What follows belongs to an exercise in optimizing a design on an open flow for small area and a short achievable clock period; a production flow would make more cautious choices. Where RTL was checked, it was by simulation tests only, not by an equivalence proof against the original. Not every run is shown, and edits may drop behaviour that the tests do not exercise. Only the layout flow was run in runs 3 to 9 and 11; the RTL was not checked for function there.

==> run_1/zoom.png <==
Window x 300 to 320, y 93 to 113 um. Cells in gray, sequential cells in the stronger gray; small squares are vias.
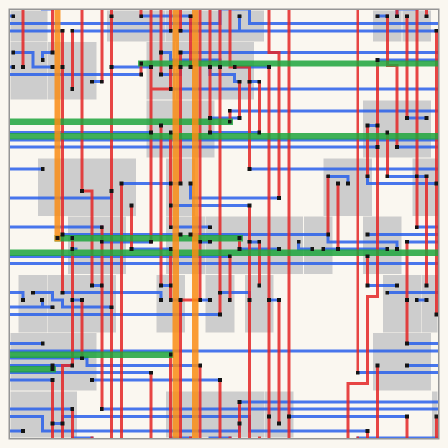
==> run_1/final_worst_path.png <==
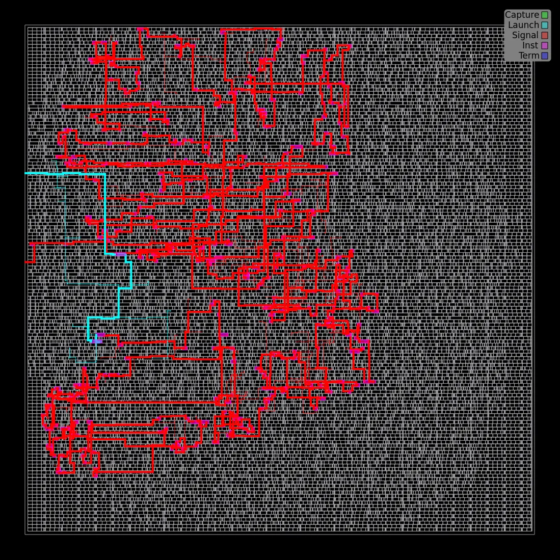
==> run_1/clock_map.png <==
Scale bar: 100 um.
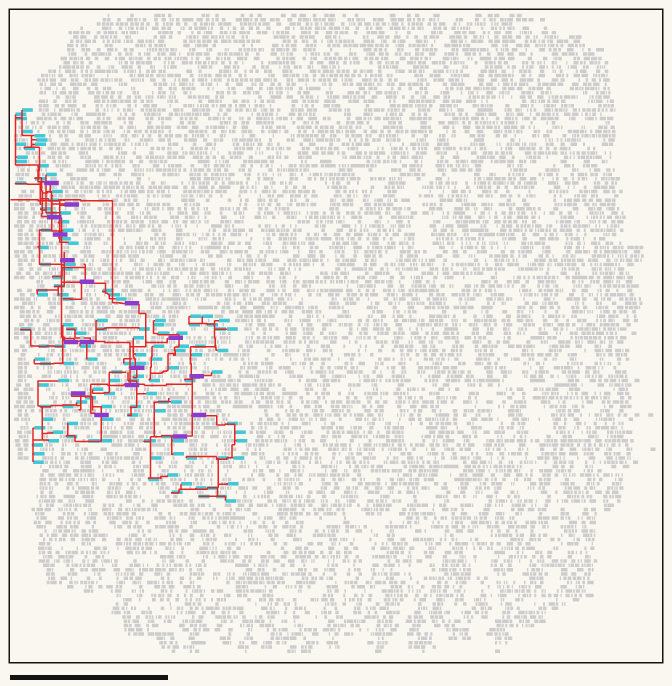
==> run_1/drive_strength.png <==
Scale bar: 100 um.
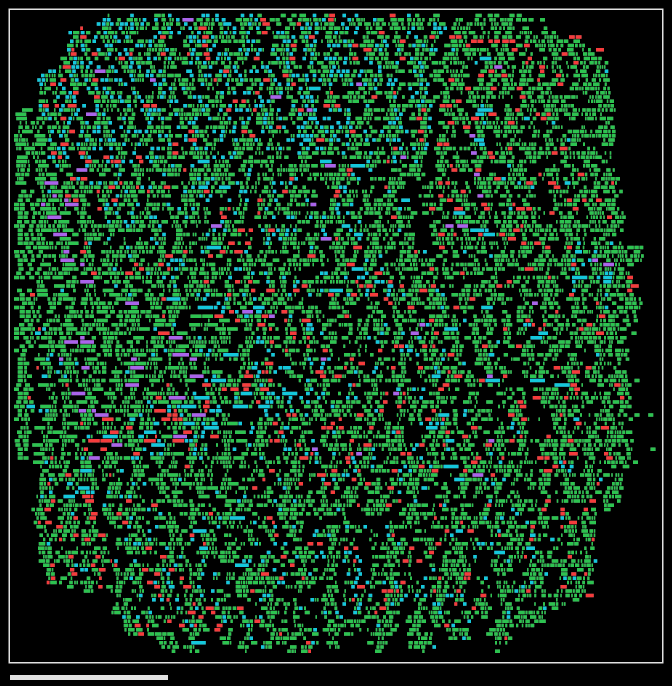
### flow/config.mk
export PLATFORM = sky130hd
export DESIGN_NAME = ColorDetect
export DESIGN_NICKNAME = ColorDetect
export VERILOG_FILES = /design/flow/design.v
export SDC_FILE = /design/flow/constraint.sdc
export NUM_CORES = 4
export LEC_CHECK = 0
export CAP_MARGIN = 20
export CORE_MARGIN = 2
export CORE_UTILIZATION = 40
export SLEW_MARGIN = 20
### flow/constraint.sdc
create_clock -name core_clock -period 100.0 [get_ports {clk}]
set_input_delay 20.0000 -clock core_clock [delete_from_list [all_inputs] [get_ports {clk}]]
set_output_delay 20.0000 -clock core_clock [all_outputs]
set_load 0.01 [all_outputs]
### flow/design.v
`timescale 1ns / 1ps
module ColorDetect(
    input reset_n,
    input clk,
    input enable,
    input [23:0] DATA_IN,
    input DATA_IN_VALID,
    input [10:0] X_VALUE,
    input [9:0] Y_VALUE,
    input [1:0] COLOR,
	input [31:0] FRAME_WAIT,
    output [31:0] COORDINATE,
    output READY
    );
    reg ready;
    reg frame_count;
    wire EN;
    integer x_sum, y_sum, counter;
    wire sof = (X_VALUE == 11'b0) && (Y_VALUE == 10'b0);
    wire [31:0] x_base = sof ? 32'd0 : x_sum;
    wire [31:0] y_base = sof ? 32'd0 : y_sum;
    wire [31:0] c_base = sof ? 32'd0 : counter;
    Internal_EN dut (
        .CLK(clk),
        .RESET(reset_n),
        .EN_IN(enable),
        .NEW_FRAME(DATA_IN_VALID && (X_VALUE == 11'b0) && (Y_VALUE == 10'b0)),
        .FRAME_WAIT(FRAME_WAIT),
        .EN_OUT(EN)
    );
    always @(posedge clk)
    begin
        if (!reset_n || !EN)
        begin
            x_sum <= 0;
            y_sum <= 0;
            counter <= 0;
            ready <= 1'b0;
        end        
        else if (EN && DATA_IN_VALID)
        begin
            if (sof)
            begin
                x_sum <= 0;
                y_sum <= 0;
                counter <= 0;
            end
            case (COLOR)
            2'b00 :      
                if ( DATA_IN[23:16] >= 180      
                    && DATA_IN[15:8] <= 80       
                    && DATA_IN[7:0] <= 80 )     
                begin     
                    x_sum <= x_base + X_VALUE;
                    y_sum <= y_base + Y_VALUE;
                    counter <= c_base + 1;
                end
            2'b01 :      
                if ( DATA_IN[23:16] < 80       
                    && DATA_IN[15:8] > 180      
                    && DATA_IN[7:0] < 80 )     
                begin     
                    x_sum <= x_base + X_VALUE;
                    y_sum <= y_base + Y_VALUE;
                    counter <= c_base + 1;
                end
            2'b10 :      
                if ( DATA_IN[23:16] < 80       
                    && DATA_IN[15:8] < 80       
                    && DATA_IN[7:0] > 180 )    
                begin     
                    x_sum <= x_base + X_VALUE;
                    y_sum <= y_base + Y_VALUE;
                    counter <= c_base + 1;
                end
            2'b11 :      
                if ( DATA_IN[23:16] > 200      
                    && DATA_IN[15:8] > 200      
                    && DATA_IN[7:0] < 80 )     
                begin     
                    x_sum <= x_base + X_VALUE;
                    y_sum <= y_base + Y_VALUE;
                    counter <= c_base + 1;
                end                 
            endcase
        end
        if( X_VALUE == 1279 && Y_VALUE == 719 ) begin   
            ready <= 1'b1;            
        end 
		if (ready) begin	
			ready <= 1'b0;
		end
    end  
    assign COORDINATE[31:16] = x_sum / counter;  
    assign COORDINATE[15:0] = y_sum / counter;  
    assign READY = ready;
endmodule
module Internal_EN(
    input CLK,
    input RESET,
    input EN_IN,
    input NEW_FRAME,
    input [31:0] FRAME_WAIT,
    output EN_OUT
    );
    reg en_out;
    integer frames;   
    always @ (posedge CLK) begin
        if (!EN_IN || !RESET) begin
            en_out <= 1'b0;
            frames <= 0;
        end
        else if (EN_IN) begin
            if (frames == FRAME_WAIT) begin
                frames <= 0;
                en_out <= 1'b1;
            end
            else if (NEW_FRAME) begin
                frames <= frames + 1;
                en_out <= 1'b0;
            end
            else begin
                en_out <= 1'b0;
            end
        end
        else begin
            en_out <= 1'b0;
        end
    end
    assign EN_OUT = en_out;    
endmodule
### flow/run.sh
#!/bin/bash
# synth_recipe.tcl (not shown) runs the flow's synth.tcl, then flattens the netlist and writes it again
# the make line also repeats each setting of config.mk as NAME=value (left out here)
make -C /OpenROAD-flow-scripts/flow DESIGN_CONFIG=/design/flow/config.mk WORK_HOME=/design/flow/orfs CLKGATE_MAP_FILE= SYNTH_SCRIPT=/design/flow/synth_recipe.tcl finish
==> flow_metrics.tcl, run 1 <==
set metrics [dict create \
    dieArea_um2 170000 \
    globalplace.congestion 1.06 \
    nonClkBufAreaFrac_pct 11.6 \
    n_all_inverters 339 \
    signal_buffers 1168 \
    dieWidth_um 413 \
    start_util_pct 40.1 \
    design.seq.count 130 \
    first_global_vias 75000 \
    fin_nets 11800 \
    holdPathEnd "ready$_SDFF_PP0_" \
    cts_root_buf "clkbuf_16" \
    synth_largest_area_cell "ha_1" \
    maxCapViolCount 0 \
    grt_pass1_wl_um 461000 \
    insertion_delay_ns 0.45 \
    synth_compound_area_share_pct 30.5 \
    synth_cells 9831 \
    worstSetupStartpoint "counter[5]$_SDFFE_PP0P_" \
    synth_top_family_by_area "compound AO/OA/AOI/OAI gates" \
    yosysWarnings 2 \
    syn_area_um2 66800 \
    dpl.hpwl_um 248000 \
    place_ws_ns -3.06 \
    core_area_um2 167000 \
    cts.reportedPaths.clkPinSlew_ns 0.06 \
    finClkSkew_ns 0.0191 \
    hp-class "flip-flop to flip-flop" \
    vias 80800 \
    async_flop_share_pct 0 \
    ant_nets 0 \
    worst_slack_ns 3.11 \
    path_max_fanout 29 \
    synth.top_cells.by_count "nor2_1 (1110), ha_1 (1087), nand2_1 (966), a21oi_1 (839), o21ai_0 (573)" \
    arrival_ns 76.89 \
    setup_viol 0 \
    drive_gt1_share_pct 16.7 \
    use_met2_pct 54.9 \
    dominant_cells "multi-input combinational cells" \
    clk_path_buf_depth 2 \
    synth_mux_area_share_pct 3.43 \
    seqCellArea_um2 2610 \
    crit_path_frequent_cell "buf_4" \
    synth-adder-area-share_pct 20.4 \
    finalCritPeriodShare_pct 96.9 \
    synth-edff-count 0 \
    multi_input_area_um2 63900 \
    synth_area_per_cell_um2 6.80 \
    cts_setup_buffers 6 \
    r2r-start "y_sum[0]$_SDFFE_PP0P_" \
    path_depth 357 \
    numPortBuffers 115 \
    top_layer_used "met5" \
    grt_max_degree 91 \
    cts_hold_buf 0 \
    rows 150 \
    grtUsageMet3_pct 5.03 \
    n_tap_cell 2204 \
    worst_slew_pin_slew_ns 1.21 \
    hold_violations 0 \
    top_usage_layer "met2" \
    fill_cells 17100 \
    grtUsageMet1_pct 47.7 \
    most-common-layout-cells "ha_1 (1080), nor2_1 (1078), buf_4 (1017)" \
    synthXorXnorAreaFrac_pct 11.5 \
    endpoint "COORDINATE[29]" \
    grt_overflow 0 \
    n_antenna_cell 5 \
    multi_input_cells 9001 \
    critPathBufInv 48 \
    r2r_slack_ns 94.96 \
    cts.sinks 130 \
    drt_wl_total_um 313000 \
    dr.pass1.iters 8 \
    min_path_cells 1 \
    post-route-drc-count 0 \
    drt_iter0_markers 8007 \
    wire_per_inst_um 24.3 \
    n_clock_buffer 19 \
    synthSimpleGateAreaFrac_pct 26.3 \
    crit_path_start_kind "flip-flop" \
    ff2ff_path_depth 20 \
    multi_input_area_share_pct 79.4 \
    cts-buffers-inserted 17 \
    timing.hold.ws_ns 0.439 \
    critPathMaxStageDelay_ns 0.61 \
    synth_top_area_share_pct 20.3 \
    antenna_found_initial 12 \
    cpMaxStageDelayCell "or4_4" \
    cts-htree-levels 4 \
    slew_violations 0 \
    synth_cell_type_count 93 \
    placed_cells 12800 \
    final_common_cell "ha_1" \
    cts_tree "built" \
    vias_per_cell 6.27 \
    critical_path_class "flip-flop to primary output" \
    yosysMostFrequentCell "nor2_1" \
    fmax_ghz 0.0103 \
    seq-cell-share_pct 3.24 \
    wl_met1_um 137000 \
    status "no timing/DRC/antenna violations" \
    area_delta_synth_final_pct 20.5 \
    dpl_cell_area_um2 77400 \
    route.met2.wl_um 134000 \
    cp.required_ns 80.00 \
    r2r-end "y_sum[30]$_SDFFE_PP0P_" \
    die_height_um 413 \
    ys_seq_area_share_pct 3.89 \
    hp-start "ready$_SDFF_PP0_" \
    cts_resized 94 \
    max_slew_margin_pct 19.1 \
    ys_ff_latch 130 \
    critPathTopFamily "compound AO/OA/AOI/OAI gates" \
    worst_setup_path_end_kind "primary output" \
    io_pins 116 \
    clkCellAreaFrac_pct 0.761 \
    grt_usage_pct 34.8 \
    synth_flop_cell "dfxtp_1" \
    wl_met3_um 27800 \
]
About zoom.png:
| layer | color |
|---|---|
| met3 | green |
| met1 | blue |
| met4 | orange |
| met2 | red |
most frequent: ha_1 (6), nand2_1 (5), nor2_1 (4)
cells with their middle in the window: 31
sequential cells in the window: 0

About final_worst_path.png:
Sum Neg Setup Slack: 0 ns
utilization after layout: 48.3%
Final Critical Period: 96.89 ns
non-filler cells, final: 12.9k

About clock_map.png:
[clock wires] red | length: 2130 um
[cells driving clock nets] purple | count: 17
[flip-flops] cyan | count: 130
routed clock nets: 18

About drive_strength.png:
| size | color | cells | share | most used |
|---|---|---|---|---|
| drive 2 | red | 590 | 5.5% | mux2_2 |
| drive 1 or less | green | 8893 | 83% | ha_1 |
| drive 6 and up | purple | 67 | 0.63% | buf_6 |
| drive 3 to 4 | cyan | 1120 | 10% | buf_4 |

==> run_1/pdn.png <==
Scale bar: 100 um. Pins as bars on the die edge. Tap cells in gray.
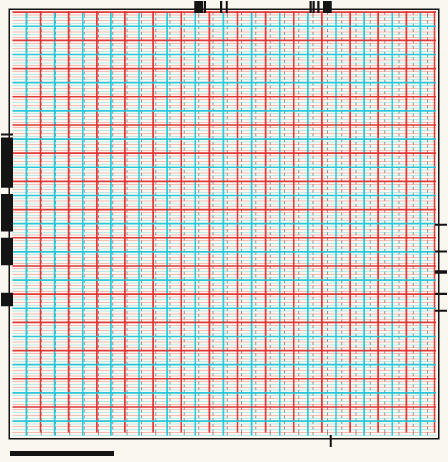

--- run 2 (changed files replaced; the others as in run 1) ---
==> flow/design.v <==
`timescale 1ns / 1ps
module ColorDetect(
    input reset_n,
    input clk,
    input enable,
    input [23:0] DATA_IN,
    input DATA_IN_VALID,
    input [10:0] X_VALUE,
    input [9:0] Y_VALUE,
    input [1:0] COLOR,
    input [31:0] FRAME_WAIT,
    output [31:0] COORDINATE,
    output READY
    );
    localparam KX = 4;   
    localparam KY = 4;   
    reg ready;
    reg en;
    reg [15:0] frames;
    reg [19:0] count;            
    reg [10:0] x_q0;             
    reg x_neg;                   
    reg [19:0] x_part;           
    reg [10:KX] x_qhi;           
    reg [9:0] y_q0;
    reg y_neg;
    reg [19:0] y_part;
    reg [9:KY] y_qhi;
    wire sof = (X_VALUE == 11'd0) && (Y_VALUE == 10'd0);
    wire run = enable && reset_n;
    wire hit = (frames == FRAME_WAIT[15:0]);
    always @(posedge clk) begin
        en <= run && hit;
        if (!run || hit)
            frames <= 16'd0;
        else if (DATA_IN_VALID && sof)
            frames <= frames + 16'd1;
    end
    always @(posedge clk)
        ready <= (X_VALUE == 11'd1279) && (Y_VALUE == 10'd719) && !ready;
    wire [7:0] r = DATA_IN[23:16];
    wire [7:0] g = DATA_IN[15:8];
    wire [7:0] b = DATA_IN[7:0];
    reg match;
    always @(*) begin
        case (COLOR)
            2'b00: match = (r >= 8'd180) && (g <= 8'd80) && (b <= 8'd80);
            2'b01: match = (r < 8'd80) && (g > 8'd180) && (b < 8'd80);
            2'b10: match = (r < 8'd80) && (g < 8'd80) && (b > 8'd180);
            default: match = (r > 8'd200) && (g > 8'd200) && (b < 8'd80);
        endcase
    end
    wire [10:0] qx;
    wire [19:0] rx;
    wire [9:0] qy;
    wire [19:0] ry;
    CentroidFinish #(.W(11), .K0(KX)) fx (.q0(x_q0), .neg(x_neg), .part(x_part), .qhi(x_qhi), .d(count), .q(qx), .r(rx));
    CentroidFinish #(.W(10), .K0(KY)) fy (.q0(y_q0), .neg(y_neg), .part(y_part), .qhi(y_qhi), .d(count), .q(qy), .r(ry));
    wire [19:0] dn = count + 20'd1;
    wire nx_neg, ny_neg;
    wire [19:0] nx_part, ny_part;
    wire [10:KX] nx_qhi;
    wire [9:KY] ny_qhi;
    CentroidStart #(.W(11), .K0(KX)) sx (.q(qx), .r(rx), .v(X_VALUE), .d(dn), .neg(nx_neg), .part(nx_part), .qhi(nx_qhi));
    CentroidStart #(.W(10), .K0(KY)) sy (.q(qy), .r(ry), .v(Y_VALUE), .d(dn), .neg(ny_neg), .part(ny_part), .qhi(ny_qhi));
    wire clr = !reset_n || !en;
    always @(posedge clk) begin
        if (clr || (DATA_IN_VALID && sof)) begin
            count <= {19'd0, !clr && match};
            x_q0 <= 11'd0;
            x_neg <= 1'b0;
            x_part <= 20'd0;
            x_qhi <= 0;
            y_q0 <= 10'd0;
            y_neg <= 1'b0;
            y_part <= 20'd0;
            y_qhi <= 0;
        end else if (DATA_IN_VALID && match) begin
            count <= dn;
            x_q0 <= qx;
            x_neg <= nx_neg;
            x_part <= nx_part;
            x_qhi <= nx_qhi;
            y_q0 <= qy;
            y_neg <= ny_neg;
            y_part <= ny_part;
            y_qhi <= ny_qhi;
        end
    end
    assign COORDINATE = {5'd0, qx, 6'd0, qy};
    assign READY = ready;
endmodule
module RippleAdd #(parameter N = 8) (
    input [N-1:0] a,
    input [N-1:0] b,
    input ci,
    output [N-1:0] s,
    output co
    );
    wire [N:0] c;
    assign c[0] = ci;
    genvar j;
    generate
        for (j = 0; j < N; j = j + 1) begin : bit_
            assign s[j] = a[j] ^ b[j] ^ c[j];
            assign c[j+1] = (a[j] & b[j]) | (c[j] & (a[j] ^ b[j]));
        end
    endgenerate
    assign co = c[N];
endmodule
module DivStage #(parameter W = 11, parameter I = 1) (
    input [W:0] a,
    input [19:0] d,
    output [W:0] an,
    output qb
    );
    localparam K = W + 1 - I;
    wire [K-1:0] t;
    wire ge;
    RippleAdd #(.N(K)) sub (.a(a[W:I]), .b(~d[K-1:0]), .ci(1'b1), .s(t), .co(ge));
    assign qb = ge & ~|d[19:K];
    generate
        if (I > 0) begin : low
            assign an = qb ? {t, a[I-1:0]} : a;
        end
    endgenerate
endmodule
module CentroidStart #(parameter W = 11, parameter K0 = 4) (
    input [W-1:0] q,
    input [19:0] r,
    input [W-1:0] v,
    input [19:0] d,
    output neg,
    output [19:0] part,
    output [W-1:K0] qhi
    );
    wire [20:0] o1 = {1'b0, r};
    wire [20:0] o2 = {{(21-W){1'b0}}, v};
    wire [20:0] o3 = {{(21-W){1'b1}}, ~q};
    wire [20:0] cs = o1 ^ o2 ^ o3;
    wire [20:0] cc = (o1 & o2) | (o1 & o3) | (o2 & o3);
    wire [20:0] n;
    wire co;
    RippleAdd #(.N(21)) add (.a(cs), .b({cc[19:0], 1'b0}), .ci(1'b1), .s(n), .co(co));
    assign neg = n[20];
    wire [19:0] m = n[19:0] ^ {20{neg}};
    wire [W:0] a [K0:W];
    assign a[W] = m[W:0];
    genvar i;
    generate
        for (i = W - 1; i >= K0; i = i - 1) begin : stage
            DivStage #(.W(W), .I(i)) st (.a(a[i+1]), .d(d), .an(a[i]), .qb(qhi[i]));
        end
    endgenerate
    assign part = {m[19:W+1], a[K0]};
endmodule
module CentroidFinish #(parameter W = 11, parameter K0 = 4) (
    input [W-1:0] q0,
    input neg,
    input [19:0] part,
    input [W-1:K0] qhi,
    input [19:0] d,
    output [W-1:0] q,
    output [19:0] r
    );
    wire [W:0] a [0:K0];
    wire [K0-1:0] qlo;
    assign a[K0] = part[W:0];
    genvar i;
    generate
        for (i = K0 - 1; i >= 1; i = i - 1) begin : stage
            DivStage #(.W(W), .I(i)) st (.a(a[i+1]), .d(d), .an(a[i]), .qb(qlo[i]));
        end
    endgenerate
    wire [19:0] p = {part[19:W+1], a[1]};
    wire [19:0] t0;
    wire [19:0] u;
    wire ge0, cu;
    RippleAdd #(.N(20)) sub0 (.a(p), .b(~d), .ci(1'b1), .s(t0), .co(ge0));
    RippleAdd #(.N(20)) add2 (.a({d[18:0], 1'b0}), .b(~p), .ci(1'b0), .s(u), .co(cu));
    assign qlo[0] = ge0;
    assign r = neg ? (ge0 ? u : ~t0) : (ge0 ? t0 : p);
    wire [W-1:0] quo = {qhi, qlo};
    wire cq;
    RippleAdd #(.N(W)) addq (.a(q0), .b(quo ^ {W{neg}}), .ci(1'b0), .s(q), .co(cq));
endmodule
==> flow/config.mk <==
export PLATFORM = sky130hd
export DESIGN_NAME = ColorDetect
export DESIGN_NICKNAME = ColorDetect
export VERILOG_FILES = /design/flow/design.v
export SDC_FILE = /design/flow/constraint.sdc
export NUM_CORES = 4
export LEC_CHECK = 0
export ABC_AREA = 1
export CAP_MARGIN = 20
export CORE_MARGIN = 2
export CORE_UTILIZATION = 40
export SLEW_MARGIN = 20
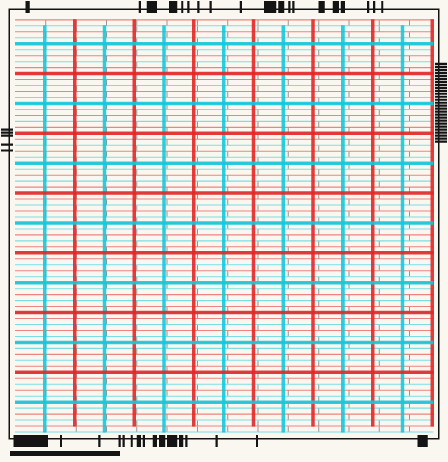
(run_2/pdn.png)
Scale bar: 50 um. Pins as bars on the die edge. Tap cells in gray.
| net | color |
|---|---|
| VDD | red |
| VSS | cyan |
met4 straps: 14
met5 straps: 13
signal pins: 116
rows: 69

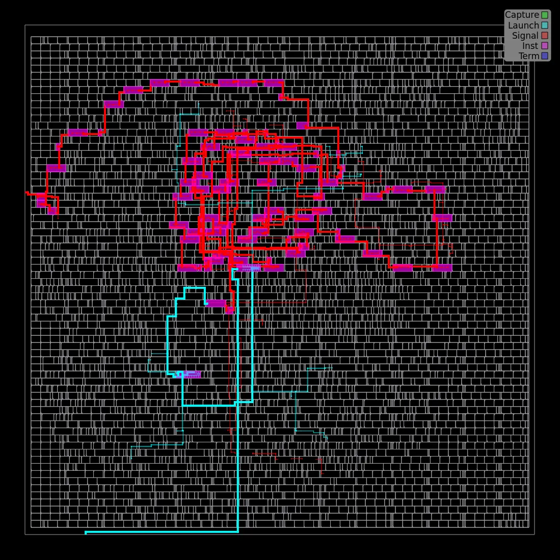
(run_2/final_worst_path.png)
Final Critical Period: 46.41 ns
non-filler cells, final: 2317
utilization after layout: 46.3%
worst setup margin: 53.59 ns

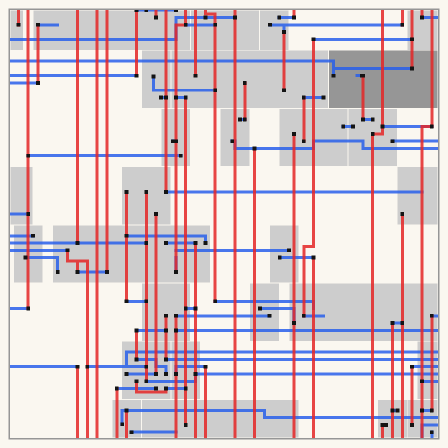
(run_2/zoom.png)
Window x 136 to 156, y 39 to 59 um. Cells in gray, sequential cells in the stronger gray; small squares are vias.
| layer | color |
|---|---|
| met2 | red |
| met1 | blue |
cells with their middle in the window: 23
sequential cells in the window: 1
netlist names of flops here include: y_part (1)
most frequent: inv_1 (9), fa_1 (5)

==> run 2 against run 1 <==
  * Still clean on timing, DRC and antenna
  * Clock skew fell by 0.0088 ns
  * Global-route usage fell by 14 points
  * Worst hold slack improved by 0.025 ns
  * Clock-buffer cell count did not move
  * Sequential share of layout area rose by 11 points
  * Register-to-register slack got worse by 39 ns
  * Largest cell class unchanged
==> flow_metrics.tcl, run 2 <==
set metrics [dict create \
    ys_seq_area_share_pct 15.7 \
    cts_root_buf "clkbuf_16" \
    synth_top_family_by_area "adder cells" \
    design.seq.count 114 \
    core_area_um2 35700 \
    cts-buffers-inserted 17 \
    worst_setup_path_end_kind "primary output" \
    grtUsageMet3_pct 3.21 \
    dieArea_um2 38000 \
    yosysMostFrequentCell "inv_1" \
    dieWidth_um 195 \
    setup_viol 0 \
    maxCapViolCount 0 \
    cp.required_ns 80.00 \
    synth-edff-count 1 \
    post-route-drc-count 0 \
    route.met2.wl_um 18500 \
    dr.pass1.iters 5 \
    insertion_delay_ns 0.44 \
    area_delta_synth_final_pct 13.5 \
    grt_overflow 0 \
    endpoint "COORDINATE[26]" \
    critPathMaxStageDelay_ns 0.68 \
    grt_pass1_wl_um 63100 \
    synth.top_cells.by_count "inv_1 (337), nand2_1 (298), fa_1 (250), dfxtp_1 (113), o21ai_0 (108)" \
    nonClkBufAreaFrac_pct 6.28 \
    holdPathEnd "x_qhi[4]$_SDFFE_PP0P_" \
    ff2ff_path_depth 158 \
    cpMaxStageDelayCell "fa_1" \
    synth_cell_type_count 60 \
    grt_usage_pct 21.1 \
    path_depth 82 \
    cts_resized 0 \
    hp-class "flip-flop to flip-flop" \
    placed_cells 2285 \
    async_flop_share_pct 0 \
    wl_met1_um 17000 \
    clk_path_buf_depth 2 \
    drive_gt1_share_pct 8.08 \
    max_slew_margin_pct 20.0 \
    fmax_ghz 0.0215 \
    final_common_cell "inv_1" \
    drt_wl_total_um 38200 \
    dpl_cell_area_um2 15900 \
    synth_area_per_cell_um2 8.25 \
    critPathBufInv 14 \
    first_global_vias 11900 \
    finClkSkew_ns 0.0103 \
    syn_area_um2 14600 \
    status "no timing/DRC/antenna violations" \
    min_path_cells 2 \
    io_pins 116 \
    wl_met3_um 1640 \
    clkCellAreaFrac_pct 3.63 \
]
==> run_2/registers.png <==
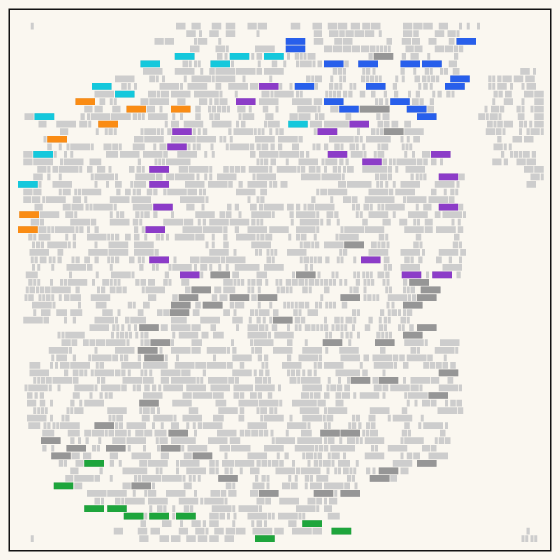

--- run 3 (diff from run 2) ---
--- a/flow/design.v
+++ b/flow/design.v
@@ -12,8 +12,8 @@
     output [31:0] COORDINATE,
     output READY
     );
-    localparam KX = 4;   
-    localparam KY = 4;   
+    localparam KX = 5;   
+    localparam KY = 5;   
     reg ready;
     reg en;
     reg [15:0] frames;
@@ -56,13 +56,14 @@
     wire [19:0] ry;
     CentroidFinish #(.W(11), .K0(KX)) fx (.q0(x_q0), .neg(x_neg), .part(x_part), .qhi(x_qhi), .d(count), .q(qx), .r(rx));
     CentroidFinish #(.W(10), .K0(KY)) fy (.q0(y_q0), .neg(y_neg), .part(y_part), .qhi(y_qhi), .d(count), .q(qy), .r(ry));
-    wire [19:0] dn = count + 20'd1;
+    wire take = DATA_IN_VALID && match;
+    wire [19:0] dn = count + {19'd0, take};
     wire nx_neg, ny_neg;
     wire [19:0] nx_part, ny_part;
     wire [10:KX] nx_qhi;
     wire [9:KY] ny_qhi;
-    CentroidStart #(.W(11), .K0(KX)) sx (.q(qx), .r(rx), .v(X_VALUE), .d(dn), .neg(nx_neg), .part(nx_part), .qhi(nx_qhi));
-    CentroidStart #(.W(10), .K0(KY)) sy (.q(qy), .r(ry), .v(Y_VALUE), .d(dn), .neg(ny_neg), .part(ny_part), .qhi(ny_qhi));
+    CentroidStart #(.W(11), .K0(KX)) sx (.q(qx), .r(rx), .v(X_VALUE), .take(take), .d(dn), .neg(nx_neg), .part(nx_part), .qhi(nx_qhi));
+    CentroidStart #(.W(10), .K0(KY)) sy (.q(qy), .r(ry), .v(Y_VALUE), .take(take), .d(dn), .neg(ny_neg), .part(ny_part), .qhi(ny_qhi));
     wire clr = !reset_n || !en;
     always @(posedge clk) begin
         if (clr || (DATA_IN_VALID && sof)) begin
@@ -75,7 +76,7 @@
             y_neg <= 1'b0;
             y_part <= 20'd0;
             y_qhi <= 0;
-        end else if (DATA_IN_VALID && match) begin
+        end else begin
             count <= dn;
             x_q0 <= qx;
             x_neg <= nx_neg;
@@ -108,6 +109,28 @@
     endgenerate
     assign co = c[N];
 endmodule
+module SelectAdd #(parameter N = 8, parameter B = 4) (
+    input [N-1:0] a,
+    input [N-1:0] b,
+    input ci,
+    output [N-1:0] s,
+    output co
+    );
+    generate
+        if (N <= B) begin : one
+            RippleAdd #(.N(N)) r (.a(a), .b(b), .ci(ci), .s(s), .co(co));
+        end else begin : split
+            wire c;
+            RippleAdd #(.N(B)) lo (.a(a[B-1:0]), .b(b[B-1:0]), .ci(ci), .s(s[B-1:0]), .co(c));
+            wire [N-B-1:0] s0, s1;
+            wire c0, c1;
+            RippleAdd #(.N(N-B)) h0 (.a(a[N-1:B]), .b(b[N-1:B]), .ci(1'b0), .s(s0), .co(c0));
+            RippleAdd #(.N(N-B)) h1 (.a(a[N-1:B]), .b(b[N-1:B]), .ci(1'b1), .s(s1), .co(c1));
+            assign s[N-1:B] = c ? s1 : s0;
+            assign co = c0 | (c & c1);
+        end
+    endgenerate
+endmodule
 module DivStage #(parameter W = 11, parameter I = 1) (
     input [W:0] a,
     input [19:0] d,
@@ -129,14 +152,15 @@
     input [W-1:0] q,
     input [19:0] r,
     input [W-1:0] v,
+    input take,
     input [19:0] d,
     output neg,
     output [19:0] part,
     output [W-1:K0] qhi
     );
     wire [20:0] o1 = {1'b0, r};
-    wire [20:0] o2 = {{(21-W){1'b0}}, v};
-    wire [20:0] o3 = {{(21-W){1'b1}}, ~q};
+    wire [20:0] o2 = {{(21-W){1'b0}}, v & {W{take}}};
+    wire [20:0] o3 = {{(21-W){1'b1}}, ~(q & {W{take}})};
     wire [20:0] cs = o1 ^ o2 ^ o3;
     wire [20:0] cc = (o1 & o2) | (o1 & o3) | (o2 & o3);
     wire [20:0] n;
==> flow/flow/run.sh (new file) <==
#!/bin/bash
# Standard layout, except: synthesis leaves adders to ABC (no full-adder
# cells), ABC's buffers are removed at floorplan, and the port buffers are
# buf_2 cells.
set -euo pipefail
export BUFFER_PORTS_ARGS="-buffer_cell sky130_fd_sc_hd__buf_2"
bash standard.sh "ADDER_MAP_FILE=" "REMOVE_ABC_BUFFERS=1" "BUFFER_PORTS_ARGS=-buffer_cell sky130_fd_sc_hd__buf_2" finish > standard.log 2>&1
==> flow/standard.sh (new file) <==
#!/bin/bash
# synth_recipe.tcl (not shown) runs the flow's synth.tcl, then flattens the netlist and writes it again
# the make line also repeats each setting of config.mk as NAME=value (left out here)
make -C /OpenROAD-flow-scripts/flow DESIGN_CONFIG=/design/flow/config.mk WORK_HOME=/design/flow/orfs CLKGATE_MAP_FILE= SYNTH_SCRIPT=/design/flow/synth_recipe.tcl "${@:-finish}"
removed: flow/run.sh
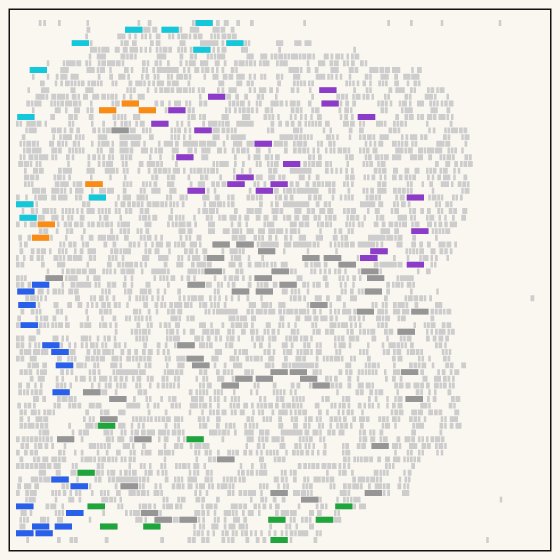
(run_3/registers.png)
| netlist name | color | placed flops |
|---|---|---|
| frames | blue | 16 |
| y_q0 | green | 10 |
| x_part | purple | 20 |
| x_q0 | cyan | 11 |
| x_qhi | orange | 6 |
not colored: 49

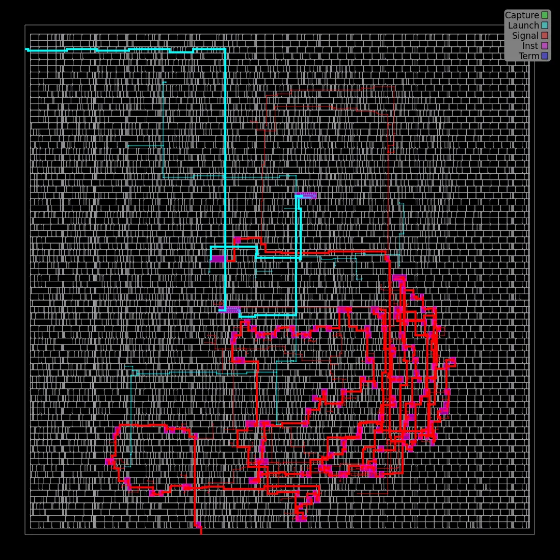
(run_3/final_worst_path.png)
utilization after layout: 41.9%
Final Critical Period: 34.76 ns
non-filler cells, final: 3843
worst setup margin: 65.24 ns

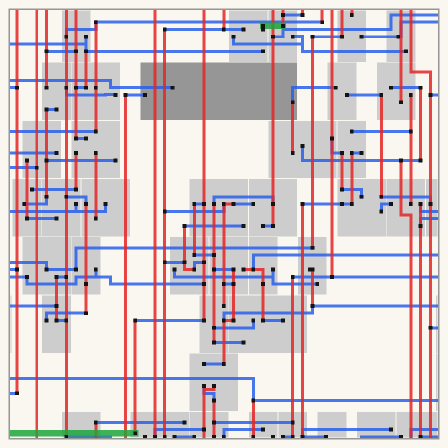
(run_3/zoom.png)
Window x 154 to 174, y 45 to 65 um. Cells in gray, sequential cells in the stronger gray; small squares are vias.
| layer | color |
|---|---|
| met1 | blue |
| met3 | green |
| met2 | red |
netlist names of flops here include: y_part (1)
sequential cells in the window: 1
most frequent: nand2_1 (9), inv_1 (4), nand2_2 (4)
cells with their middle in the window: 31

==> run 3 against run 2 <==
  * Fmax is 34% higher
  * Highest routed layer unchanged
  * Wire length increased by 42%
  * Register-to-register slack improved by 23 ns
  * Setup slack better by 12 ns
  * First-iteration DRC count is 77% higher
  * Die area rose by 26%
  * Critical path depth up 54
  * Utilization decreased by 4.4 points
==> flow_metrics.tcl, run 3 <==
set metrics [dict create \
    wire_per_inst_um 14.1 \
    grtUsageMet3_pct 2.36 \
    multi_input_area_um2 13300 \
    final_common_cell "nand2_1" \
    synth_mux_area_share_pct 0 \
    post-route-drc-count 0 \
    cts.reportedPaths.clkPinSlew_ns 0.09 \
    area_delta_synth_final_pct 3.24 \
    nonClkBufAreaFrac_pct 3.02 \
    signal_buffers 106 \
    core_area_um2 45500 \
    route.met2.wl_um 24100 \
    cts-buffers-inserted 9 \
    grt_usage_pct 22.7 \
    worst_setup_path_end_kind "primary output" \
    synth-edff-count 0 \
    synth_cell_type_count 72 \
    fmax_ghz 0.0288 \
    cts_root_buf "clkbuf_16" \
    critical_path_class "flip-flop to primary output" \
    rows 78 \
    crit_path_frequent_cell "nand2_2" \
    dpl.hpwl_um 43100 \
    yosysWarnings 5 \
    yosysMostFrequentCell "nand2_1" \
    design.seq.count 112 \
    synth_top_family_by_area "simple AND/OR/NAND/NOR gates" \
    synth_largest_area_cell "nand2_1" \
    io_pins 116 \
    synth_area_per_cell_um2 5.74 \
    n_all_inverters 476 \
    vias_per_cell 4.93 \
    ys_ff_latch 112 \
    cpMaxStageDelayCell "a21oi_2" \
    dieWidth_um 219 \
    vias 18900 \
    cts_tree "built" \
    cts-htree-levels 3 \
    n_antenna_cell 1 \
    hp-class "flip-flop to flip-flop" \
    dpl_cell_area_um2 18700 \
    grt_pass1_wl_um 86300 \
    crit_path_start_kind "flip-flop" \
    synth_cells 3213 \
    placed_cells 3826 \
    top_usage_layer "met2" \
    arrival_ns 14.76 \
    max_slew_margin_pct 36.7 \
    worstSetupStartpoint "count[1]$_SDFF_PN0_" \
    fin_nets 3320 \
    finalCritPeriodShare_pct 34.8 \
    holdPathEnd "frames[7]$_SDFFE_PP0P_" \
    drt_iter0_markers 1212 \
    synthSimpleGateAreaFrac_pct 54.9 \
    synth_compound_area_share_pct 9.30 \
    cts_hold_buf 0 \
    tns_ns 0 \
    finClkSkew_ns 0.0140 \
    synth_top_area_share_pct 20.6 \
    hp-start "frames[7]$_SDFFE_PP0P_" \
    synthXorXnorAreaFrac_pct 7.78 \
    dieArea_um2 47900 \
    seq-cell-share_pct 11.8 \
    ys_seq_area_share_pct 12.2 \
    async_flop_share_pct 0 \
    grt_setup_unrepaired "no" \
    path_depth 136 \
    endpoint "COORDINATE[9]" \
    worst_slew_pin_slew_ns 0.948 \
    grt_max_degree 47 \
    critPathMaxStageDelay_ns 0.58 \
    seqCellArea_um2 2240 \
    critPathBufInv 8 \
    start_util_pct 40.6 \
    synth-adder-area-share_pct 0.0542 \
    r2r-start "count[1]$_SDFF_PN0_" \
    min_path_cells 2 \
    cts_resized 0 \
    n_tap_cell 600 \
    numPortBuffers 88 \
    wl_met1_um 26600 \
    final_design_area_no_fill_um2 19000 \
    setup_viol 0 \
    grtUsageMet1_pct 31.1 \
    top_layer_used "met4" \
    insertion_delay_ns 0.40 \
    clk_path_buf_depth 2 \
    slew_violations 0 \
    clkCellAreaFrac_pct 1.69 \
    path_max_fanout 43 \
    top_regs "count x20, x_part x20, y_part x20" \
    maxCapViolCount 0 \
    most-common-layout-cells "nand2_1 (1015), inv_1 (418), nand3_1 (318)" \
    grt_overflow 0 \
    hold_violations 0 \
    multi_input_cells 2532 \
    cp.required_ns 80.00 \
    globalplace.congestion 0.858 \
    ff2ff_path_depth 198 \
    yosys-top-cells-area "nand2_1 (21%), dfxtp_1 (12%), nand3_1 (8.6%)" \
    die_height_um 219 \
    use_met2_pct 37.6 \
    status "no timing/DRC/antenna violations" \
    syn_area_um2 18500 \
    dominant_cells "multi-input combinational cells" \
    critPathTopFamily "simple AND/OR/NAND/NOR gates" \
    multi_input_area_share_pct 70.0 \
    drive_gt1_share_pct 18.8 \
    dr.pass1.iters 5 \
    drt_wl_total_um 54300 \
    timing.hold.ws_ns 0.530 \
    place_ws_ns 65.71 \
    ant_nets 0 \
    n_clock_buffer 9 \
    cts.sinks 112 \
    first_global_vias 16500 \
    r2r-end "y_part[5]$_SDFF_PN0_" \
    cts_setup_buffers 0 \
    r2r_slack_ns 78.35 \
    antenna_found_initial 3 \
    fill_cells 5194 \
    wl_met3_um 2240 \
    synth.top_cells.by_count "nand2_1 (1015), inv_1 (419), nand3_1 (318), nand2_2 (241), nor2_1 (179)" \
    synth_flop_cell "dfxtp_1" \
]
==> run_3/clock_map.png <==
Scale bar: 50 um.
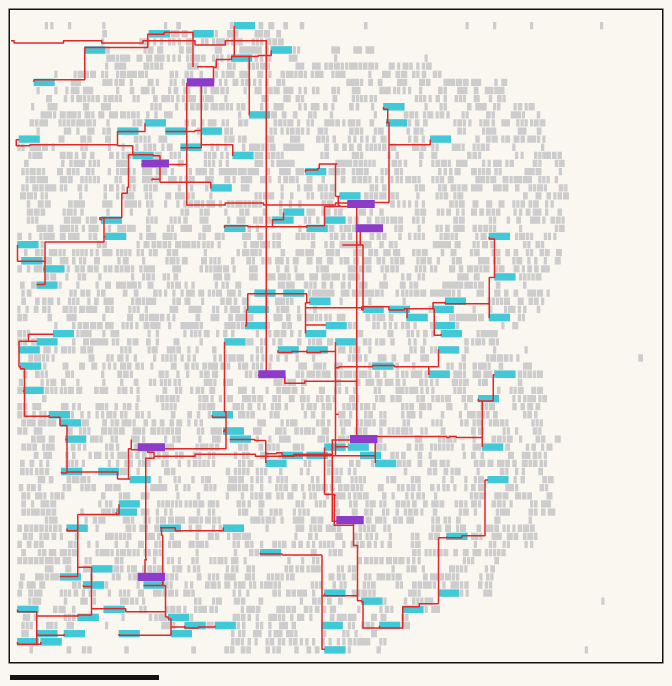

--- run 4 (diff from run 3) ---
==> flow/flow/run.sh (replaced) <==
#!/bin/bash
# Standard layout, except: synthesis leaves adders to ABC (no full-adder
# cells), and the port buffers are buf_2 cells.
set -euo pipefail
export BUFFER_PORTS_ARGS="-buffer_cell sky130_fd_sc_hd__buf_2"
bash standard.sh "ADDER_MAP_FILE=" "BUFFER_PORTS_ARGS=-buffer_cell sky130_fd_sc_hd__buf_2" finish > standard.log 2>&1
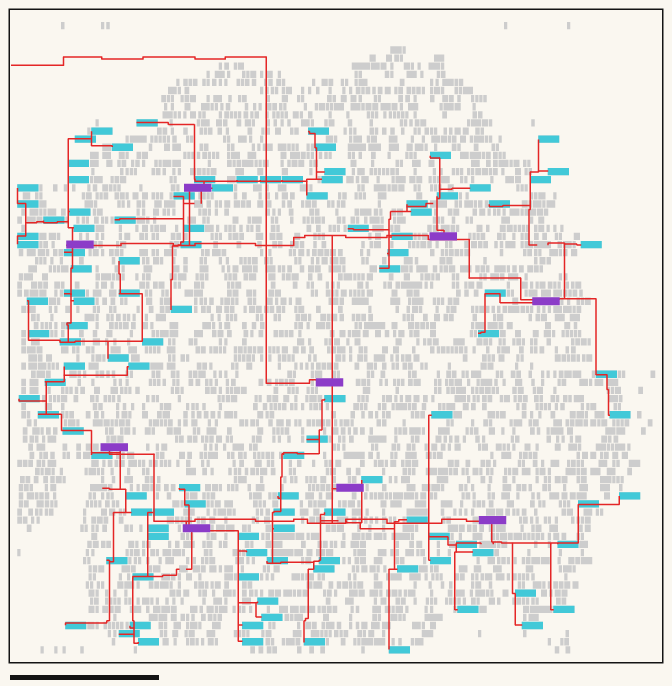
(run_4/clock_map.png)
Scale bar: 50 um.
[cells driving clock nets] purple | count: 9
[flip-flops] cyan | count: 112
[clock wires] red | length: 2250 um
flops lie: all over the die

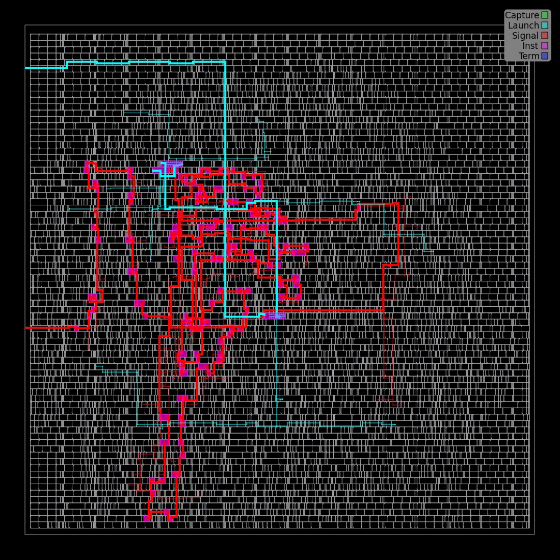
(run_4/final_worst_path.png)
Final Critical Period: 34.38 ns
worst setup margin: 65.62 ns
utilization after layout: 41.8%
non-filler cells, final: 3840

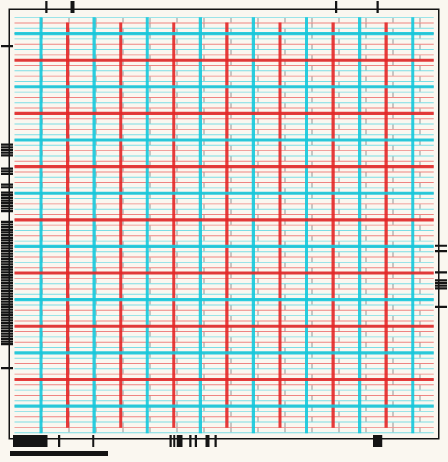
(run_4/pdn.png)
Scale bar: 50 um. Pins as bars on the die edge. Tap cells in gray.
| net | color |
|---|---|
| VSS | cyan |
| VDD | red |
met5 straps: 15
met1 rails: 79
tap cells: 600
signal pins: 116
met4 straps: 15

==> run 4 against run 3 <==
  * Critical path type unchanged
  * Final area fell by 0.10%
  * Via count about the same
  * Wire length decreased by 3.6%
  * Fmax up 1.1%
  * Still clean
  * Critical path depth unchanged
  * Largest cell class unchanged
  * Utilization barely moved
  * Synthesized cell count is the same
  * Sequential share of layout area about the same
  * Synthesized area did not move
  * Die area unchanged
==> flow_metrics.tcl, run 4 <==
set metrics [dict create \
    grt_max_degree 64 \
    finalCritPeriodShare_pct 34.4 \
    r2r_slack_ns 78.96 \
    crit_path_frequent_cell "nand2_2" \
    maxCapViolCount 0 \
    fill_cells 5109 \
    synth_cell_type_count 72 \
    die_height_um 219 \
    dpl.hpwl_um 41300 \
    dieArea_um2 47900 \
    grtUsageMet3_pct 3.31 \
    final_common_cell "nand2_1" \
    worst_setup_path_end_kind "primary output" \
    multi_input_area_share_pct 70.1 \
    place_ws_ns 66.11 \
    synth_top_area_share_pct 20.6 \
    yosys-top-cells-area "nand2_1 (21%), dfxtp_1 (12%), nand3_1 (8.6%)" \
    route.met2.wl_um 24300 \
    yosysWarnings 5 \
    start_util_pct 40.6 \
    cpMaxStageDelayCell "a21oi_2" \
    io_pins 116 \
    synth_top_family_by_area "simple AND/OR/NAND/NOR gates" \
    path_max_fanout 43 \
    multi_input_cells 2532 \
    synthXorXnorAreaFrac_pct 7.78 \
    clk_path_buf_depth 2 \
    placed_cells 3824 \
    grt_usage_pct 22.0 \
    r2r-end "y_part[7]$_SDFF_PN0_" \
    worstSetupStartpoint "count[1]$_SDFF_PN0_" \
    drt_wl_total_um 52400 \
    grt_overflow 0 \
    grt_setup_unrepaired "no" \
    crit_path_start_kind "flip-flop" \
    synth_largest_area_cell "nand2_1" \
    arrival_ns 14.38 \
    synth_flop_cell "dfxtp_1" \
    dominant_cells "multi-input combinational cells" \
    hp-start "frames[10]$_SDFFE_PP0P_" \
    tns_ns 0 \
    grtUsageMet1_pct 28.6 \
    setup_viol 0 \
    wl_met3_um 2680 \
    status "no timing/DRC/antenna violations" \
    synth_compound_area_share_pct 9.30 \
    finClkSkew_ns 0.0207 \
    core_area_um2 45500 \
    timing.hold.ws_ns 0.530 \
    n_antenna_cell 0 \
    top_regs "count x20, x_part x20, y_part x20" \
    ys_seq_area_share_pct 12.2 \
    vias 18900 \
    slew_violations 0 \
    signal_buffers 104 \
    n_all_inverters 476 \
    fin_nets 3318 \
    grt_pass1_wl_um 84300 \
    fmax_ghz 0.0291 \
    first_global_vias 16800 \
    worst_slew_pin_slew_ns 1.26 \
    synth_mux_area_share_pct 0 \
    synthSimpleGateAreaFrac_pct 54.9 \
    post-route-drc-count 0 \
    critPathTopFamily "simple AND/OR/NAND/NOR gates" \
    dieWidth_um 219 \
    wire_per_inst_um 13.6 \
    clkCellAreaFrac_pct 1.68 \
    final_design_area_no_fill_um2 19000 \
    ant_nets 0 \
    cts_setup_buffers 0 \
    n_tap_cell 600 \
    wl_met1_um 24400 \
    ff2ff_path_depth 200 \
    dpl_cell_area_um2 18700 \
    ys_ff_latch 112 \
    top_layer_used "met4" \
    cts_hold_buf 0 \
    seq-cell-share_pct 11.8 \
    synth.top_cells.by_count "nand2_1 (1015), inv_1 (419), nand3_1 (318), nand2_2 (241), nor2_1 (179)" \
    top_usage_layer "met2" \
    syn_area_um2 18500 \
    nonClkBufAreaFrac_pct 2.95 \
    async_flop_share_pct 0 \
    cts-htree-levels 3 \
    cts.sinks 112 \
    synth_cells 3213 \
    design.seq.count 112 \
    min_path_cells 2 \
    path_depth 136 \
    most-common-layout-cells "nand2_1 (1015), inv_1 (418), nand3_1 (318)" \
    synth_area_per_cell_um2 5.74 \
    synth-adder-area-share_pct 0.0542 \
    area_delta_synth_final_pct 3.13 \
    r2r-start "count[1]$_SDFF_PN0_" \
    cts-buffers-inserted 9 \
    synth-edff-count 0 \
    hold_violations 0 \
    endpoint "COORDINATE[9]" \
    insertion_delay_ns 0.42 \
    cts_root_buf "clkbuf_16" \
    critPathMaxStageDelay_ns 0.53 \
    numPortBuffers 88 \
    seqCellArea_um2 2240 \
    rows 78 \
    cts_resized 0 \
    n_clock_buffer 9 \
    holdPathEnd "frames[10]$_SDFFE_PP0P_" \
    antenna_found_initial 0 \
    use_met2_pct 38.1 \
    critical_path_class "flip-flop to primary output" \
    max_slew_margin_pct 15.2 \
    critPathBufInv 8 \
    yosysMostFrequentCell "nand2_1" \
    multi_input_area_um2 13300 \
    cp.required_ns 80.00 \
    vias_per_cell 4.93 \
    cts.reportedPaths.clkPinSlew_ns 0.09 \
    drt_iter0_markers 1159 \
    globalplace.congestion 0.873 \
    dr.pass1.iters 5 \
    hp-class "flip-flop to flip-flop" \
    cts_tree "built" \
    drive_gt1_share_pct 18.7 \
]
==> run_4/registers.png <==
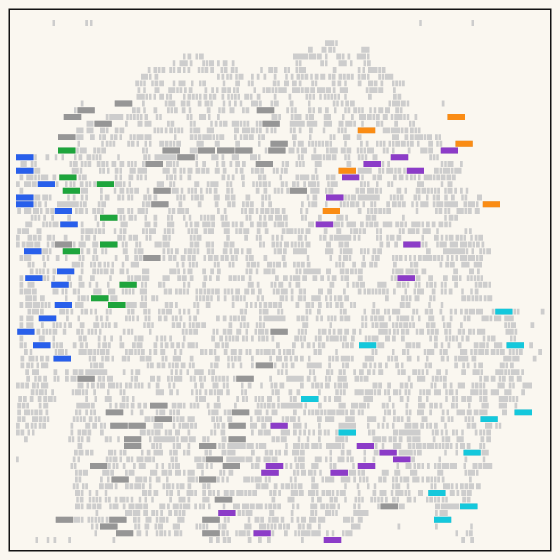

--- run 5 (diff from run 4) ---
==> flow/flow/run.sh (replaced) <==
#!/bin/bash
# Standard layout, except: synthesis leaves adders to ABC (no full-adder
# cells), timing repair aims at a shorter period than the clock's (a larger
# setup slack margin), and the port buffers are buf_2 cells.
set -euo pipefail
export BUFFER_PORTS_ARGS="-buffer_cell sky130_fd_sc_hd__buf_2"
bash standard.sh "ADDER_MAP_FILE=" "SETUP_SLACK_MARGIN=68" "BUFFER_PORTS_ARGS=-buffer_cell sky130_fd_sc_hd__buf_2" finish > standard.log 2>&1
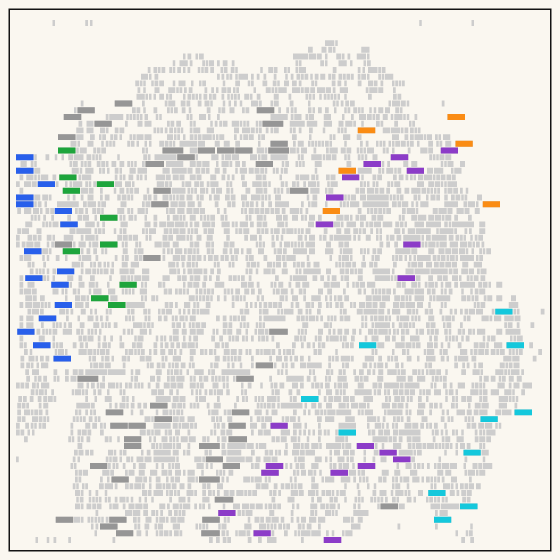
(run_5/registers.png)
| netlist name | color | placed flops |
|---|---|---|
| frames | blue | 16 |
| x_part | purple | 20 |
| y_q0 | green | 10 |
| x_qhi | orange | 6 |
| x_q0 | cyan | 11 |
not colored: 49

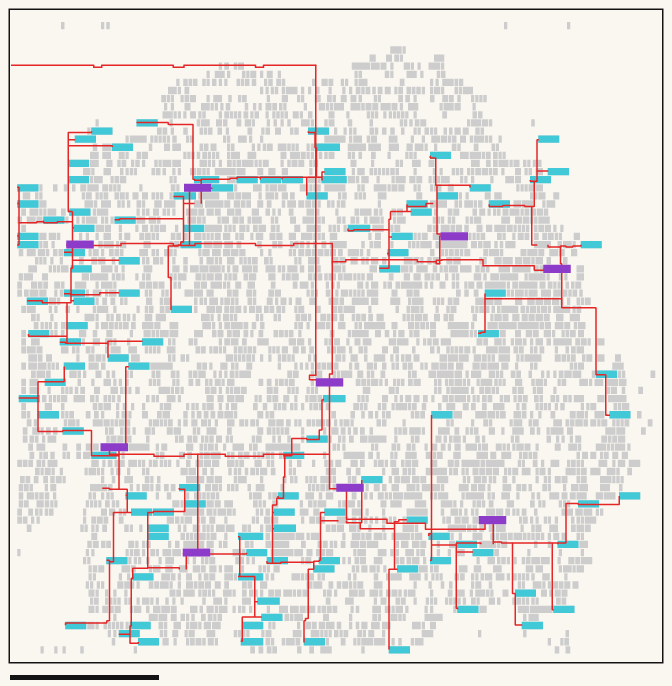
(run_5/clock_map.png)
Scale bar: 50 um.
[clock wires] red | length: 2240 um
[flip-flops] cyan | count: 112
[cells driving clock nets] purple | count: 9
routed clock nets: 10

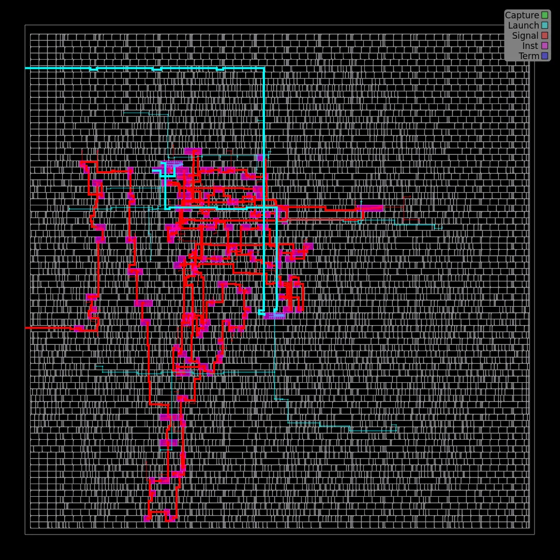
(run_5/final_worst_path.png)
non-filler cells, final: 4013
Final Critical Period: 31.90 ns
utilization after layout: 46.9%
worst setup margin: 68.10 ns

==> run 5 against run 4 <==
  * Setup slack improved by 2.5 ns
  * Clock-buffer cell count unchanged
  * Clock skew decreased by 0.0020 ns
  * Non-clock buffer count increased by 168
  * Utilization increased by 5.0 points
  * Critical path type unchanged
  * Highest routed layer unchanged
==> flow_metrics.tcl, run 5 <==
set metrics [dict create \
    top_usage_layer "met2" \
    seq-cell-share_pct 10.7 \
    dpl_cell_area_um2 18700 \
    synthXorXnorAreaFrac_pct 7.78 \
    maxCapViolCount 0 \
    timing.hold.ws_ns 0.531 \
    n_antenna_cell 0 \
    drt_iter0_markers 1190 \
    vias_per_cell 5.00 \
    most-common-layout-cells "nand2_1 (937), inv_1 (415), nand3_1 (300)" \
    crit_path_frequent_cell "nand2_2" \
    holdPathEnd "frames[7]$_SDFFE_PP0P_" \
    worstSetupStartpoint "count[1]$_SDFF_PN0_" \
    grt_pass1_wl_um 87200 \
    fmax_ghz 0.0313 \
    status "no timing/DRC/antenna violations" \
    synth_cell_type_count 72 \
    cts.sinks 112 \
    use_met2_pct 39.1 \
    synth-edff-count 0 \
    multi_input_cells 2537 \
    place_ws_ns 66.11 \
    dpl.hpwl_um 41300 \
    multi_input_area_um2 14100 \
    design.seq.count 112 \
    r2r-end "y_part[6]$_SDFF_PN0_" \
    grtUsageMet3_pct 3.42 \
    final_design_area_no_fill_um2 21300 \
    synth_top_family_by_area "simple AND/OR/NAND/NOR gates" \
    drive_gt1_share_pct 26.7 \
    grt_max_degree 64 \
    wl_met3_um 2850 \
    finClkSkew_ns 0.0187 \
    cp.required_ns 80.00 \
    grtUsageMet1_pct 29.5 \
    route.met2.wl_um 26500 \
    rows 78 \
    fill_cells 4863 \
    synth_area_per_cell_um2 5.74 \
    critPathBufInv 8 \
    cts_root_buf "clkbuf_16" \
    grt_usage_pct 22.8 \
    yosysWarnings 5 \
    placed_cells 3824 \
    start_util_pct 40.6 \
    min_path_cells 2 \
    clk_path_buf_depth 2 \
    hold_violations 0 \
    core_area_um2 45500 \
    globalplace.congestion 0.873 \
    drt_wl_total_um 56500 \
    cts.reportedPaths.clkPinSlew_ns 0.10 \
    cts_hold_buf 0 \
    die_height_um 219 \
    slew_violations 0 \
    final_common_cell "nand2_1" \
    post-route-drc-count 0 \
]
==> run_5/zoom.png <==
Window x 154 to 174, y 45 to 65 um. Cells in gray, sequential cells in the stronger gray; small squares are vias.
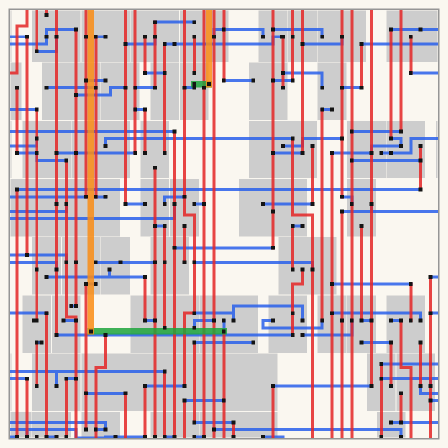

--- run 6 (diff from run 5) ---
--- a/flow/design.v
+++ b/flow/design.v
@@ -12,8 +12,8 @@
     output [31:0] COORDINATE,
     output READY
     );
-    localparam KX = 5;   
-    localparam KY = 5;   
+    localparam KX = 4;   
+    localparam KY = 4;   
     reg ready;
     reg en;
     reg [15:0] frames;
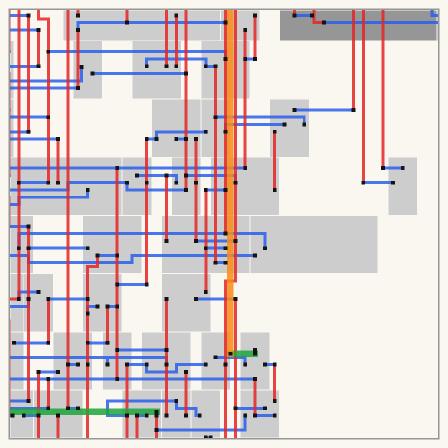
(run_6/zoom.png)
Window x 153 to 173, y 44 to 64 um. Cells in gray, sequential cells in the stronger gray; small squares are vias.
| layer | color |
|---|---|
| met4 | orange |
| met2 | red |
| met1 | blue |
| met3 | green |
cells with their middle in the window: 31
sequential cells in the window: 1
most frequent: nand2_1 (8)
netlist names of flops here include: y_neg (1)

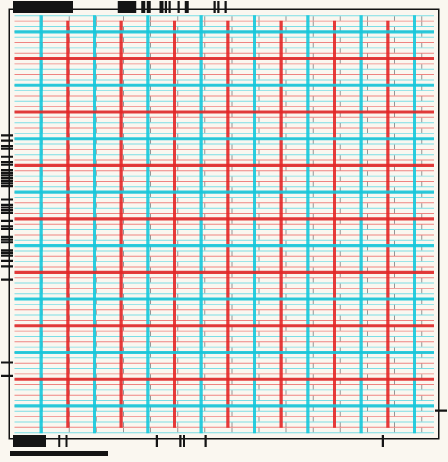
(run_6/pdn.png)
Scale bar: 50 um. Pins as bars on the die edge. Tap cells in gray.
| net | color |
|---|---|
| VSS | cyan |
| VDD | red |
met1 rails: 79
signal pins: 116

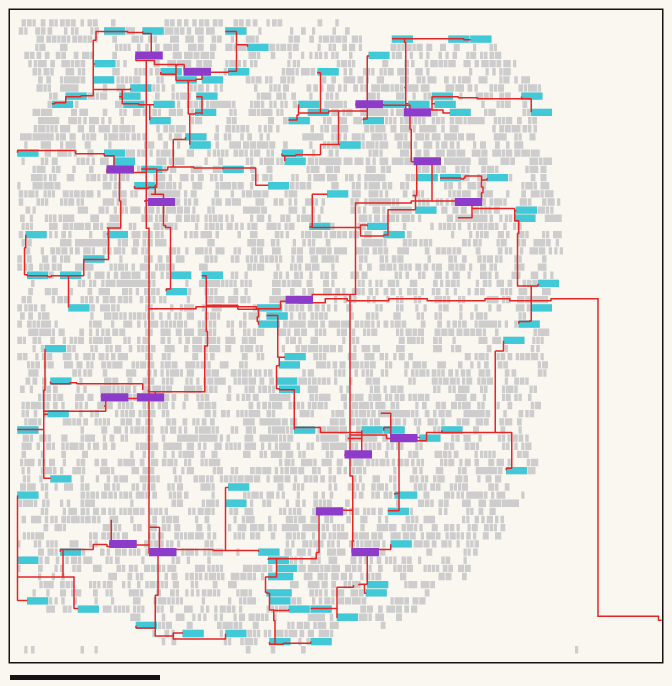
(run_6/clock_map.png)
Scale bar: 50 um.
[flip-flops] cyan | count: 114
[clock wires] red | length: 2480 um
[cells driving clock nets] purple | count: 17
flops lie: all over the die
routed clock nets: 18

==> run 6 against run 5 <==
  * Sequential share of layout area up 0.47 points
  * First-iteration DRC count is 7.1% higher
  * Wire length decreased by 1.7%
  * Critical endpoint is now x_part[4]$_SDFF_PN0_
  * Largest cell class unchanged
==> flow_metrics.tcl, run 6 <==
set metrics [dict create \
    clkCellAreaFrac_pct 3.13 \
    most-common-layout-cells "nand2_1 (967), inv_1 (405), nand3_1 (304)" \
    antenna_found_initial 1 \
    post-route-drc-count 0 \
    crit_path_frequent_cell "nand2_2" \
    status "no timing/DRC/antenna violations" \
    worstSetupStartpoint "DATA_IN[21]" \
    finalCritPeriodShare_pct 31.2 \
    synth_area_per_cell_um2 5.72 \
    insertion_delay_ns 0.46 \
    grt_overflow 0 \
    cts_resized 27 \
    cts.sinks 114 \
    path_depth 114 \
    period_minus_slack_ns 31.18 \
    multi_input_cells 2529 \
    finClkSkew_ns 0.0146 \
    n_antenna_cell 1 \
    drt_wl_total_um 55600 \
    synth_top_area_share_pct 20.3 \
    cpMaxStageDelayCell "a22o_4" \
    maxCapViolCount 0 \
    yosys-top-cells-area "nand2_1 (20%), dfxtp_1 (12%), nand3_1 (9.1%)" \
    grt_max_degree 62 \
    cts_setup_buffers 10 \
    hold_violations 0 \
    multi_input_area_share_pct 67.3 \
    top_usage_layer "met2" \
    cts-htree-levels 4 \
    ys_seq_area_share_pct 12.5 \
    r2r-start "count[11]$_SDFF_PN0_" \
    worst_setup_path_end_kind "flip-flop" \
    worst_slew_pin_slew_ns 1.09 \
    place_ws_ns 65.03 \
    numPortBuffers 88 \
    critical_path_class "primary input to flip-flop" \
    final_util_pct 45.6 \
    r2r-end "y_part[8]$_SDFF_PN0_" \
    route.met2.wl_um 25900 \
    hp-class "flip-flop to flip-flop" \
    dieWidth_um 218 \
    cts_root_buf "clkbuf_16" \
    n_all_inverters 474 \
    ys_ff_latch 114 \
    synth.top_cells.by_count "nand2_1 (991), inv_1 (414), nand3_1 (331), nand2_2 (261), nor2_1 (196)" \
    cts-buffers-inserted 17 \
    core_area_um2 45300 \
    holdPathEnd "frames[12]$_SDFFE_PP0P_" \
    synth_mux_area_share_pct 0 \
    endpoint "x_part[4]$_SDFF_PN0_" \
    dr.pass1.iters 5 \
    clk_path_buf_depth 2 \
    r2r_slack_ns 81.13 \
    wl_met3_um 2810 \
    synth_cell_type_count 66 \
    globalplace.congestion 0.905 \
    grt_pass1_wl_um 86000 \
    rows 78 \
    use_met2_pct 38.9 \
    cp.required_ns 100.39 \
    arrival_ns 31.57 \
    synth_largest_area_cell "nand2_1" \
    fin_nets 3390 \
    vias 19500 \
    ant_nets 0 \
    vias_per_cell 4.98 \
    grtUsageMet3_pct 2.71 \
    wl_met1_um 25900 \
    synth_top_family_by_area "simple AND/OR/NAND/NOR gates" \
    max_slew_margin_pct 26.8 \
    top_layer_used "met5" \
    final_common_cell "nand2_1" \
    setup_viol 0 \
    hp-start "frames[12]$_SDFFE_PP0P_" \
]
==> run_6/registers.png <==
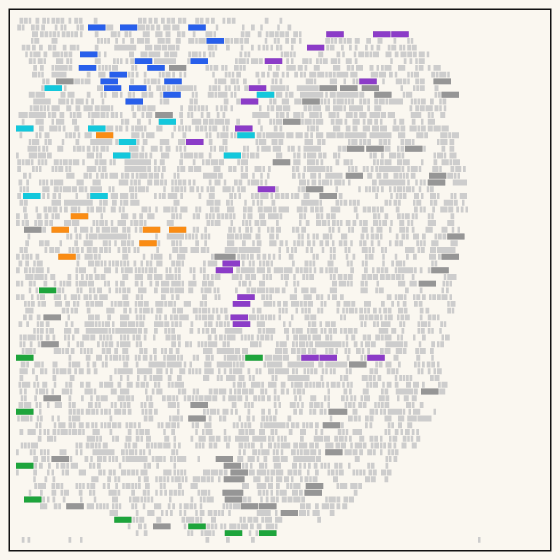

--- run 7 (diff from run 6) ---
--- a/flow/design.v
+++ b/flow/design.v
@@ -12,8 +12,8 @@
     output [31:0] COORDINATE,
     output READY
     );
-    localparam KX = 4;   
-    localparam KY = 4;   
+    localparam KX = 5;   
+    localparam KY = 5;   
     reg ready;
     reg en;
     reg [15:0] frames;
@@ -140,7 +140,7 @@
     localparam K = W + 1 - I;
     wire [K-1:0] t;
     wire ge;
-    RippleAdd #(.N(K)) sub (.a(a[W:I]), .b(~d[K-1:0]), .ci(1'b1), .s(t), .co(ge));
+    SelectAdd #(.N(K), .B((K+1)/2)) sub (.a(a[W:I]), .b(~d[K-1:0]), .ci(1'b1), .s(t), .co(ge));
     assign qb = ge & ~|d[19:K];
     generate
         if (I > 0) begin : low
@@ -165,7 +165,7 @@
     wire [20:0] cc = (o1 & o2) | (o1 & o3) | (o2 & o3);
     wire [20:0] n;
     wire co;
-    RippleAdd #(.N(21)) add (.a(cs), .b({cc[19:0], 1'b0}), .ci(1'b1), .s(n), .co(co));
+    SelectAdd #(.N(21), .B(11)) add (.a(cs), .b({cc[19:0], 1'b0}), .ci(1'b1), .s(n), .co(co));
     assign neg = n[20];
     wire [19:0] m = n[19:0] ^ {20{neg}};
     wire [W:0] a [K0:W];
@@ -200,11 +200,14 @@
     wire [19:0] t0;
     wire [19:0] u;
     wire ge0, cu;
-    RippleAdd #(.N(20)) sub0 (.a(p), .b(~d), .ci(1'b1), .s(t0), .co(ge0));
-    RippleAdd #(.N(20)) add2 (.a({d[18:0], 1'b0}), .b(~p), .ci(1'b0), .s(u), .co(cu));
+    SelectAdd #(.N(20), .B(10)) sub0 (.a(p), .b(~d), .ci(1'b1), .s(t0), .co(ge0));
+    SelectAdd #(.N(20), .B(10)) add2 (.a({d[18:0], 1'b0}), .b(~p), .ci(1'b0), .s(u), .co(cu));
     assign qlo[0] = ge0;
     assign r = neg ? (ge0 ? u : ~t0) : (ge0 ? t0 : p);
-    wire [W-1:0] quo = {qhi, qlo};
-    wire cq;
-    RippleAdd #(.N(W)) addq (.a(q0), .b(quo ^ {W{neg}}), .ci(1'b0), .s(q), .co(cq));
-endmodule
+    wire [W-1:0] e = {qhi, qlo[K0-1:1], 1'b0} ^ {{(W-1){neg}}, 1'b0};
+    wire [W-1:0] q_0, q_1;
+    wire cq0, cq1;
+    RippleAdd #(.N(W)) addq0 (.a(q0), .b(e), .ci(1'b0), .s(q_0), .co(cq0));
+    RippleAdd #(.N(W)) addq1 (.a(q0), .b(e | 1'b1), .ci(1'b0), .s(q_1), .co(cq1));
+    assign q = (ge0 ^ neg) ? q_1 : q_0;
+endmodule
==> flow/flow/run.sh (replaced) <==
#!/bin/bash
# Standard layout, with the port buffers made from buf_2 cells instead of
# the resizer's default choice.
set -euo pipefail
export BUFFER_PORTS_ARGS="-buffer_cell sky130_fd_sc_hd__buf_2"
bash standard.sh "BUFFER_PORTS_ARGS=-buffer_cell sky130_fd_sc_hd__buf_2" finish > standard.log 2>&1
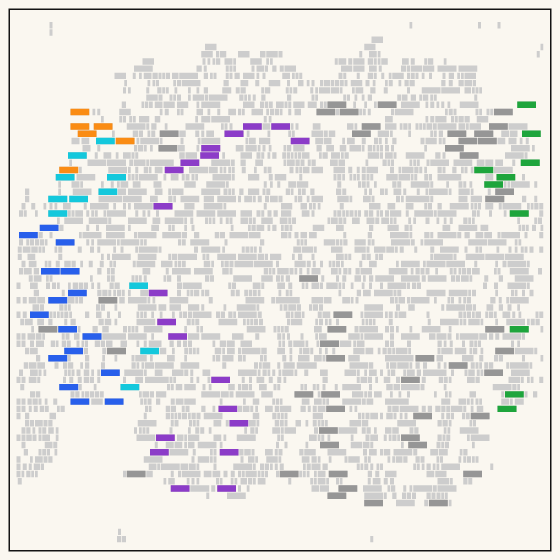
(run_7/registers.png)
| netlist name | color | placed flops |
|---|---|---|
| x_q0 | cyan | 11 |
| x_qhi | orange | 6 |
| y_q0 | green | 10 |
| x_part | purple | 20 |
| frames | blue | 16 |

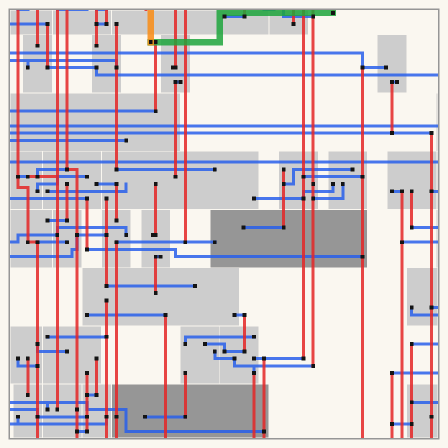
(run_7/zoom.png)
Window x 142 to 162, y 41 to 61 um. Cells in gray, sequential cells in the stronger gray; small squares are vias.
| layer | color |
|---|---|
| met2 | red |
| met4 | orange |
| met1 | blue |
| met3 | green |
most frequent: o21ai_0 (4)
netlist names of flops here include: y_part (2)
sequential cells in the window: 2
cells with their middle in the window: 27

==> run 7 against run 6 <==
  * Still clean on timing, DRC and antenna
  * Setup slack got worse by 11 ns
  * Critical path depth decreased by 32
  * Final area decreased by 17%
  * Non-clock buffer count decreased by 66
  * Via count decreased by 30%
  * Register-to-register slack got worse by 17 ns
  * Worst hold slack improved by 0.055 ns
  * Utilization decreased by 1.5 points
  * Cell count decreased by 30%
  * Wire length decreased by 26%
  * Die area decreased by 13%
  * Critical endpoint is now COORDINATE[26]
  * Largest cell class unchanged
==> flow_metrics.tcl, run 7 <==
set metrics [dict create \
    status "no timing/DRC/antenna violations" \
    synthXorXnorAreaFrac_pct 8.19 \
    dr.pass1.iters 7 \
    cts.sinks 112 \
    synth_largest_area_cell "fa_1" \
    synthSimpleGateAreaFrac_pct 20.6 \
    hp-start "frames[15]$_SDFFE_PP0P_" \
    finClkSkew_ns 0.0139 \
    fin_nets 2616 \
    setup_viol 0 \
    io_pins 116 \
    drive_gt1_share_pct 7.95 \
    vias_per_cell 4.96 \
    route.met2.wl_um 18500 \
    critPathMaxStageDelay_ns 0.57 \
    use_met2_pct 34.2 \
    cts.reportedPaths.clkPinSlew_ns 0.07 \
    design.seq.count 112 \
    synth-adder-area-share_pct 31.9 \
    worst_slew_pin_slew_ns 1.17 \
    synth_cell_type_count 58 \
    cts_tree "built" \
    first_global_vias 13300 \
    grt_max_degree 47 \
    multi_input_area_share_pct 68.8 \
    synth-edff-count 0 \
    seq-cell-share_pct 13.1 \
    synth_top_area_share_pct 22.1 \
    synth_cells 2171 \
    timing.hold.ws_ns 0.533 \
    core_area_um2 38800 \
    wl_met3_um 2160 \
    clkCellAreaFrac_pct 1.78 \
    cts_root_buf "clkbuf_16" \
    critPathTopFamily "adder cells" \
    path_depth 82 \
    cp.required_ns 80.00 \
    top_layer_used "met4" \
    seqCellArea_um2 2240 \
    ant_nets 0 \
    n_antenna_cell 1 \
    rows 72 \
    syn_area_um2 15800 \
    fill_cells 3975 \
    ys_seq_area_share_pct 14.2 \
    endpoint "COORDINATE[26]" \
    cts-buffers-inserted 9 \
    ff2ff_path_depth 153 \
    dpl.hpwl_um 33300 \
    wire_per_inst_um 14.8 \
    grt_usage_pct 20.5 \
    clk_path_buf_depth 2 \
    insertion_delay_ns 0.39 \
    top_regs "count x20, x_part x20, y_part x20" \
    crit_path_start_kind "flip-flop" \
    start_util_pct 40.8 \
    ys_ff_latch 112 \
    maxCapViolCount 0 \
    path_max_fanout 43 \
    area_delta_synth_final_pct 8.14 \
    n_clock_buffer 10 \
    top_usage_layer "met2" \
    tns_ns 0 \
    final_common_cell "inv_1" \
    worstSetupStartpoint "count[1]$_SDFF_PN0_" \
    grt_setup_unrepaired "no" \
]
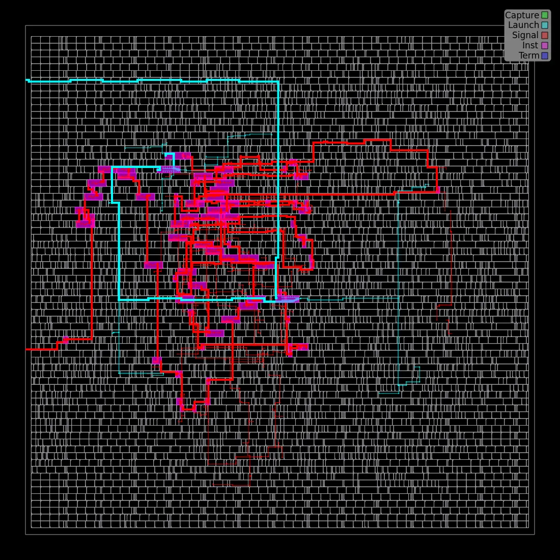
(run_7/final_worst_path.png)
non-filler cells, final: 2758
utilization after layout: 44.1%
Final Critical Period: 42.16 ns
worst setup margin: 57.84 ns

==> run_7/clock_map.png <==
Scale bar: 50 um.
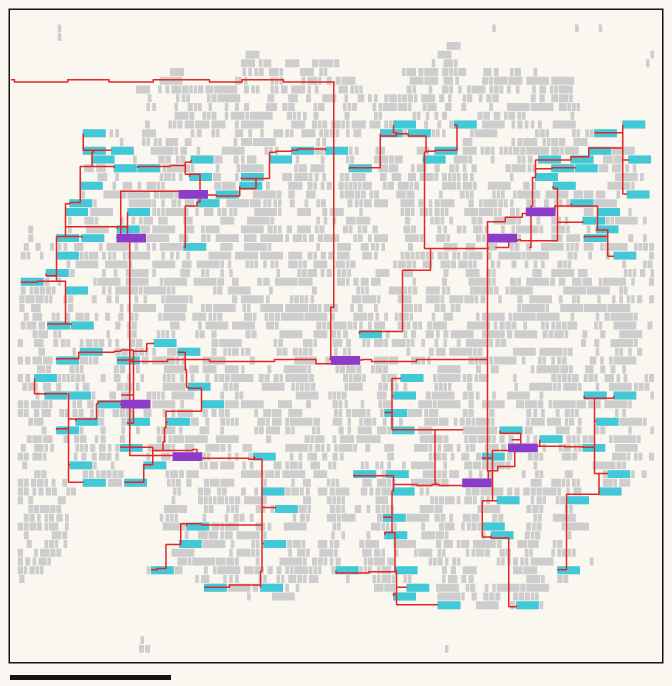

--- run 8 (diff from run 7) ---
--- a/flow/config.mk
+++ b/flow/config.mk
@@ -8,5 +8,5 @@
 export ABC_AREA = 1
 export CAP_MARGIN = 20
 export CORE_MARGIN = 2
-export CORE_UTILIZATION = 40
+export CORE_UTILIZATION = 65
 export SLEW_MARGIN = 20
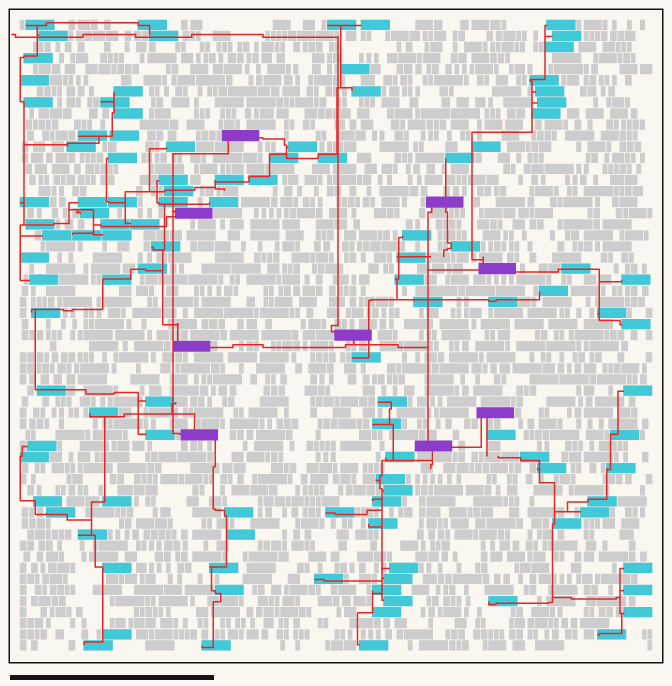
(run_8/clock_map.png)
Scale bar: 50 um.
[clock wires] red | length: 1780 um
[cells driving clock nets] purple | count: 9
[flip-flops] cyan | count: 112
flops lie: all over the die

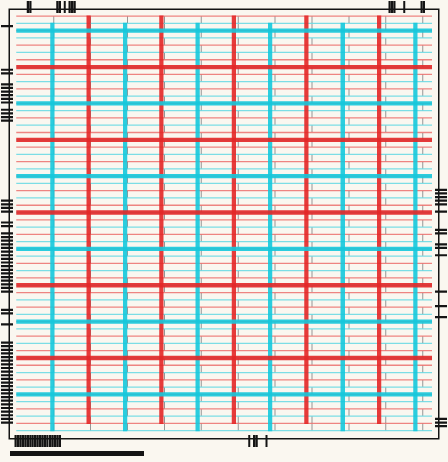
(run_8/pdn.png)
Scale bar: 50 um. Pins as bars on the die edge. Tap cells in gray.
| net | color |
|---|---|
| VSS | cyan |
| VDD | red |
met4 straps: 11
met5 straps: 11

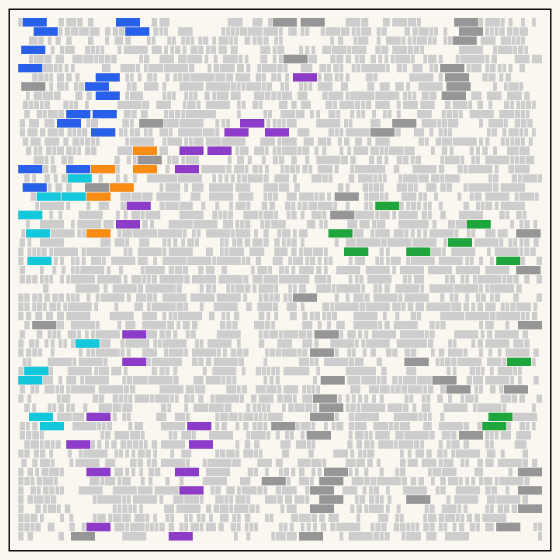
(run_8/registers.png)
| netlist name | color | placed flops |
|---|---|---|
| x_part | purple | 20 |
| frames | blue | 16 |
| x_q0 | cyan | 11 |
| y_q0 | green | 10 |
| x_qhi | orange | 6 |
not colored: 49

==> run 8 against run 7 <==
  * Die area is 38% lower
  * Global-route usage is 12 points higher
  * Final area is 1.3% lower
  * Sequential share of layout area is 0.17 points higher
  * First-iteration DRC count is 7.7% lower
  * Critical endpoint unchanged
  * Clock skew hardly changed
  * Synthesized cell count stayed put
  * Non-clock buffer count is 2 higher
  * Fmax is 0.53% higher
==> flow_metrics.tcl, run 8 <==
set metrics [dict create \
    path_depth 82 \
    vias 13900 \
    dieWidth_um 160 \
    vias_per_cell 5.43 \
    r2r_slack_ns 64.06 \
    multi_input_area_share_pct 69.7 \
    timing.hold.ws_ns 0.527 \
    first_global_vias 13800 \
    multi_input_cells 1586 \
    r2r-end "x_part[7]$_SDFF_PN0_" \
    fin_nets 2618 \
    syn_area_um2 15800 \
    yosys-top-cells-area "fa_1 (22%), dfxtp_1 (14%), inv_1 (9.9%)" \
    start_util_pct 65.7 \
    grt_usage_pct 32.5 \
    signal_buffers 107 \
    io_pins 116 \
    route.met2.wl_um 18700 \
    grt_overflow 0 \
    cts_tree "built" \
    top_usage_layer "met2" \
    crit_path_start_kind "flip-flop" \
    status "no timing/DRC/antenna violations" \
    cpMaxStageDelayCell "fa_1" \
    synth_top_family_by_area "adder cells" \
    wl_met1_um 17200 \
    worst_slack_ns 58.06 \
    slew_violations 0 \
    dominant_cells "multi-input combinational cells" \
    fmax_ghz 0.0238 \
    final_util_pct 70.1 \
    synth_compound_area_share_pct 12.7 \
    synthSimpleGateAreaFrac_pct 20.6 \
    period_minus_slack_ns 41.94 \
    critical_path_class "flip-flop to primary output" \
    fill_cells 2126 \
    grt_max_degree 44 \
    max_slew_margin_pct 35.8 \
    synth.top_cells.by_count "inv_1 (416), nand2_1 (383), nor2_1 (185), fa_1 (175), o21ai_0 (171)" \
    worst_slew_pin_slew_ns 0.959 \
    min_path_cells 2 \
    wl_met3_um 2520 \
    drt_iter0_markers 787 \
    synth_top_area_share_pct 22.1 \
    insertion_delay_ns 0.38 \
    top_regs "count x20, x_part x20, y_part x20" \
    tns_ns 0 \
    cp.required_ns 80.00 \
    seq-cell-share_pct 13.3 \
    design.seq.count 112 \
    dr.pass1.iters 5 \
    synth-edff-count 0 \
    ff2ff_path_depth 150 \
    setup_viol 0 \
    clkCellAreaFrac_pct 1.86 \
    drt_wl_total_um 39800 \
    synth_cell_type_count 58 \
    final_common_cell "inv_1" \
    synth_mux_area_share_pct 0.593 \
    synth_area_per_cell_um2 7.29 \
    n_clock_buffer 9 \
    most-common-layout-cells "inv_1 (416), nand2_1 (382), nor2_1 (185)" \
    use_met2_pct 55.3 \
    cts-buffers-inserted 9 \
    hold_violations 0 \
    placed_cells 2549 \
    grtUsageMet3_pct 3.92 \
    drive_gt1_share_pct 7.99 \
    yosysMostFrequentCell "inv_1" \
    area_delta_synth_final_pct 6.74 \
    core_area_um2 24100 \
    n_tap_cell 324 \
    async_flop_share_pct 0 \
    maxCapViolCount 0 \
    globalplace.congestion 0.942 \
    cts.reportedPaths.clkPinSlew_ns 0.09 \
    worstSetupStartpoint "count[1]$_SDFF_PN0_" \
    nonClkBufAreaFrac_pct 3.45 \
    r2r-start "count[1]$_SDFF_PN0_" \
    antenna_found_initial 0 \
    seqCellArea_um2 2240 \
    grtUsageMet1_pct 42.9 \
    synth-adder-area-share_pct 31.9 \
    dieArea_um2 25600 \
    post-route-drc-count 0 \
    arrival_ns 21.94 \
    ant_nets 0 \
    hp-class "flip-flop to flip-flop" \
    ys_seq_area_share_pct 14.2 \
    cts_root_buf "clkbuf_16" \
    rows 57 \
    dpl.hpwl_um 32000 \
    grt_pass1_wl_um 66700 \
    final_cells 2565 \
    synth_cells 2171 \
    synthXorXnorAreaFrac_pct 8.19 \
    finClkSkew_ns 0.0138 \
    multi_input_area_um2 11800 \
    top_layer_used "met4" \
    n_antenna_cell 0 \
    cts_hold_buf 0 \
    cts-htree-levels 3 \
    ys_ff_latch 112 \
    synth_flop_cell "dfxtp_1" \
    critPathBufInv 15 \
    dpl_cell_area_um2 16600 \
    numPortBuffers 88 \
    wire_per_inst_um 15.5 \
    final_design_area_no_fill_um2 16900 \
    critPathMaxStageDelay_ns 0.56 \
    grt_setup_unrepaired "no" \
    finalCritPeriodShare_pct 41.9 \
    place_ws_ns 58.74 \
    n_all_inverters 420 \
    cts_resized 0 \
    hp-start "frames[1]$_SDFFE_PP0P_" \
    cts_setup_buffers 0 \
    synth_largest_area_cell "fa_1" \
    endpoint "COORDINATE[26]" \
    cts.sinks 112 \
    clk_path_buf_depth 2 \
]
==> run_8/final_worst_path.png <==
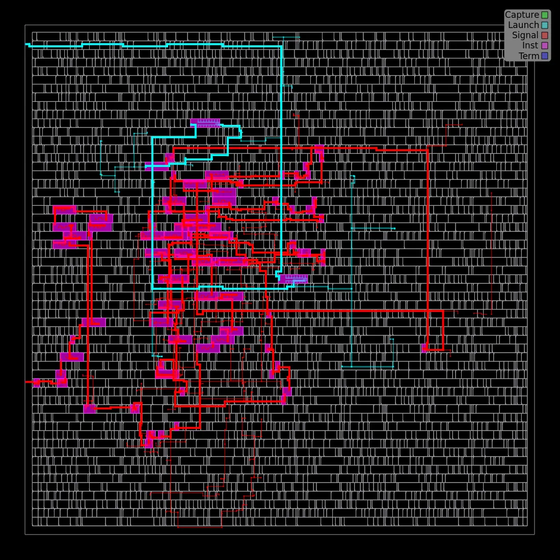

--- run 9 (diff from run 8) ---
==> flow/flow/run.sh (replaced) <==
#!/bin/bash
# Standard layout, with the port buffers made from buf_2 cells instead of
# the resizer's default choice, and timing repair aiming at a shorter period
# than the clock's (a larger setup slack margin).
set -euo pipefail
export BUFFER_PORTS_ARGS="-buffer_cell sky130_fd_sc_hd__buf_2"
bash standard.sh "BUFFER_PORTS_ARGS=-buffer_cell sky130_fd_sc_hd__buf_2" "SETUP_SLACK_MARGIN=62" finish > standard.log 2>&1
--- a/flow/config.mk
+++ b/flow/config.mk
@@ -8,5 +8,5 @@
 export ABC_AREA = 1
 export CAP_MARGIN = 20
 export CORE_MARGIN = 2
-export CORE_UTILIZATION = 65
+export CORE_UTILIZATION = 40
 export SLEW_MARGIN = 20
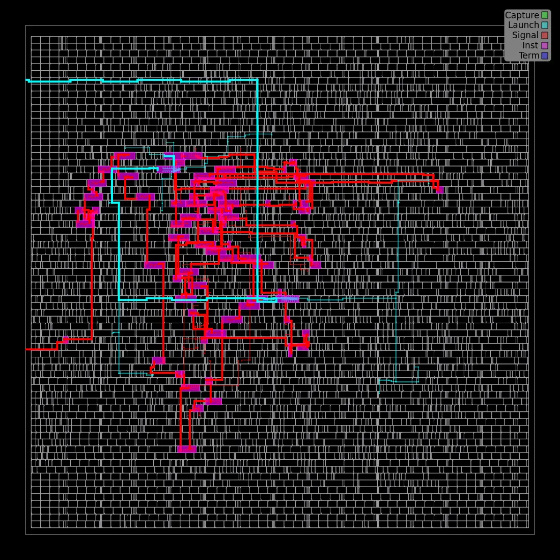
(run_9/final_worst_path.png)
Final Critical Period: 37.27 ns
utilization after layout: 46.2%
worst setup margin: 62.73 ns

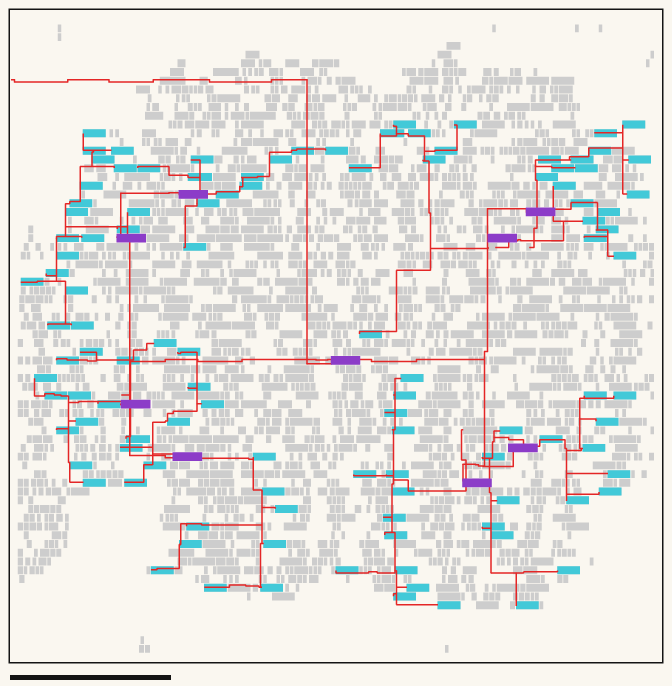
(run_9/clock_map.png)
Scale bar: 50 um.
[clock wires] red | length: 1950 um
[flip-flops] cyan | count: 112
[cells driving clock nets] purple | count: 9
routed clock nets: 10
flops lie: all over the die

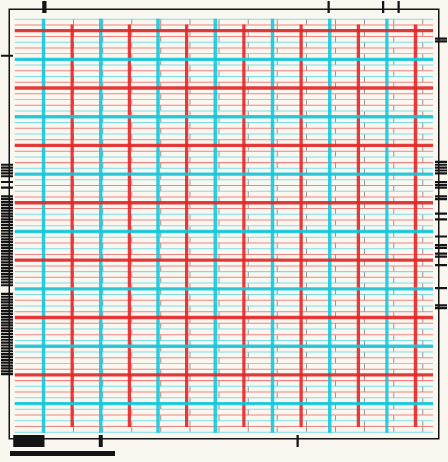
(run_9/pdn.png)
Scale bar: 50 um. Pins as bars on the die edge. Tap cells in gray.
| net | color |
|---|---|
| VDD | red |
| VSS | cyan |
tap cells: 518
signal pins: 116

==> run 9 against run 8 <==
  * Sequential cell count is the same
  * Final area increased by 6.1%
  * Global-route usage is 11 points lower
  * First-iteration DRC count shrank 2.8%
  * Clock-buffer cell count is 1 higher
  * Sequential share of layout area down 0.74 points
  * Fmax up 13%
  * Via count rose by 0.24%
==> flow_metrics.tcl, run 9 <==
set metrics [dict create \
    tns_ns 0 \
    yosysMostFrequentCell "inv_1" \
    max_slew_margin_pct 22.1 \
    drt_iter0_markers 765 \
    slew_violations 0 \
    setup_viol 0 \
    crit_path_frequent_cell "fa_2" \
    n_tap_cell 518 \
    cts.reportedPaths.clkPinSlew_ns 0.08 \
    seqCellArea_um2 2250 \
    dpl_cell_area_um2 16800 \
    globalplace.congestion 0.873 \
    dominant_cells "multi-input combinational cells" \
    synth_mux_area_share_pct 0.593 \
    grt_pass1_wl_um 68800 \
    wl_met1_um 19900 \
    wl_met3_um 2590 \
    multi_input_area_share_pct 67.8 \
    worst_setup_path_end_kind "primary output" \
    n_all_inverters 420 \
    final_cells 2805 \
    crit_path_start_kind "flip-flop" \
    drive_gt1_share_pct 13.6 \
    yosysWarnings 5 \
    grt_overflow 0 \
    io_pins 116 \
    clkCellAreaFrac_pct 1.70 \
    design.seq.count 112 \
    synth-adder-area-share_pct 31.9 \
    nonClkBufAreaFrac_pct 5.38 \
    fill_cells 3945 \
    insertion_delay_ns 0.39 \
    synth_cell_type_count 58 \
    dieWidth_um 203 \
    timing.hold.ws_ns 0.528 \
    grtUsageMet1_pct 28.2 \
    critPathBufInv 16 \
    grtUsageMet3_pct 3.58 \
    synth_compound_area_share_pct 12.7 \
    synth_top_area_share_pct 22.1 \
    hp-class "flip-flop to flip-flop" \
    n_antenna_cell 1 \
    cts.sinks 112 \
    cts_root_buf "clkbuf_16" \
    place_ws_ns 58.44 \
    cpMaxStageDelayCell "fa_2" \
    r2r-end "x_part[7]$_SDFF_PN0_" \
    multi_input_area_um2 12200 \
    ys_seq_area_share_pct 14.2 \
    fmax_ghz 0.0268 \
    critPathMaxStageDelay_ns 0.43 \
    status "no timing/DRC/antenna violations" \
    fin_nets 2663 \
    rows 72 \
    vias 14000 \
    synth_flop_cell "dfxtp_1" \
    drt_wl_total_um 42900 \
    synth_area_per_cell_um2 7.29 \
    first_global_vias 13600 \
    clk_path_buf_depth 2 \
    multi_input_cells 1588 \
    synth-edff-count 0 \
    die_height_um 203 \
]
==> run_9/registers.png <==
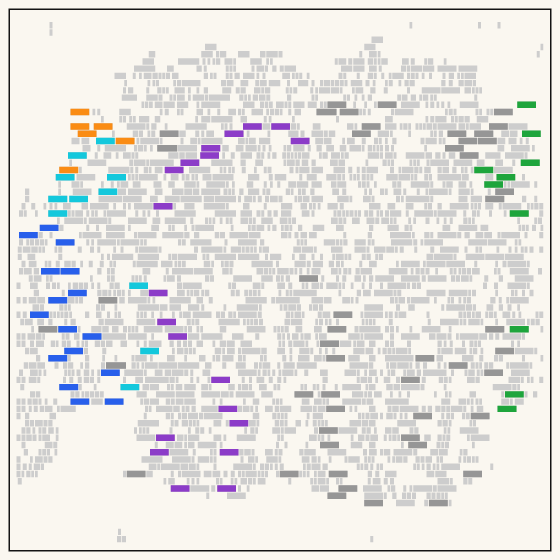

--- run 10 (diff from run 9) ---
--- a/flow/design.v
+++ b/flow/design.v
@@ -204,10 +204,7 @@
     SelectAdd #(.N(20), .B(10)) add2 (.a({d[18:0], 1'b0}), .b(~p), .ci(1'b0), .s(u), .co(cu));
     assign qlo[0] = ge0;
     assign r = neg ? (ge0 ? u : ~t0) : (ge0 ? t0 : p);
-    wire [W-1:0] e = {qhi, qlo[K0-1:1], 1'b0} ^ {{(W-1){neg}}, 1'b0};
-    wire [W-1:0] q_0, q_1;
-    wire cq0, cq1;
-    RippleAdd #(.N(W)) addq0 (.a(q0), .b(e), .ci(1'b0), .s(q_0), .co(cq0));
-    RippleAdd #(.N(W)) addq1 (.a(q0), .b(e | 1'b1), .ci(1'b0), .s(q_1), .co(cq1));
-    assign q = (ge0 ^ neg) ? q_1 : q_0;
-endmodule
+    wire [W-1:0] quo = {qhi, qlo};
+    wire cq;
+    RippleAdd #(.N(W)) addq (.a(q0), .b(quo ^ {W{neg}}), .ci(1'b0), .s(q), .co(cq));
+endmodule
==> flow/run.sh (new file) <==
#!/bin/bash
# synth_recipe.tcl (not shown) runs the flow's synth.tcl, then flattens the netlist and writes it again
# the make line also repeats each setting of config.mk as NAME=value (left out here)
make -C /OpenROAD-flow-scripts/flow DESIGN_CONFIG=/design/flow/config.mk WORK_HOME=/design/flow/orfs CLKGATE_MAP_FILE= SYNTH_SCRIPT=/design/flow/synth_recipe.tcl finish
removed: flow/flow/run.sh
removed: flow/standard.sh
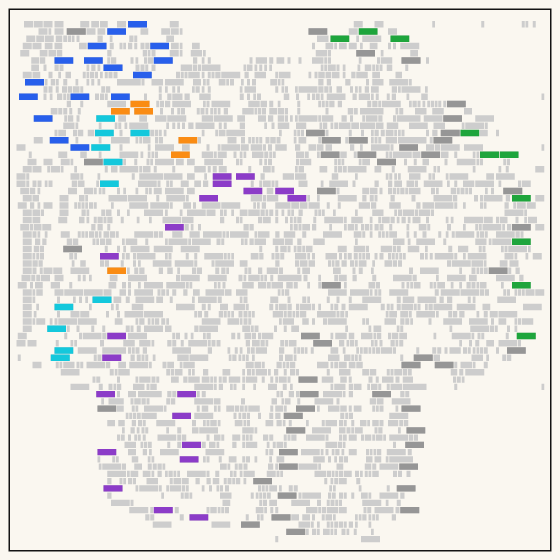
(run_10/registers.png)
| netlist name | color | placed flops |
|---|---|---|
| frames | blue | 16 |
| y_q0 | green | 10 |
| x_qhi | orange | 6 |
| x_q0 | cyan | 11 |
| x_part | purple | 20 |

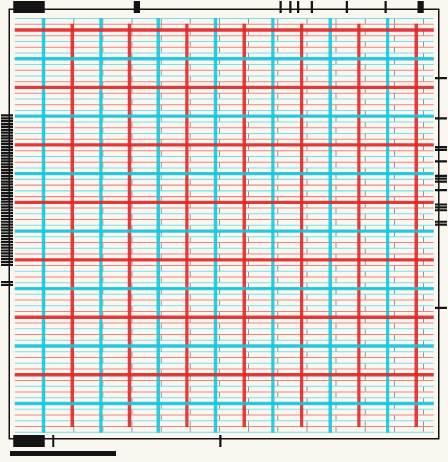
(run_10/pdn.png)
Scale bar: 50 um. Pins as bars on the die edge. Tap cells in gray.
| net | color |
|---|---|
| VDD | red |
| VSS | cyan |
met5 straps: 14
rows: 72

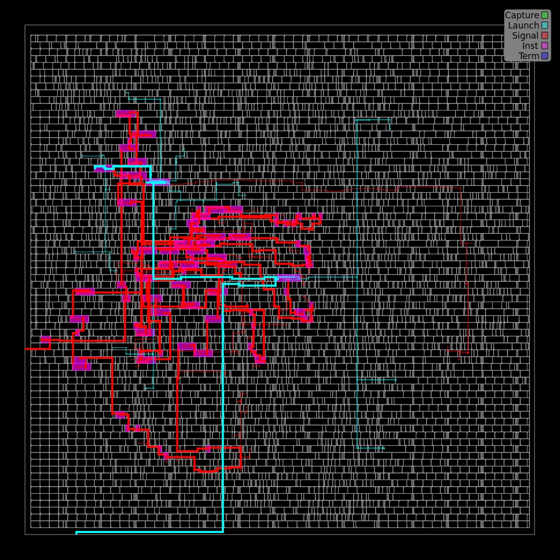
(run_10/final_worst_path.png)
non-filler cells, final: 2759
Final Critical Period: 42.12 ns
utilization after layout: 45.1%
worst setup margin: 57.88 ns

==> run 10 against run 9 <==
  * Critical path depth increased by 2
  * Register-to-register slack worse by 6.3 ns
  * Cell count is 1.6% lower
  * Synthesized cell count grew 0.23%
  * Utilization decreased by 1.0 points
  * Critical endpoint unchanged
  * Synthesized area shrank 0.36%
  * Via count is 1.6% lower
==> flow_metrics.tcl, run 10 <==
set metrics [dict create \
    drt_wl_total_um 41500 \
    endpoint "COORDINATE[26]" \
    path_max_fanout 16 \
    dr.pass1.iters 5 \
    cts_setup_buffers 0 \
    ant_nets 0 \
    finalCritPeriodShare_pct 42.1 \
    hold_violations 0 \
    synthSimpleGateAreaFrac_pct 20.6 \
    dpl_cell_area_um2 17200 \
    place_ws_ns 58.65 \
    n_all_inverters 421 \
    holdPathEnd "frames[11]$_SDFFE_PP0P_" \
    fmax_ghz 0.0237 \
    grtUsageMet1_pct 27.3 \
    timing.hold.ws_ns 0.502 \
    arrival_ns 22.12 \
    r2r-start "count[0]$_DFF_P_" \
    start_util_pct 40.6 \
    antenna_found_initial 1 \
    cts_tree "built" \
    synth_top_family_by_area "adder cells" \
    seqCellArea_um2 2240 \
    grt_usage_pct 21.1 \
    wl_met3_um 1930 \
    clkCellAreaFrac_pct 1.91 \
    vias_per_cell 4.98 \
    yosys-top-cells-area "fa_1 (22%), dfxtp_1 (14%), inv_1 (9.9%)" \
    path_depth 85 \
    wire_per_inst_um 15.1 \
    synth_top_area_share_pct 22.2 \
    use_met2_pct 36.0 \
    design.seq.count 112 \
    placed_cells 2743 \
    cts.reportedPaths.clkPinSlew_ns 0.09 \
    area_delta_synth_final_pct 11.1 \
    status "no timing/DRC/antenna violations" \
    dieArea_um2 41000 \
    dominant_cells "multi-input combinational cells" \
    worst_setup_path_end_kind "primary output" \
    fill_cells 3925 \
    final_common_cell "inv_1" \
    n_clock_buffer 9 \
    synth_cell_type_count 54 \
    multi_input_cells 1587 \
    critical_path_class "flip-flop to primary output" \
    cp.required_ns 80.00 \
    critPathMaxStageDelay_ns 0.60 \
    worst_slew_pin_slew_ns 0.923 \
    worstSetupStartpoint "count[0]$_DFF_P_" \
    synth_compound_area_share_pct 13.0 \
    insertion_delay_ns 0.40 \
    syn_area_um2 15800 \
    crit_path_start_kind "flip-flop" \
    io_pins 116 \
    ys_ff_latch 112 \
    tns_ns 0 \
    synth_mux_area_share_pct 0.603 \
    critPathTopFamily "adder cells" \
    cts_hold_buf 0 \
    cts-buffers-inserted 9 \
    yosysMostFrequentCell "inv_1" \
    critPathBufInv 16 \
    top_regs "count x20, x_part x20, y_part x20" \
    die_height_um 203 \
    drt_iter0_markers 844 \
    cts_root_buf "clkbuf_16" \
    ys_seq_area_share_pct 14.2 \
    multi_input_area_share_pct 66.8 \
    drive_gt1_share_pct 3.53 \
    grt_overflow 0 \
    synth-edff-count 0 \
    synth-adder-area-share_pct 32.1 \
    min_path_cells 2 \
    synth_largest_area_cell "fa_1" \
    vias 13700 \
    multi_input_area_um2 11700 \
    n_antenna_cell 0 \
    fin_nets 2618 \
    most-common-layout-cells "inv_1 (418), nand2_1 (376), nor2_1 (195)" \
    final_design_area_no_fill_um2 17500 \
    synth_area_per_cell_um2 7.25 \
    clk_path_buf_depth 2 \
    cts-htree-levels 3 \
    grt_max_degree 46 \
    synthXorXnorAreaFrac_pct 7.66 \
    cpMaxStageDelayCell "clkdlybuf4s50_1" \
    synth.top_cells.by_count "inv_1 (418), nand2_1 (376), nor2_1 (197), fa_1 (175), o21ai_0 (174)" \
    hp-start "frames[11]$_SDFFE_PP0P_" \
    top_layer_used "met5" \
    finClkSkew_ns 0.0139 \
    grtUsageMet3_pct 3.23 \
    n_tap_cell 518 \
    maxCapViolCount 0 \
    route.met2.wl_um 19400 \
    globalplace.congestion 0.872 \
    core_area_um2 38800 \
    wl_met1_um 19100 \
    ff2ff_path_depth 150 \
    rows 72 \
    async_flop_share_pct 0 \
    slew_violations 0 \
    synth_cells 2176 \
    synth_flop_cell "dfxtp_1" \
    r2r-end "x_part[6]$_SDFF_PN0_" \
    dieWidth_um 203 \
    signal_buffers 105 \
    dpl.hpwl_um 33700 \
    r2r_slack_ns 63.92 \
    post-route-drc-count 0 \
    numPortBuffers 88 \
    max_slew_margin_pct 38.4 \
    grt_pass1_wl_um 68700 \
    crit_path_frequent_cell "fa_1" \
    cts_resized 0 \
    grt_setup_unrepaired "no" \
    seq-cell-share_pct 12.8 \
    setup_viol 0 \
    top_usage_layer "met2" \
    yosysWarnings 5 \
    first_global_vias 13800 \
    hp-class "flip-flop to flip-flop" \
]
==> run_10/zoom.png <==
Window x 142 to 162, y 41 to 61 um. Cells in gray, sequential cells in the stronger gray; small squares are vias.
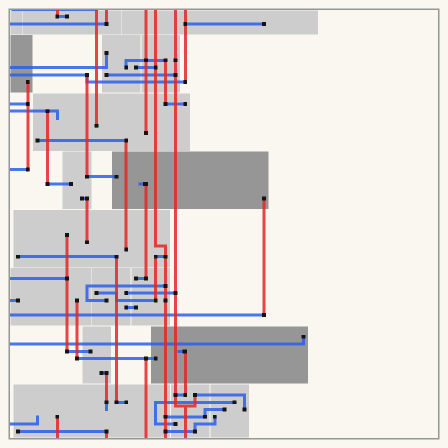

## Run 11: large edit since run 10, in outline
flow/design.v: 210 -> 221 lines; modules unchanged: 0
  ColorDetect: edited, 92 -> 95 lines
  Increment: new, 15 lines
  RippleAdd: edited, 18 -> 18 lines
  RippleSub: new, 17 lines
  DivStage: edited, 17 -> 13 lines
  CentroidStart: edited, 30 -> 30 lines
  CentroidFinish: edited, 30 -> 32 lines
  removed: SelectAdd
==> module ColorDetect as of run 11 <==
module ColorDetect(
    input reset_n,
    input clk,
    input enable,
    input [23:0] DATA_IN,
    input DATA_IN_VALID,
    input [10:0] X_VALUE,
    input [9:0] Y_VALUE,
    input [1:0] COLOR,
    input [31:0] FRAME_WAIT,
    output [31:0] COORDINATE,
    output READY
    );
    localparam KX = 4;   
    localparam KY = 4;   
    reg ready;
    reg en;
    reg [15:0] frames;
    reg [19:0] count;            
    reg [10:0] x_q0;             
    reg x_neg;                   
    reg [19:0] x_part;           
    reg [10:KX] x_qhi;           
    reg [9:0] y_q0;
    reg y_neg;
    reg [19:0] y_part;
    reg [9:KY] y_qhi;
    wire sof = (X_VALUE == 11'd0) && (Y_VALUE == 10'd0);
    wire run = enable && reset_n;
    wire hit = (frames == FRAME_WAIT[15:0]);
    wire [15:0] frames_inc;
    Increment #(.N(16)) fi (.a(frames), .ci(DATA_IN_VALID && sof), .s(frames_inc));
    always @(posedge clk) begin
        en <= run && hit;
        if (!run || hit)
            frames <= 16'd0;
        else
            frames <= frames_inc;
    end
    always @(posedge clk)
        ready <= (X_VALUE == 11'd1279) && (Y_VALUE == 10'd719) && !ready;
    wire [7:0] r = DATA_IN[23:16];
    wire [7:0] g = DATA_IN[15:8];
    wire [7:0] b = DATA_IN[7:0];
    reg match;
    always @(*) begin
        case (COLOR)
            2'b00: match = (r >= 8'd180) && (g <= 8'd80) && (b <= 8'd80);
            2'b01: match = (r < 8'd80) && (g > 8'd180) && (b < 8'd80);
            2'b10: match = (r < 8'd80) && (g < 8'd80) && (b > 8'd180);
            default: match = (r > 8'd200) && (g > 8'd200) && (b < 8'd80);
        endcase
    end
    wire [10:0] qx;
    wire [19:0] rx;
    wire [9:0] qy;
    wire [19:0] ry;
    CentroidFinish #(.W(11), .K0(KX)) fx (.q0(x_q0), .neg(x_neg), .part(x_part), .qhi(x_qhi), .d(count), .q(qx), .r(rx));
    CentroidFinish #(.W(10), .K0(KY)) fy (.q0(y_q0), .neg(y_neg), .part(y_part), .qhi(y_qhi), .d(count), .q(qy), .r(ry));
    wire take = DATA_IN_VALID && match;
    wire [19:0] dn;
    Increment #(.N(20)) ci (.a(count), .ci(take), .s(dn));
    wire nx_neg, ny_neg;
    wire [19:0] nx_part, ny_part;
    wire [10:KX] nx_qhi;
    wire [9:KY] ny_qhi;
    CentroidStart #(.W(11), .K0(KX)) sx (.q(qx), .r(rx), .v(X_VALUE), .take(take), .d(dn), .neg(nx_neg), .part(nx_part), .qhi(nx_qhi));
    CentroidStart #(.W(10), .K0(KY)) sy (.q(qy), .r(ry), .v(Y_VALUE), .take(take), .d(dn), .neg(ny_neg), .part(ny_part), .qhi(ny_qhi));
    wire clr = !reset_n || !en;
    always @(posedge clk) begin
        if (clr || (DATA_IN_VALID && sof)) begin
            count <= {19'd0, !clr && match};
            x_q0 <= 11'd0;
            x_neg <= 1'b0;
            x_part <= 20'd0;
            x_qhi <= 0;
            y_q0 <= 10'd0;
            y_neg <= 1'b0;
            y_part <= 20'd0;
            y_qhi <= 0;
        end else begin
            count <= dn;
            x_q0 <= qx;
            x_neg <= nx_neg;
            x_part <= nx_part;
            x_qhi <= nx_qhi;
            y_q0 <= qy;
            y_neg <= ny_neg;
            y_part <= ny_part;
            y_qhi <= ny_qhi;
        end
    end
    assign COORDINATE = {5'd0, qx, 6'd0, qy};
    assign READY = ready;
endmodule
==> module CentroidFinish as of run 11 <==
module CentroidFinish #(parameter W = 11, parameter K0 = 4) (
    input [W-1:0] q0,
    input neg,
    input [19:0] part,
    input [W-1:K0] qhi,
    input [19:0] d,
    output [W-1:0] q,
    output [19:0] r
    );
    wire [W:0] a [0:K0];
    wire [K0-1:0] qlo;
    assign a[K0] = part[W:0];
    genvar i;
    generate
        for (i = K0 - 1; i >= 1; i = i - 1) begin : stage
            DivStage #(.W(W), .I(i)) st (.a(a[i+1]), .d(d), .an(a[i]), .qb(qlo[i]));
        end
    endgenerate
    wire [19:0] p = {part[19:W+1], a[1]};
    wire [19:0] f0;
    wire ge0;
    RippleSub #(.N(20)) sub0 (.a(p), .b(d), .f(f0), .ge(ge0));
    wire [19:0] t0 = p ^ f0;
    wire [19:0] u;
    wire cu;
    RippleAdd #(.N(20)) add2 (.a({d[18:0], 1'b0}), .b(~p), .ci(1'b0), .s(u), .co(cu));
    assign qlo[0] = ge0;
    assign r = neg ? (ge0 ? u : ~t0) : (p ^ (f0 & {20{ge0}}));
    wire [W-1:0] quo = {qhi, qlo};
    wire cq;
    RippleAdd #(.N(W)) addq (.a(q0), .b(quo ^ {W{neg}}), .ci(1'b0), .s(q), .co(cq));
endmodule
==> module Increment as of run 11 <==
module Increment #(parameter N = 8) (
    input [N-1:0] a,
    input ci,
    output [N-1:0] s
    );
    wire [N:0] c;
    assign c[0] = ci;
    genvar j;
    generate
        for (j = 0; j < N; j = j + 1) begin : bit_
            assign s[j] = a[j] ^ c[j];
            assign c[j+1] = a[j] & c[j];
        end
    endgenerate
endmodule
==> flow/flow/run.sh (new file) <==
#!/bin/bash
# Standard layout, except: synthesis leaves adders to ABC (no full-adder
# cells), timing repair aims at a shorter period than the clock's (a larger
# setup slack margin), and the port buffers are buf_2 cells.
set -euo pipefail
export BUFFER_PORTS_ARGS="-buffer_cell sky130_fd_sc_hd__buf_2"
bash standard.sh "ADDER_MAP_FILE=" "SETUP_SLACK_MARGIN=66" "BUFFER_PORTS_ARGS=-buffer_cell sky130_fd_sc_hd__buf_2" finish > standard.log 2>&1
==> flow/standard.sh (new file) <==
#!/bin/bash
# synth_recipe.tcl (not shown) runs the flow's synth.tcl, then flattens the netlist and writes it again
# the make line also repeats each setting of config.mk as NAME=value (left out here)
make -C /OpenROAD-flow-scripts/flow DESIGN_CONFIG=/design/flow/config.mk WORK_HOME=/design/flow/orfs CLKGATE_MAP_FILE= SYNTH_SCRIPT=/design/flow/synth_recipe.tcl "${@:-finish}"
removed: flow/run.sh
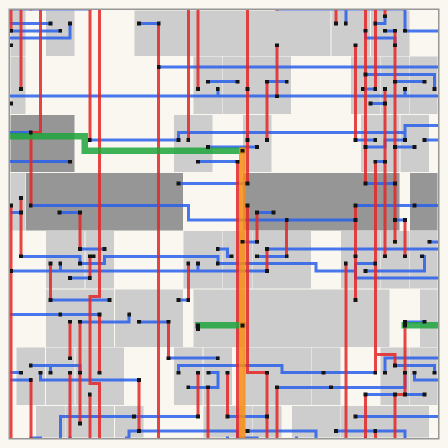
(run_11/zoom.png)
Window x 146 to 166, y 42 to 62 um. Cells in gray, sequential cells in the stronger gray; small squares are vias.
| layer | color |
|---|---|
| met1 | blue |
| met3 | green |
| met2 | red |
| met4 | orange |
sequential cells in the window: 2
most frequent: nand2_1 (14), o21ai_0 (7), inv_1 (6)
netlist names of flops here include: y_part (2)
cells with their middle in the window: 42

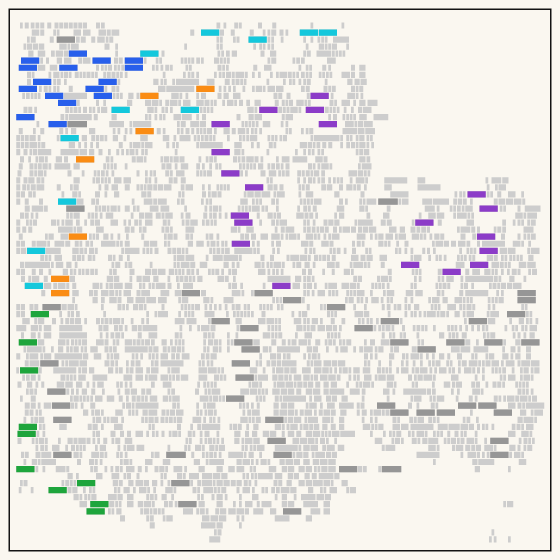
(run_11/registers.png)
| netlist name | color | placed flops |
|---|---|---|
| x_qhi | orange | 7 |
| y_q0 | green | 10 |
| x_q0 | cyan | 11 |
| frames | blue | 16 |
| x_part | purple | 20 |
not colored: 50

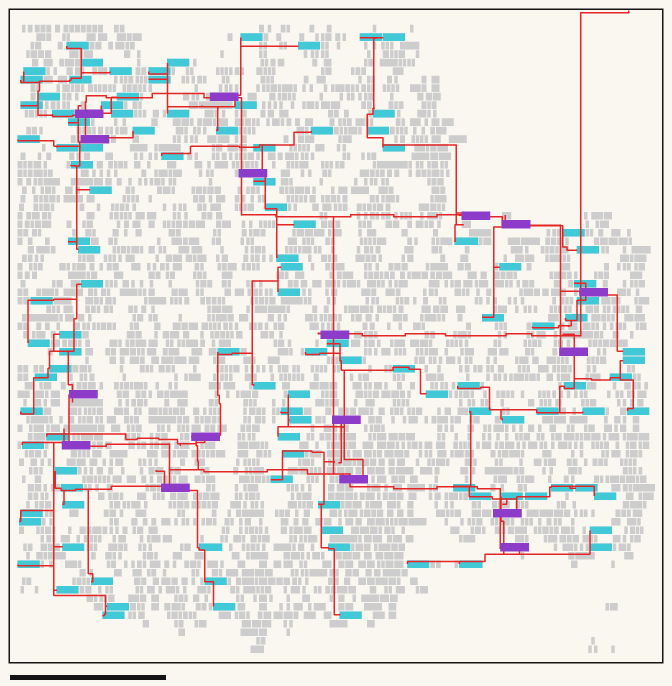
(run_11/clock_map.png)
Scale bar: 50 um.
[flip-flops] cyan | count: 114
[cells driving clock nets] purple | count: 17
[clock wires] red | length: 2550 um
flops lie: all over the die
routed clock nets: 18

==> run 11 against run 10 <==
  * Still clean
  * First-iteration DRC count increased by 14%
  * Fmax up 27%
  * Global-route usage up 1.5 points
  * Critical path depth increased by 29
==> flow_metrics.tcl, run 11 <==
set metrics [dict create \
    worst_slack_ns 66.75 \
    synth-adder-area-share_pct 0 \
    globalplace.congestion 0.938 \
    ant_nets 0 \
    endpoint "COORDINATE[9]" \
    cts_hold_buf 0 \
    slew_violations 0 \
    tns_ns 0 \
    io_pins 116 \
    grt_max_degree 57 \
    vias_per_cell 5.06 \
    wl_met3_um 3140 \
    clkCellAreaFrac_pct 3.28 \
    critPathTopFamily "simple AND/OR/NAND/NOR gates" \
    synth_top_area_share_pct 20.8 \
    dpl_cell_area_um2 17200 \
    insertion_delay_ns 0.47 \
    synthSimpleGateAreaFrac_pct 50.0 \
    cts.reportedPaths.clkPinSlew_ns 0.06 \
    top_regs "count x20, x_part x20, y_part x20" \
    top_usage_layer "met2" \
    wire_per_inst_um 14.5 \
    cts-buffers-inserted 17 \
    fill_cells 4300 \
    path_max_fanout 7 \
    path_depth 114 \
    critPathMaxStageDelay_ns 0.39 \
    synth_compound_area_share_pct 9.06 \
    r2r_slack_ns 78.82 \
    yosysWarnings 5 \
    clk_path_buf_depth 2 \
    n_tap_cell 532 \
    antenna_found_initial 0 \
    timing.hold.ws_ns 0.498 \
    nonClkBufAreaFrac_pct 6.48 \
    multi_input_area_um2 12800 \
    syn_area_um2 16700 \
    r2r-start "count[1]$_SDFF_PN0_" \
    core_area_um2 41100 \
    grtUsageMet1_pct 28.8 \
    multi_input_area_share_pct 66.6 \
    hp-class "flip-flop to flip-flop" \
    cpMaxStageDelayCell "dfxtp_1" \
    cts-htree-levels 4 \
    ys_seq_area_share_pct 13.6 \
    place_ws_ns 65.57 \
    critPathBufInv 12 \
    r2r-end "x_part[10]$_SDFF_PN0_" \
    n_antenna_cell 0 \
    synth.top_cells.by_count "nand2_1 (930), inv_1 (377), nand3_1 (271), nor2_1 (233), xor2_1 (159)" \
    cts_setup_buffers 0 \
    n_clock_buffer 17 \
    first_global_vias 16100 \
    drt_wl_total_um 51600 \
    cts_resized 5 \
    final_util_pct 46.7 \
    signal_buffers 178 \
    status "no timing/DRC/antenna violations" \
    synth_top_family_by_area "simple AND/OR/NAND/NOR gates" \
    seq-cell-share_pct 11.9 \
    hold_violations 0 \
    n_all_inverters 414 \
    die_height_um 209 \
    rows 74 \
    cts_tree "built" \
    hp-start "frames[9]$_SDFF_PP0_" \
    fmax_ghz 0.0301 \
    worst_slew_pin_slew_ns 0.869 \
    yosysMostFrequentCell "nand2_1" \
    holdPathEnd "frames[9]$_SDFF_PP0_" \
    placed_cells 3462 \
    start_util_pct 40.7 \
    worstSetupStartpoint "count[19]$_SDFF_PN0_" \
]

[static timing again, ports no longer ideal]
The results above use ideal ports. As a check the final layouts listed here were re-extracted and re-timed, cells and wires unchanged. Step 1: set_driving_cell puts a clkbuf_16 on clk and a buf_2 on each other input, an assumption about the parent block. Step 2 adds t to the input delays and takes it off the output delays; t is the mean of the earliest and latest rising clock arrival at the registers after step 1. Input paths then give back, and output paths get back, about the clock's delay inside the block. a / b / c = no drivers / after step 1 / after step 2; a / b = the first two.
run	t, ns	setup slack, ns	worst data-port slew with drivers (ns)
run 1	0.491	3.107 / 3.059 / 3.551	0.04
run 2	0.482	53.587 / 53.538 / 54.020	0.04
run 3	0.453	65.240 / 65.179 / 65.632	0.06
run 4	0.464	65.622 / 65.565 / 66.029	0.05
run 5	0.465	68.099 / 68.042 / 68.390	0.06
run 6	0.512	68.818 / 68.848 / 68.336	0.05
run 7	0.432	57.840 / 57.787 / 58.219	0.06
run 8	0.421	58.061 / 58.010 / 58.432	0.04
run 9	0.432	62.733 / 62.679 / 62.511	0.05
run 10	0.446	57.877 / 57.827 / 58.273	0.05
run 11	0.515	66.753 / 66.698 / 66.955	0.04
After both steps setup and hold are still met in every run listed. For run 6, which loses most, drivers alone change the setup slack by +0.030 ns; drivers and shift together by -0.482 ns.
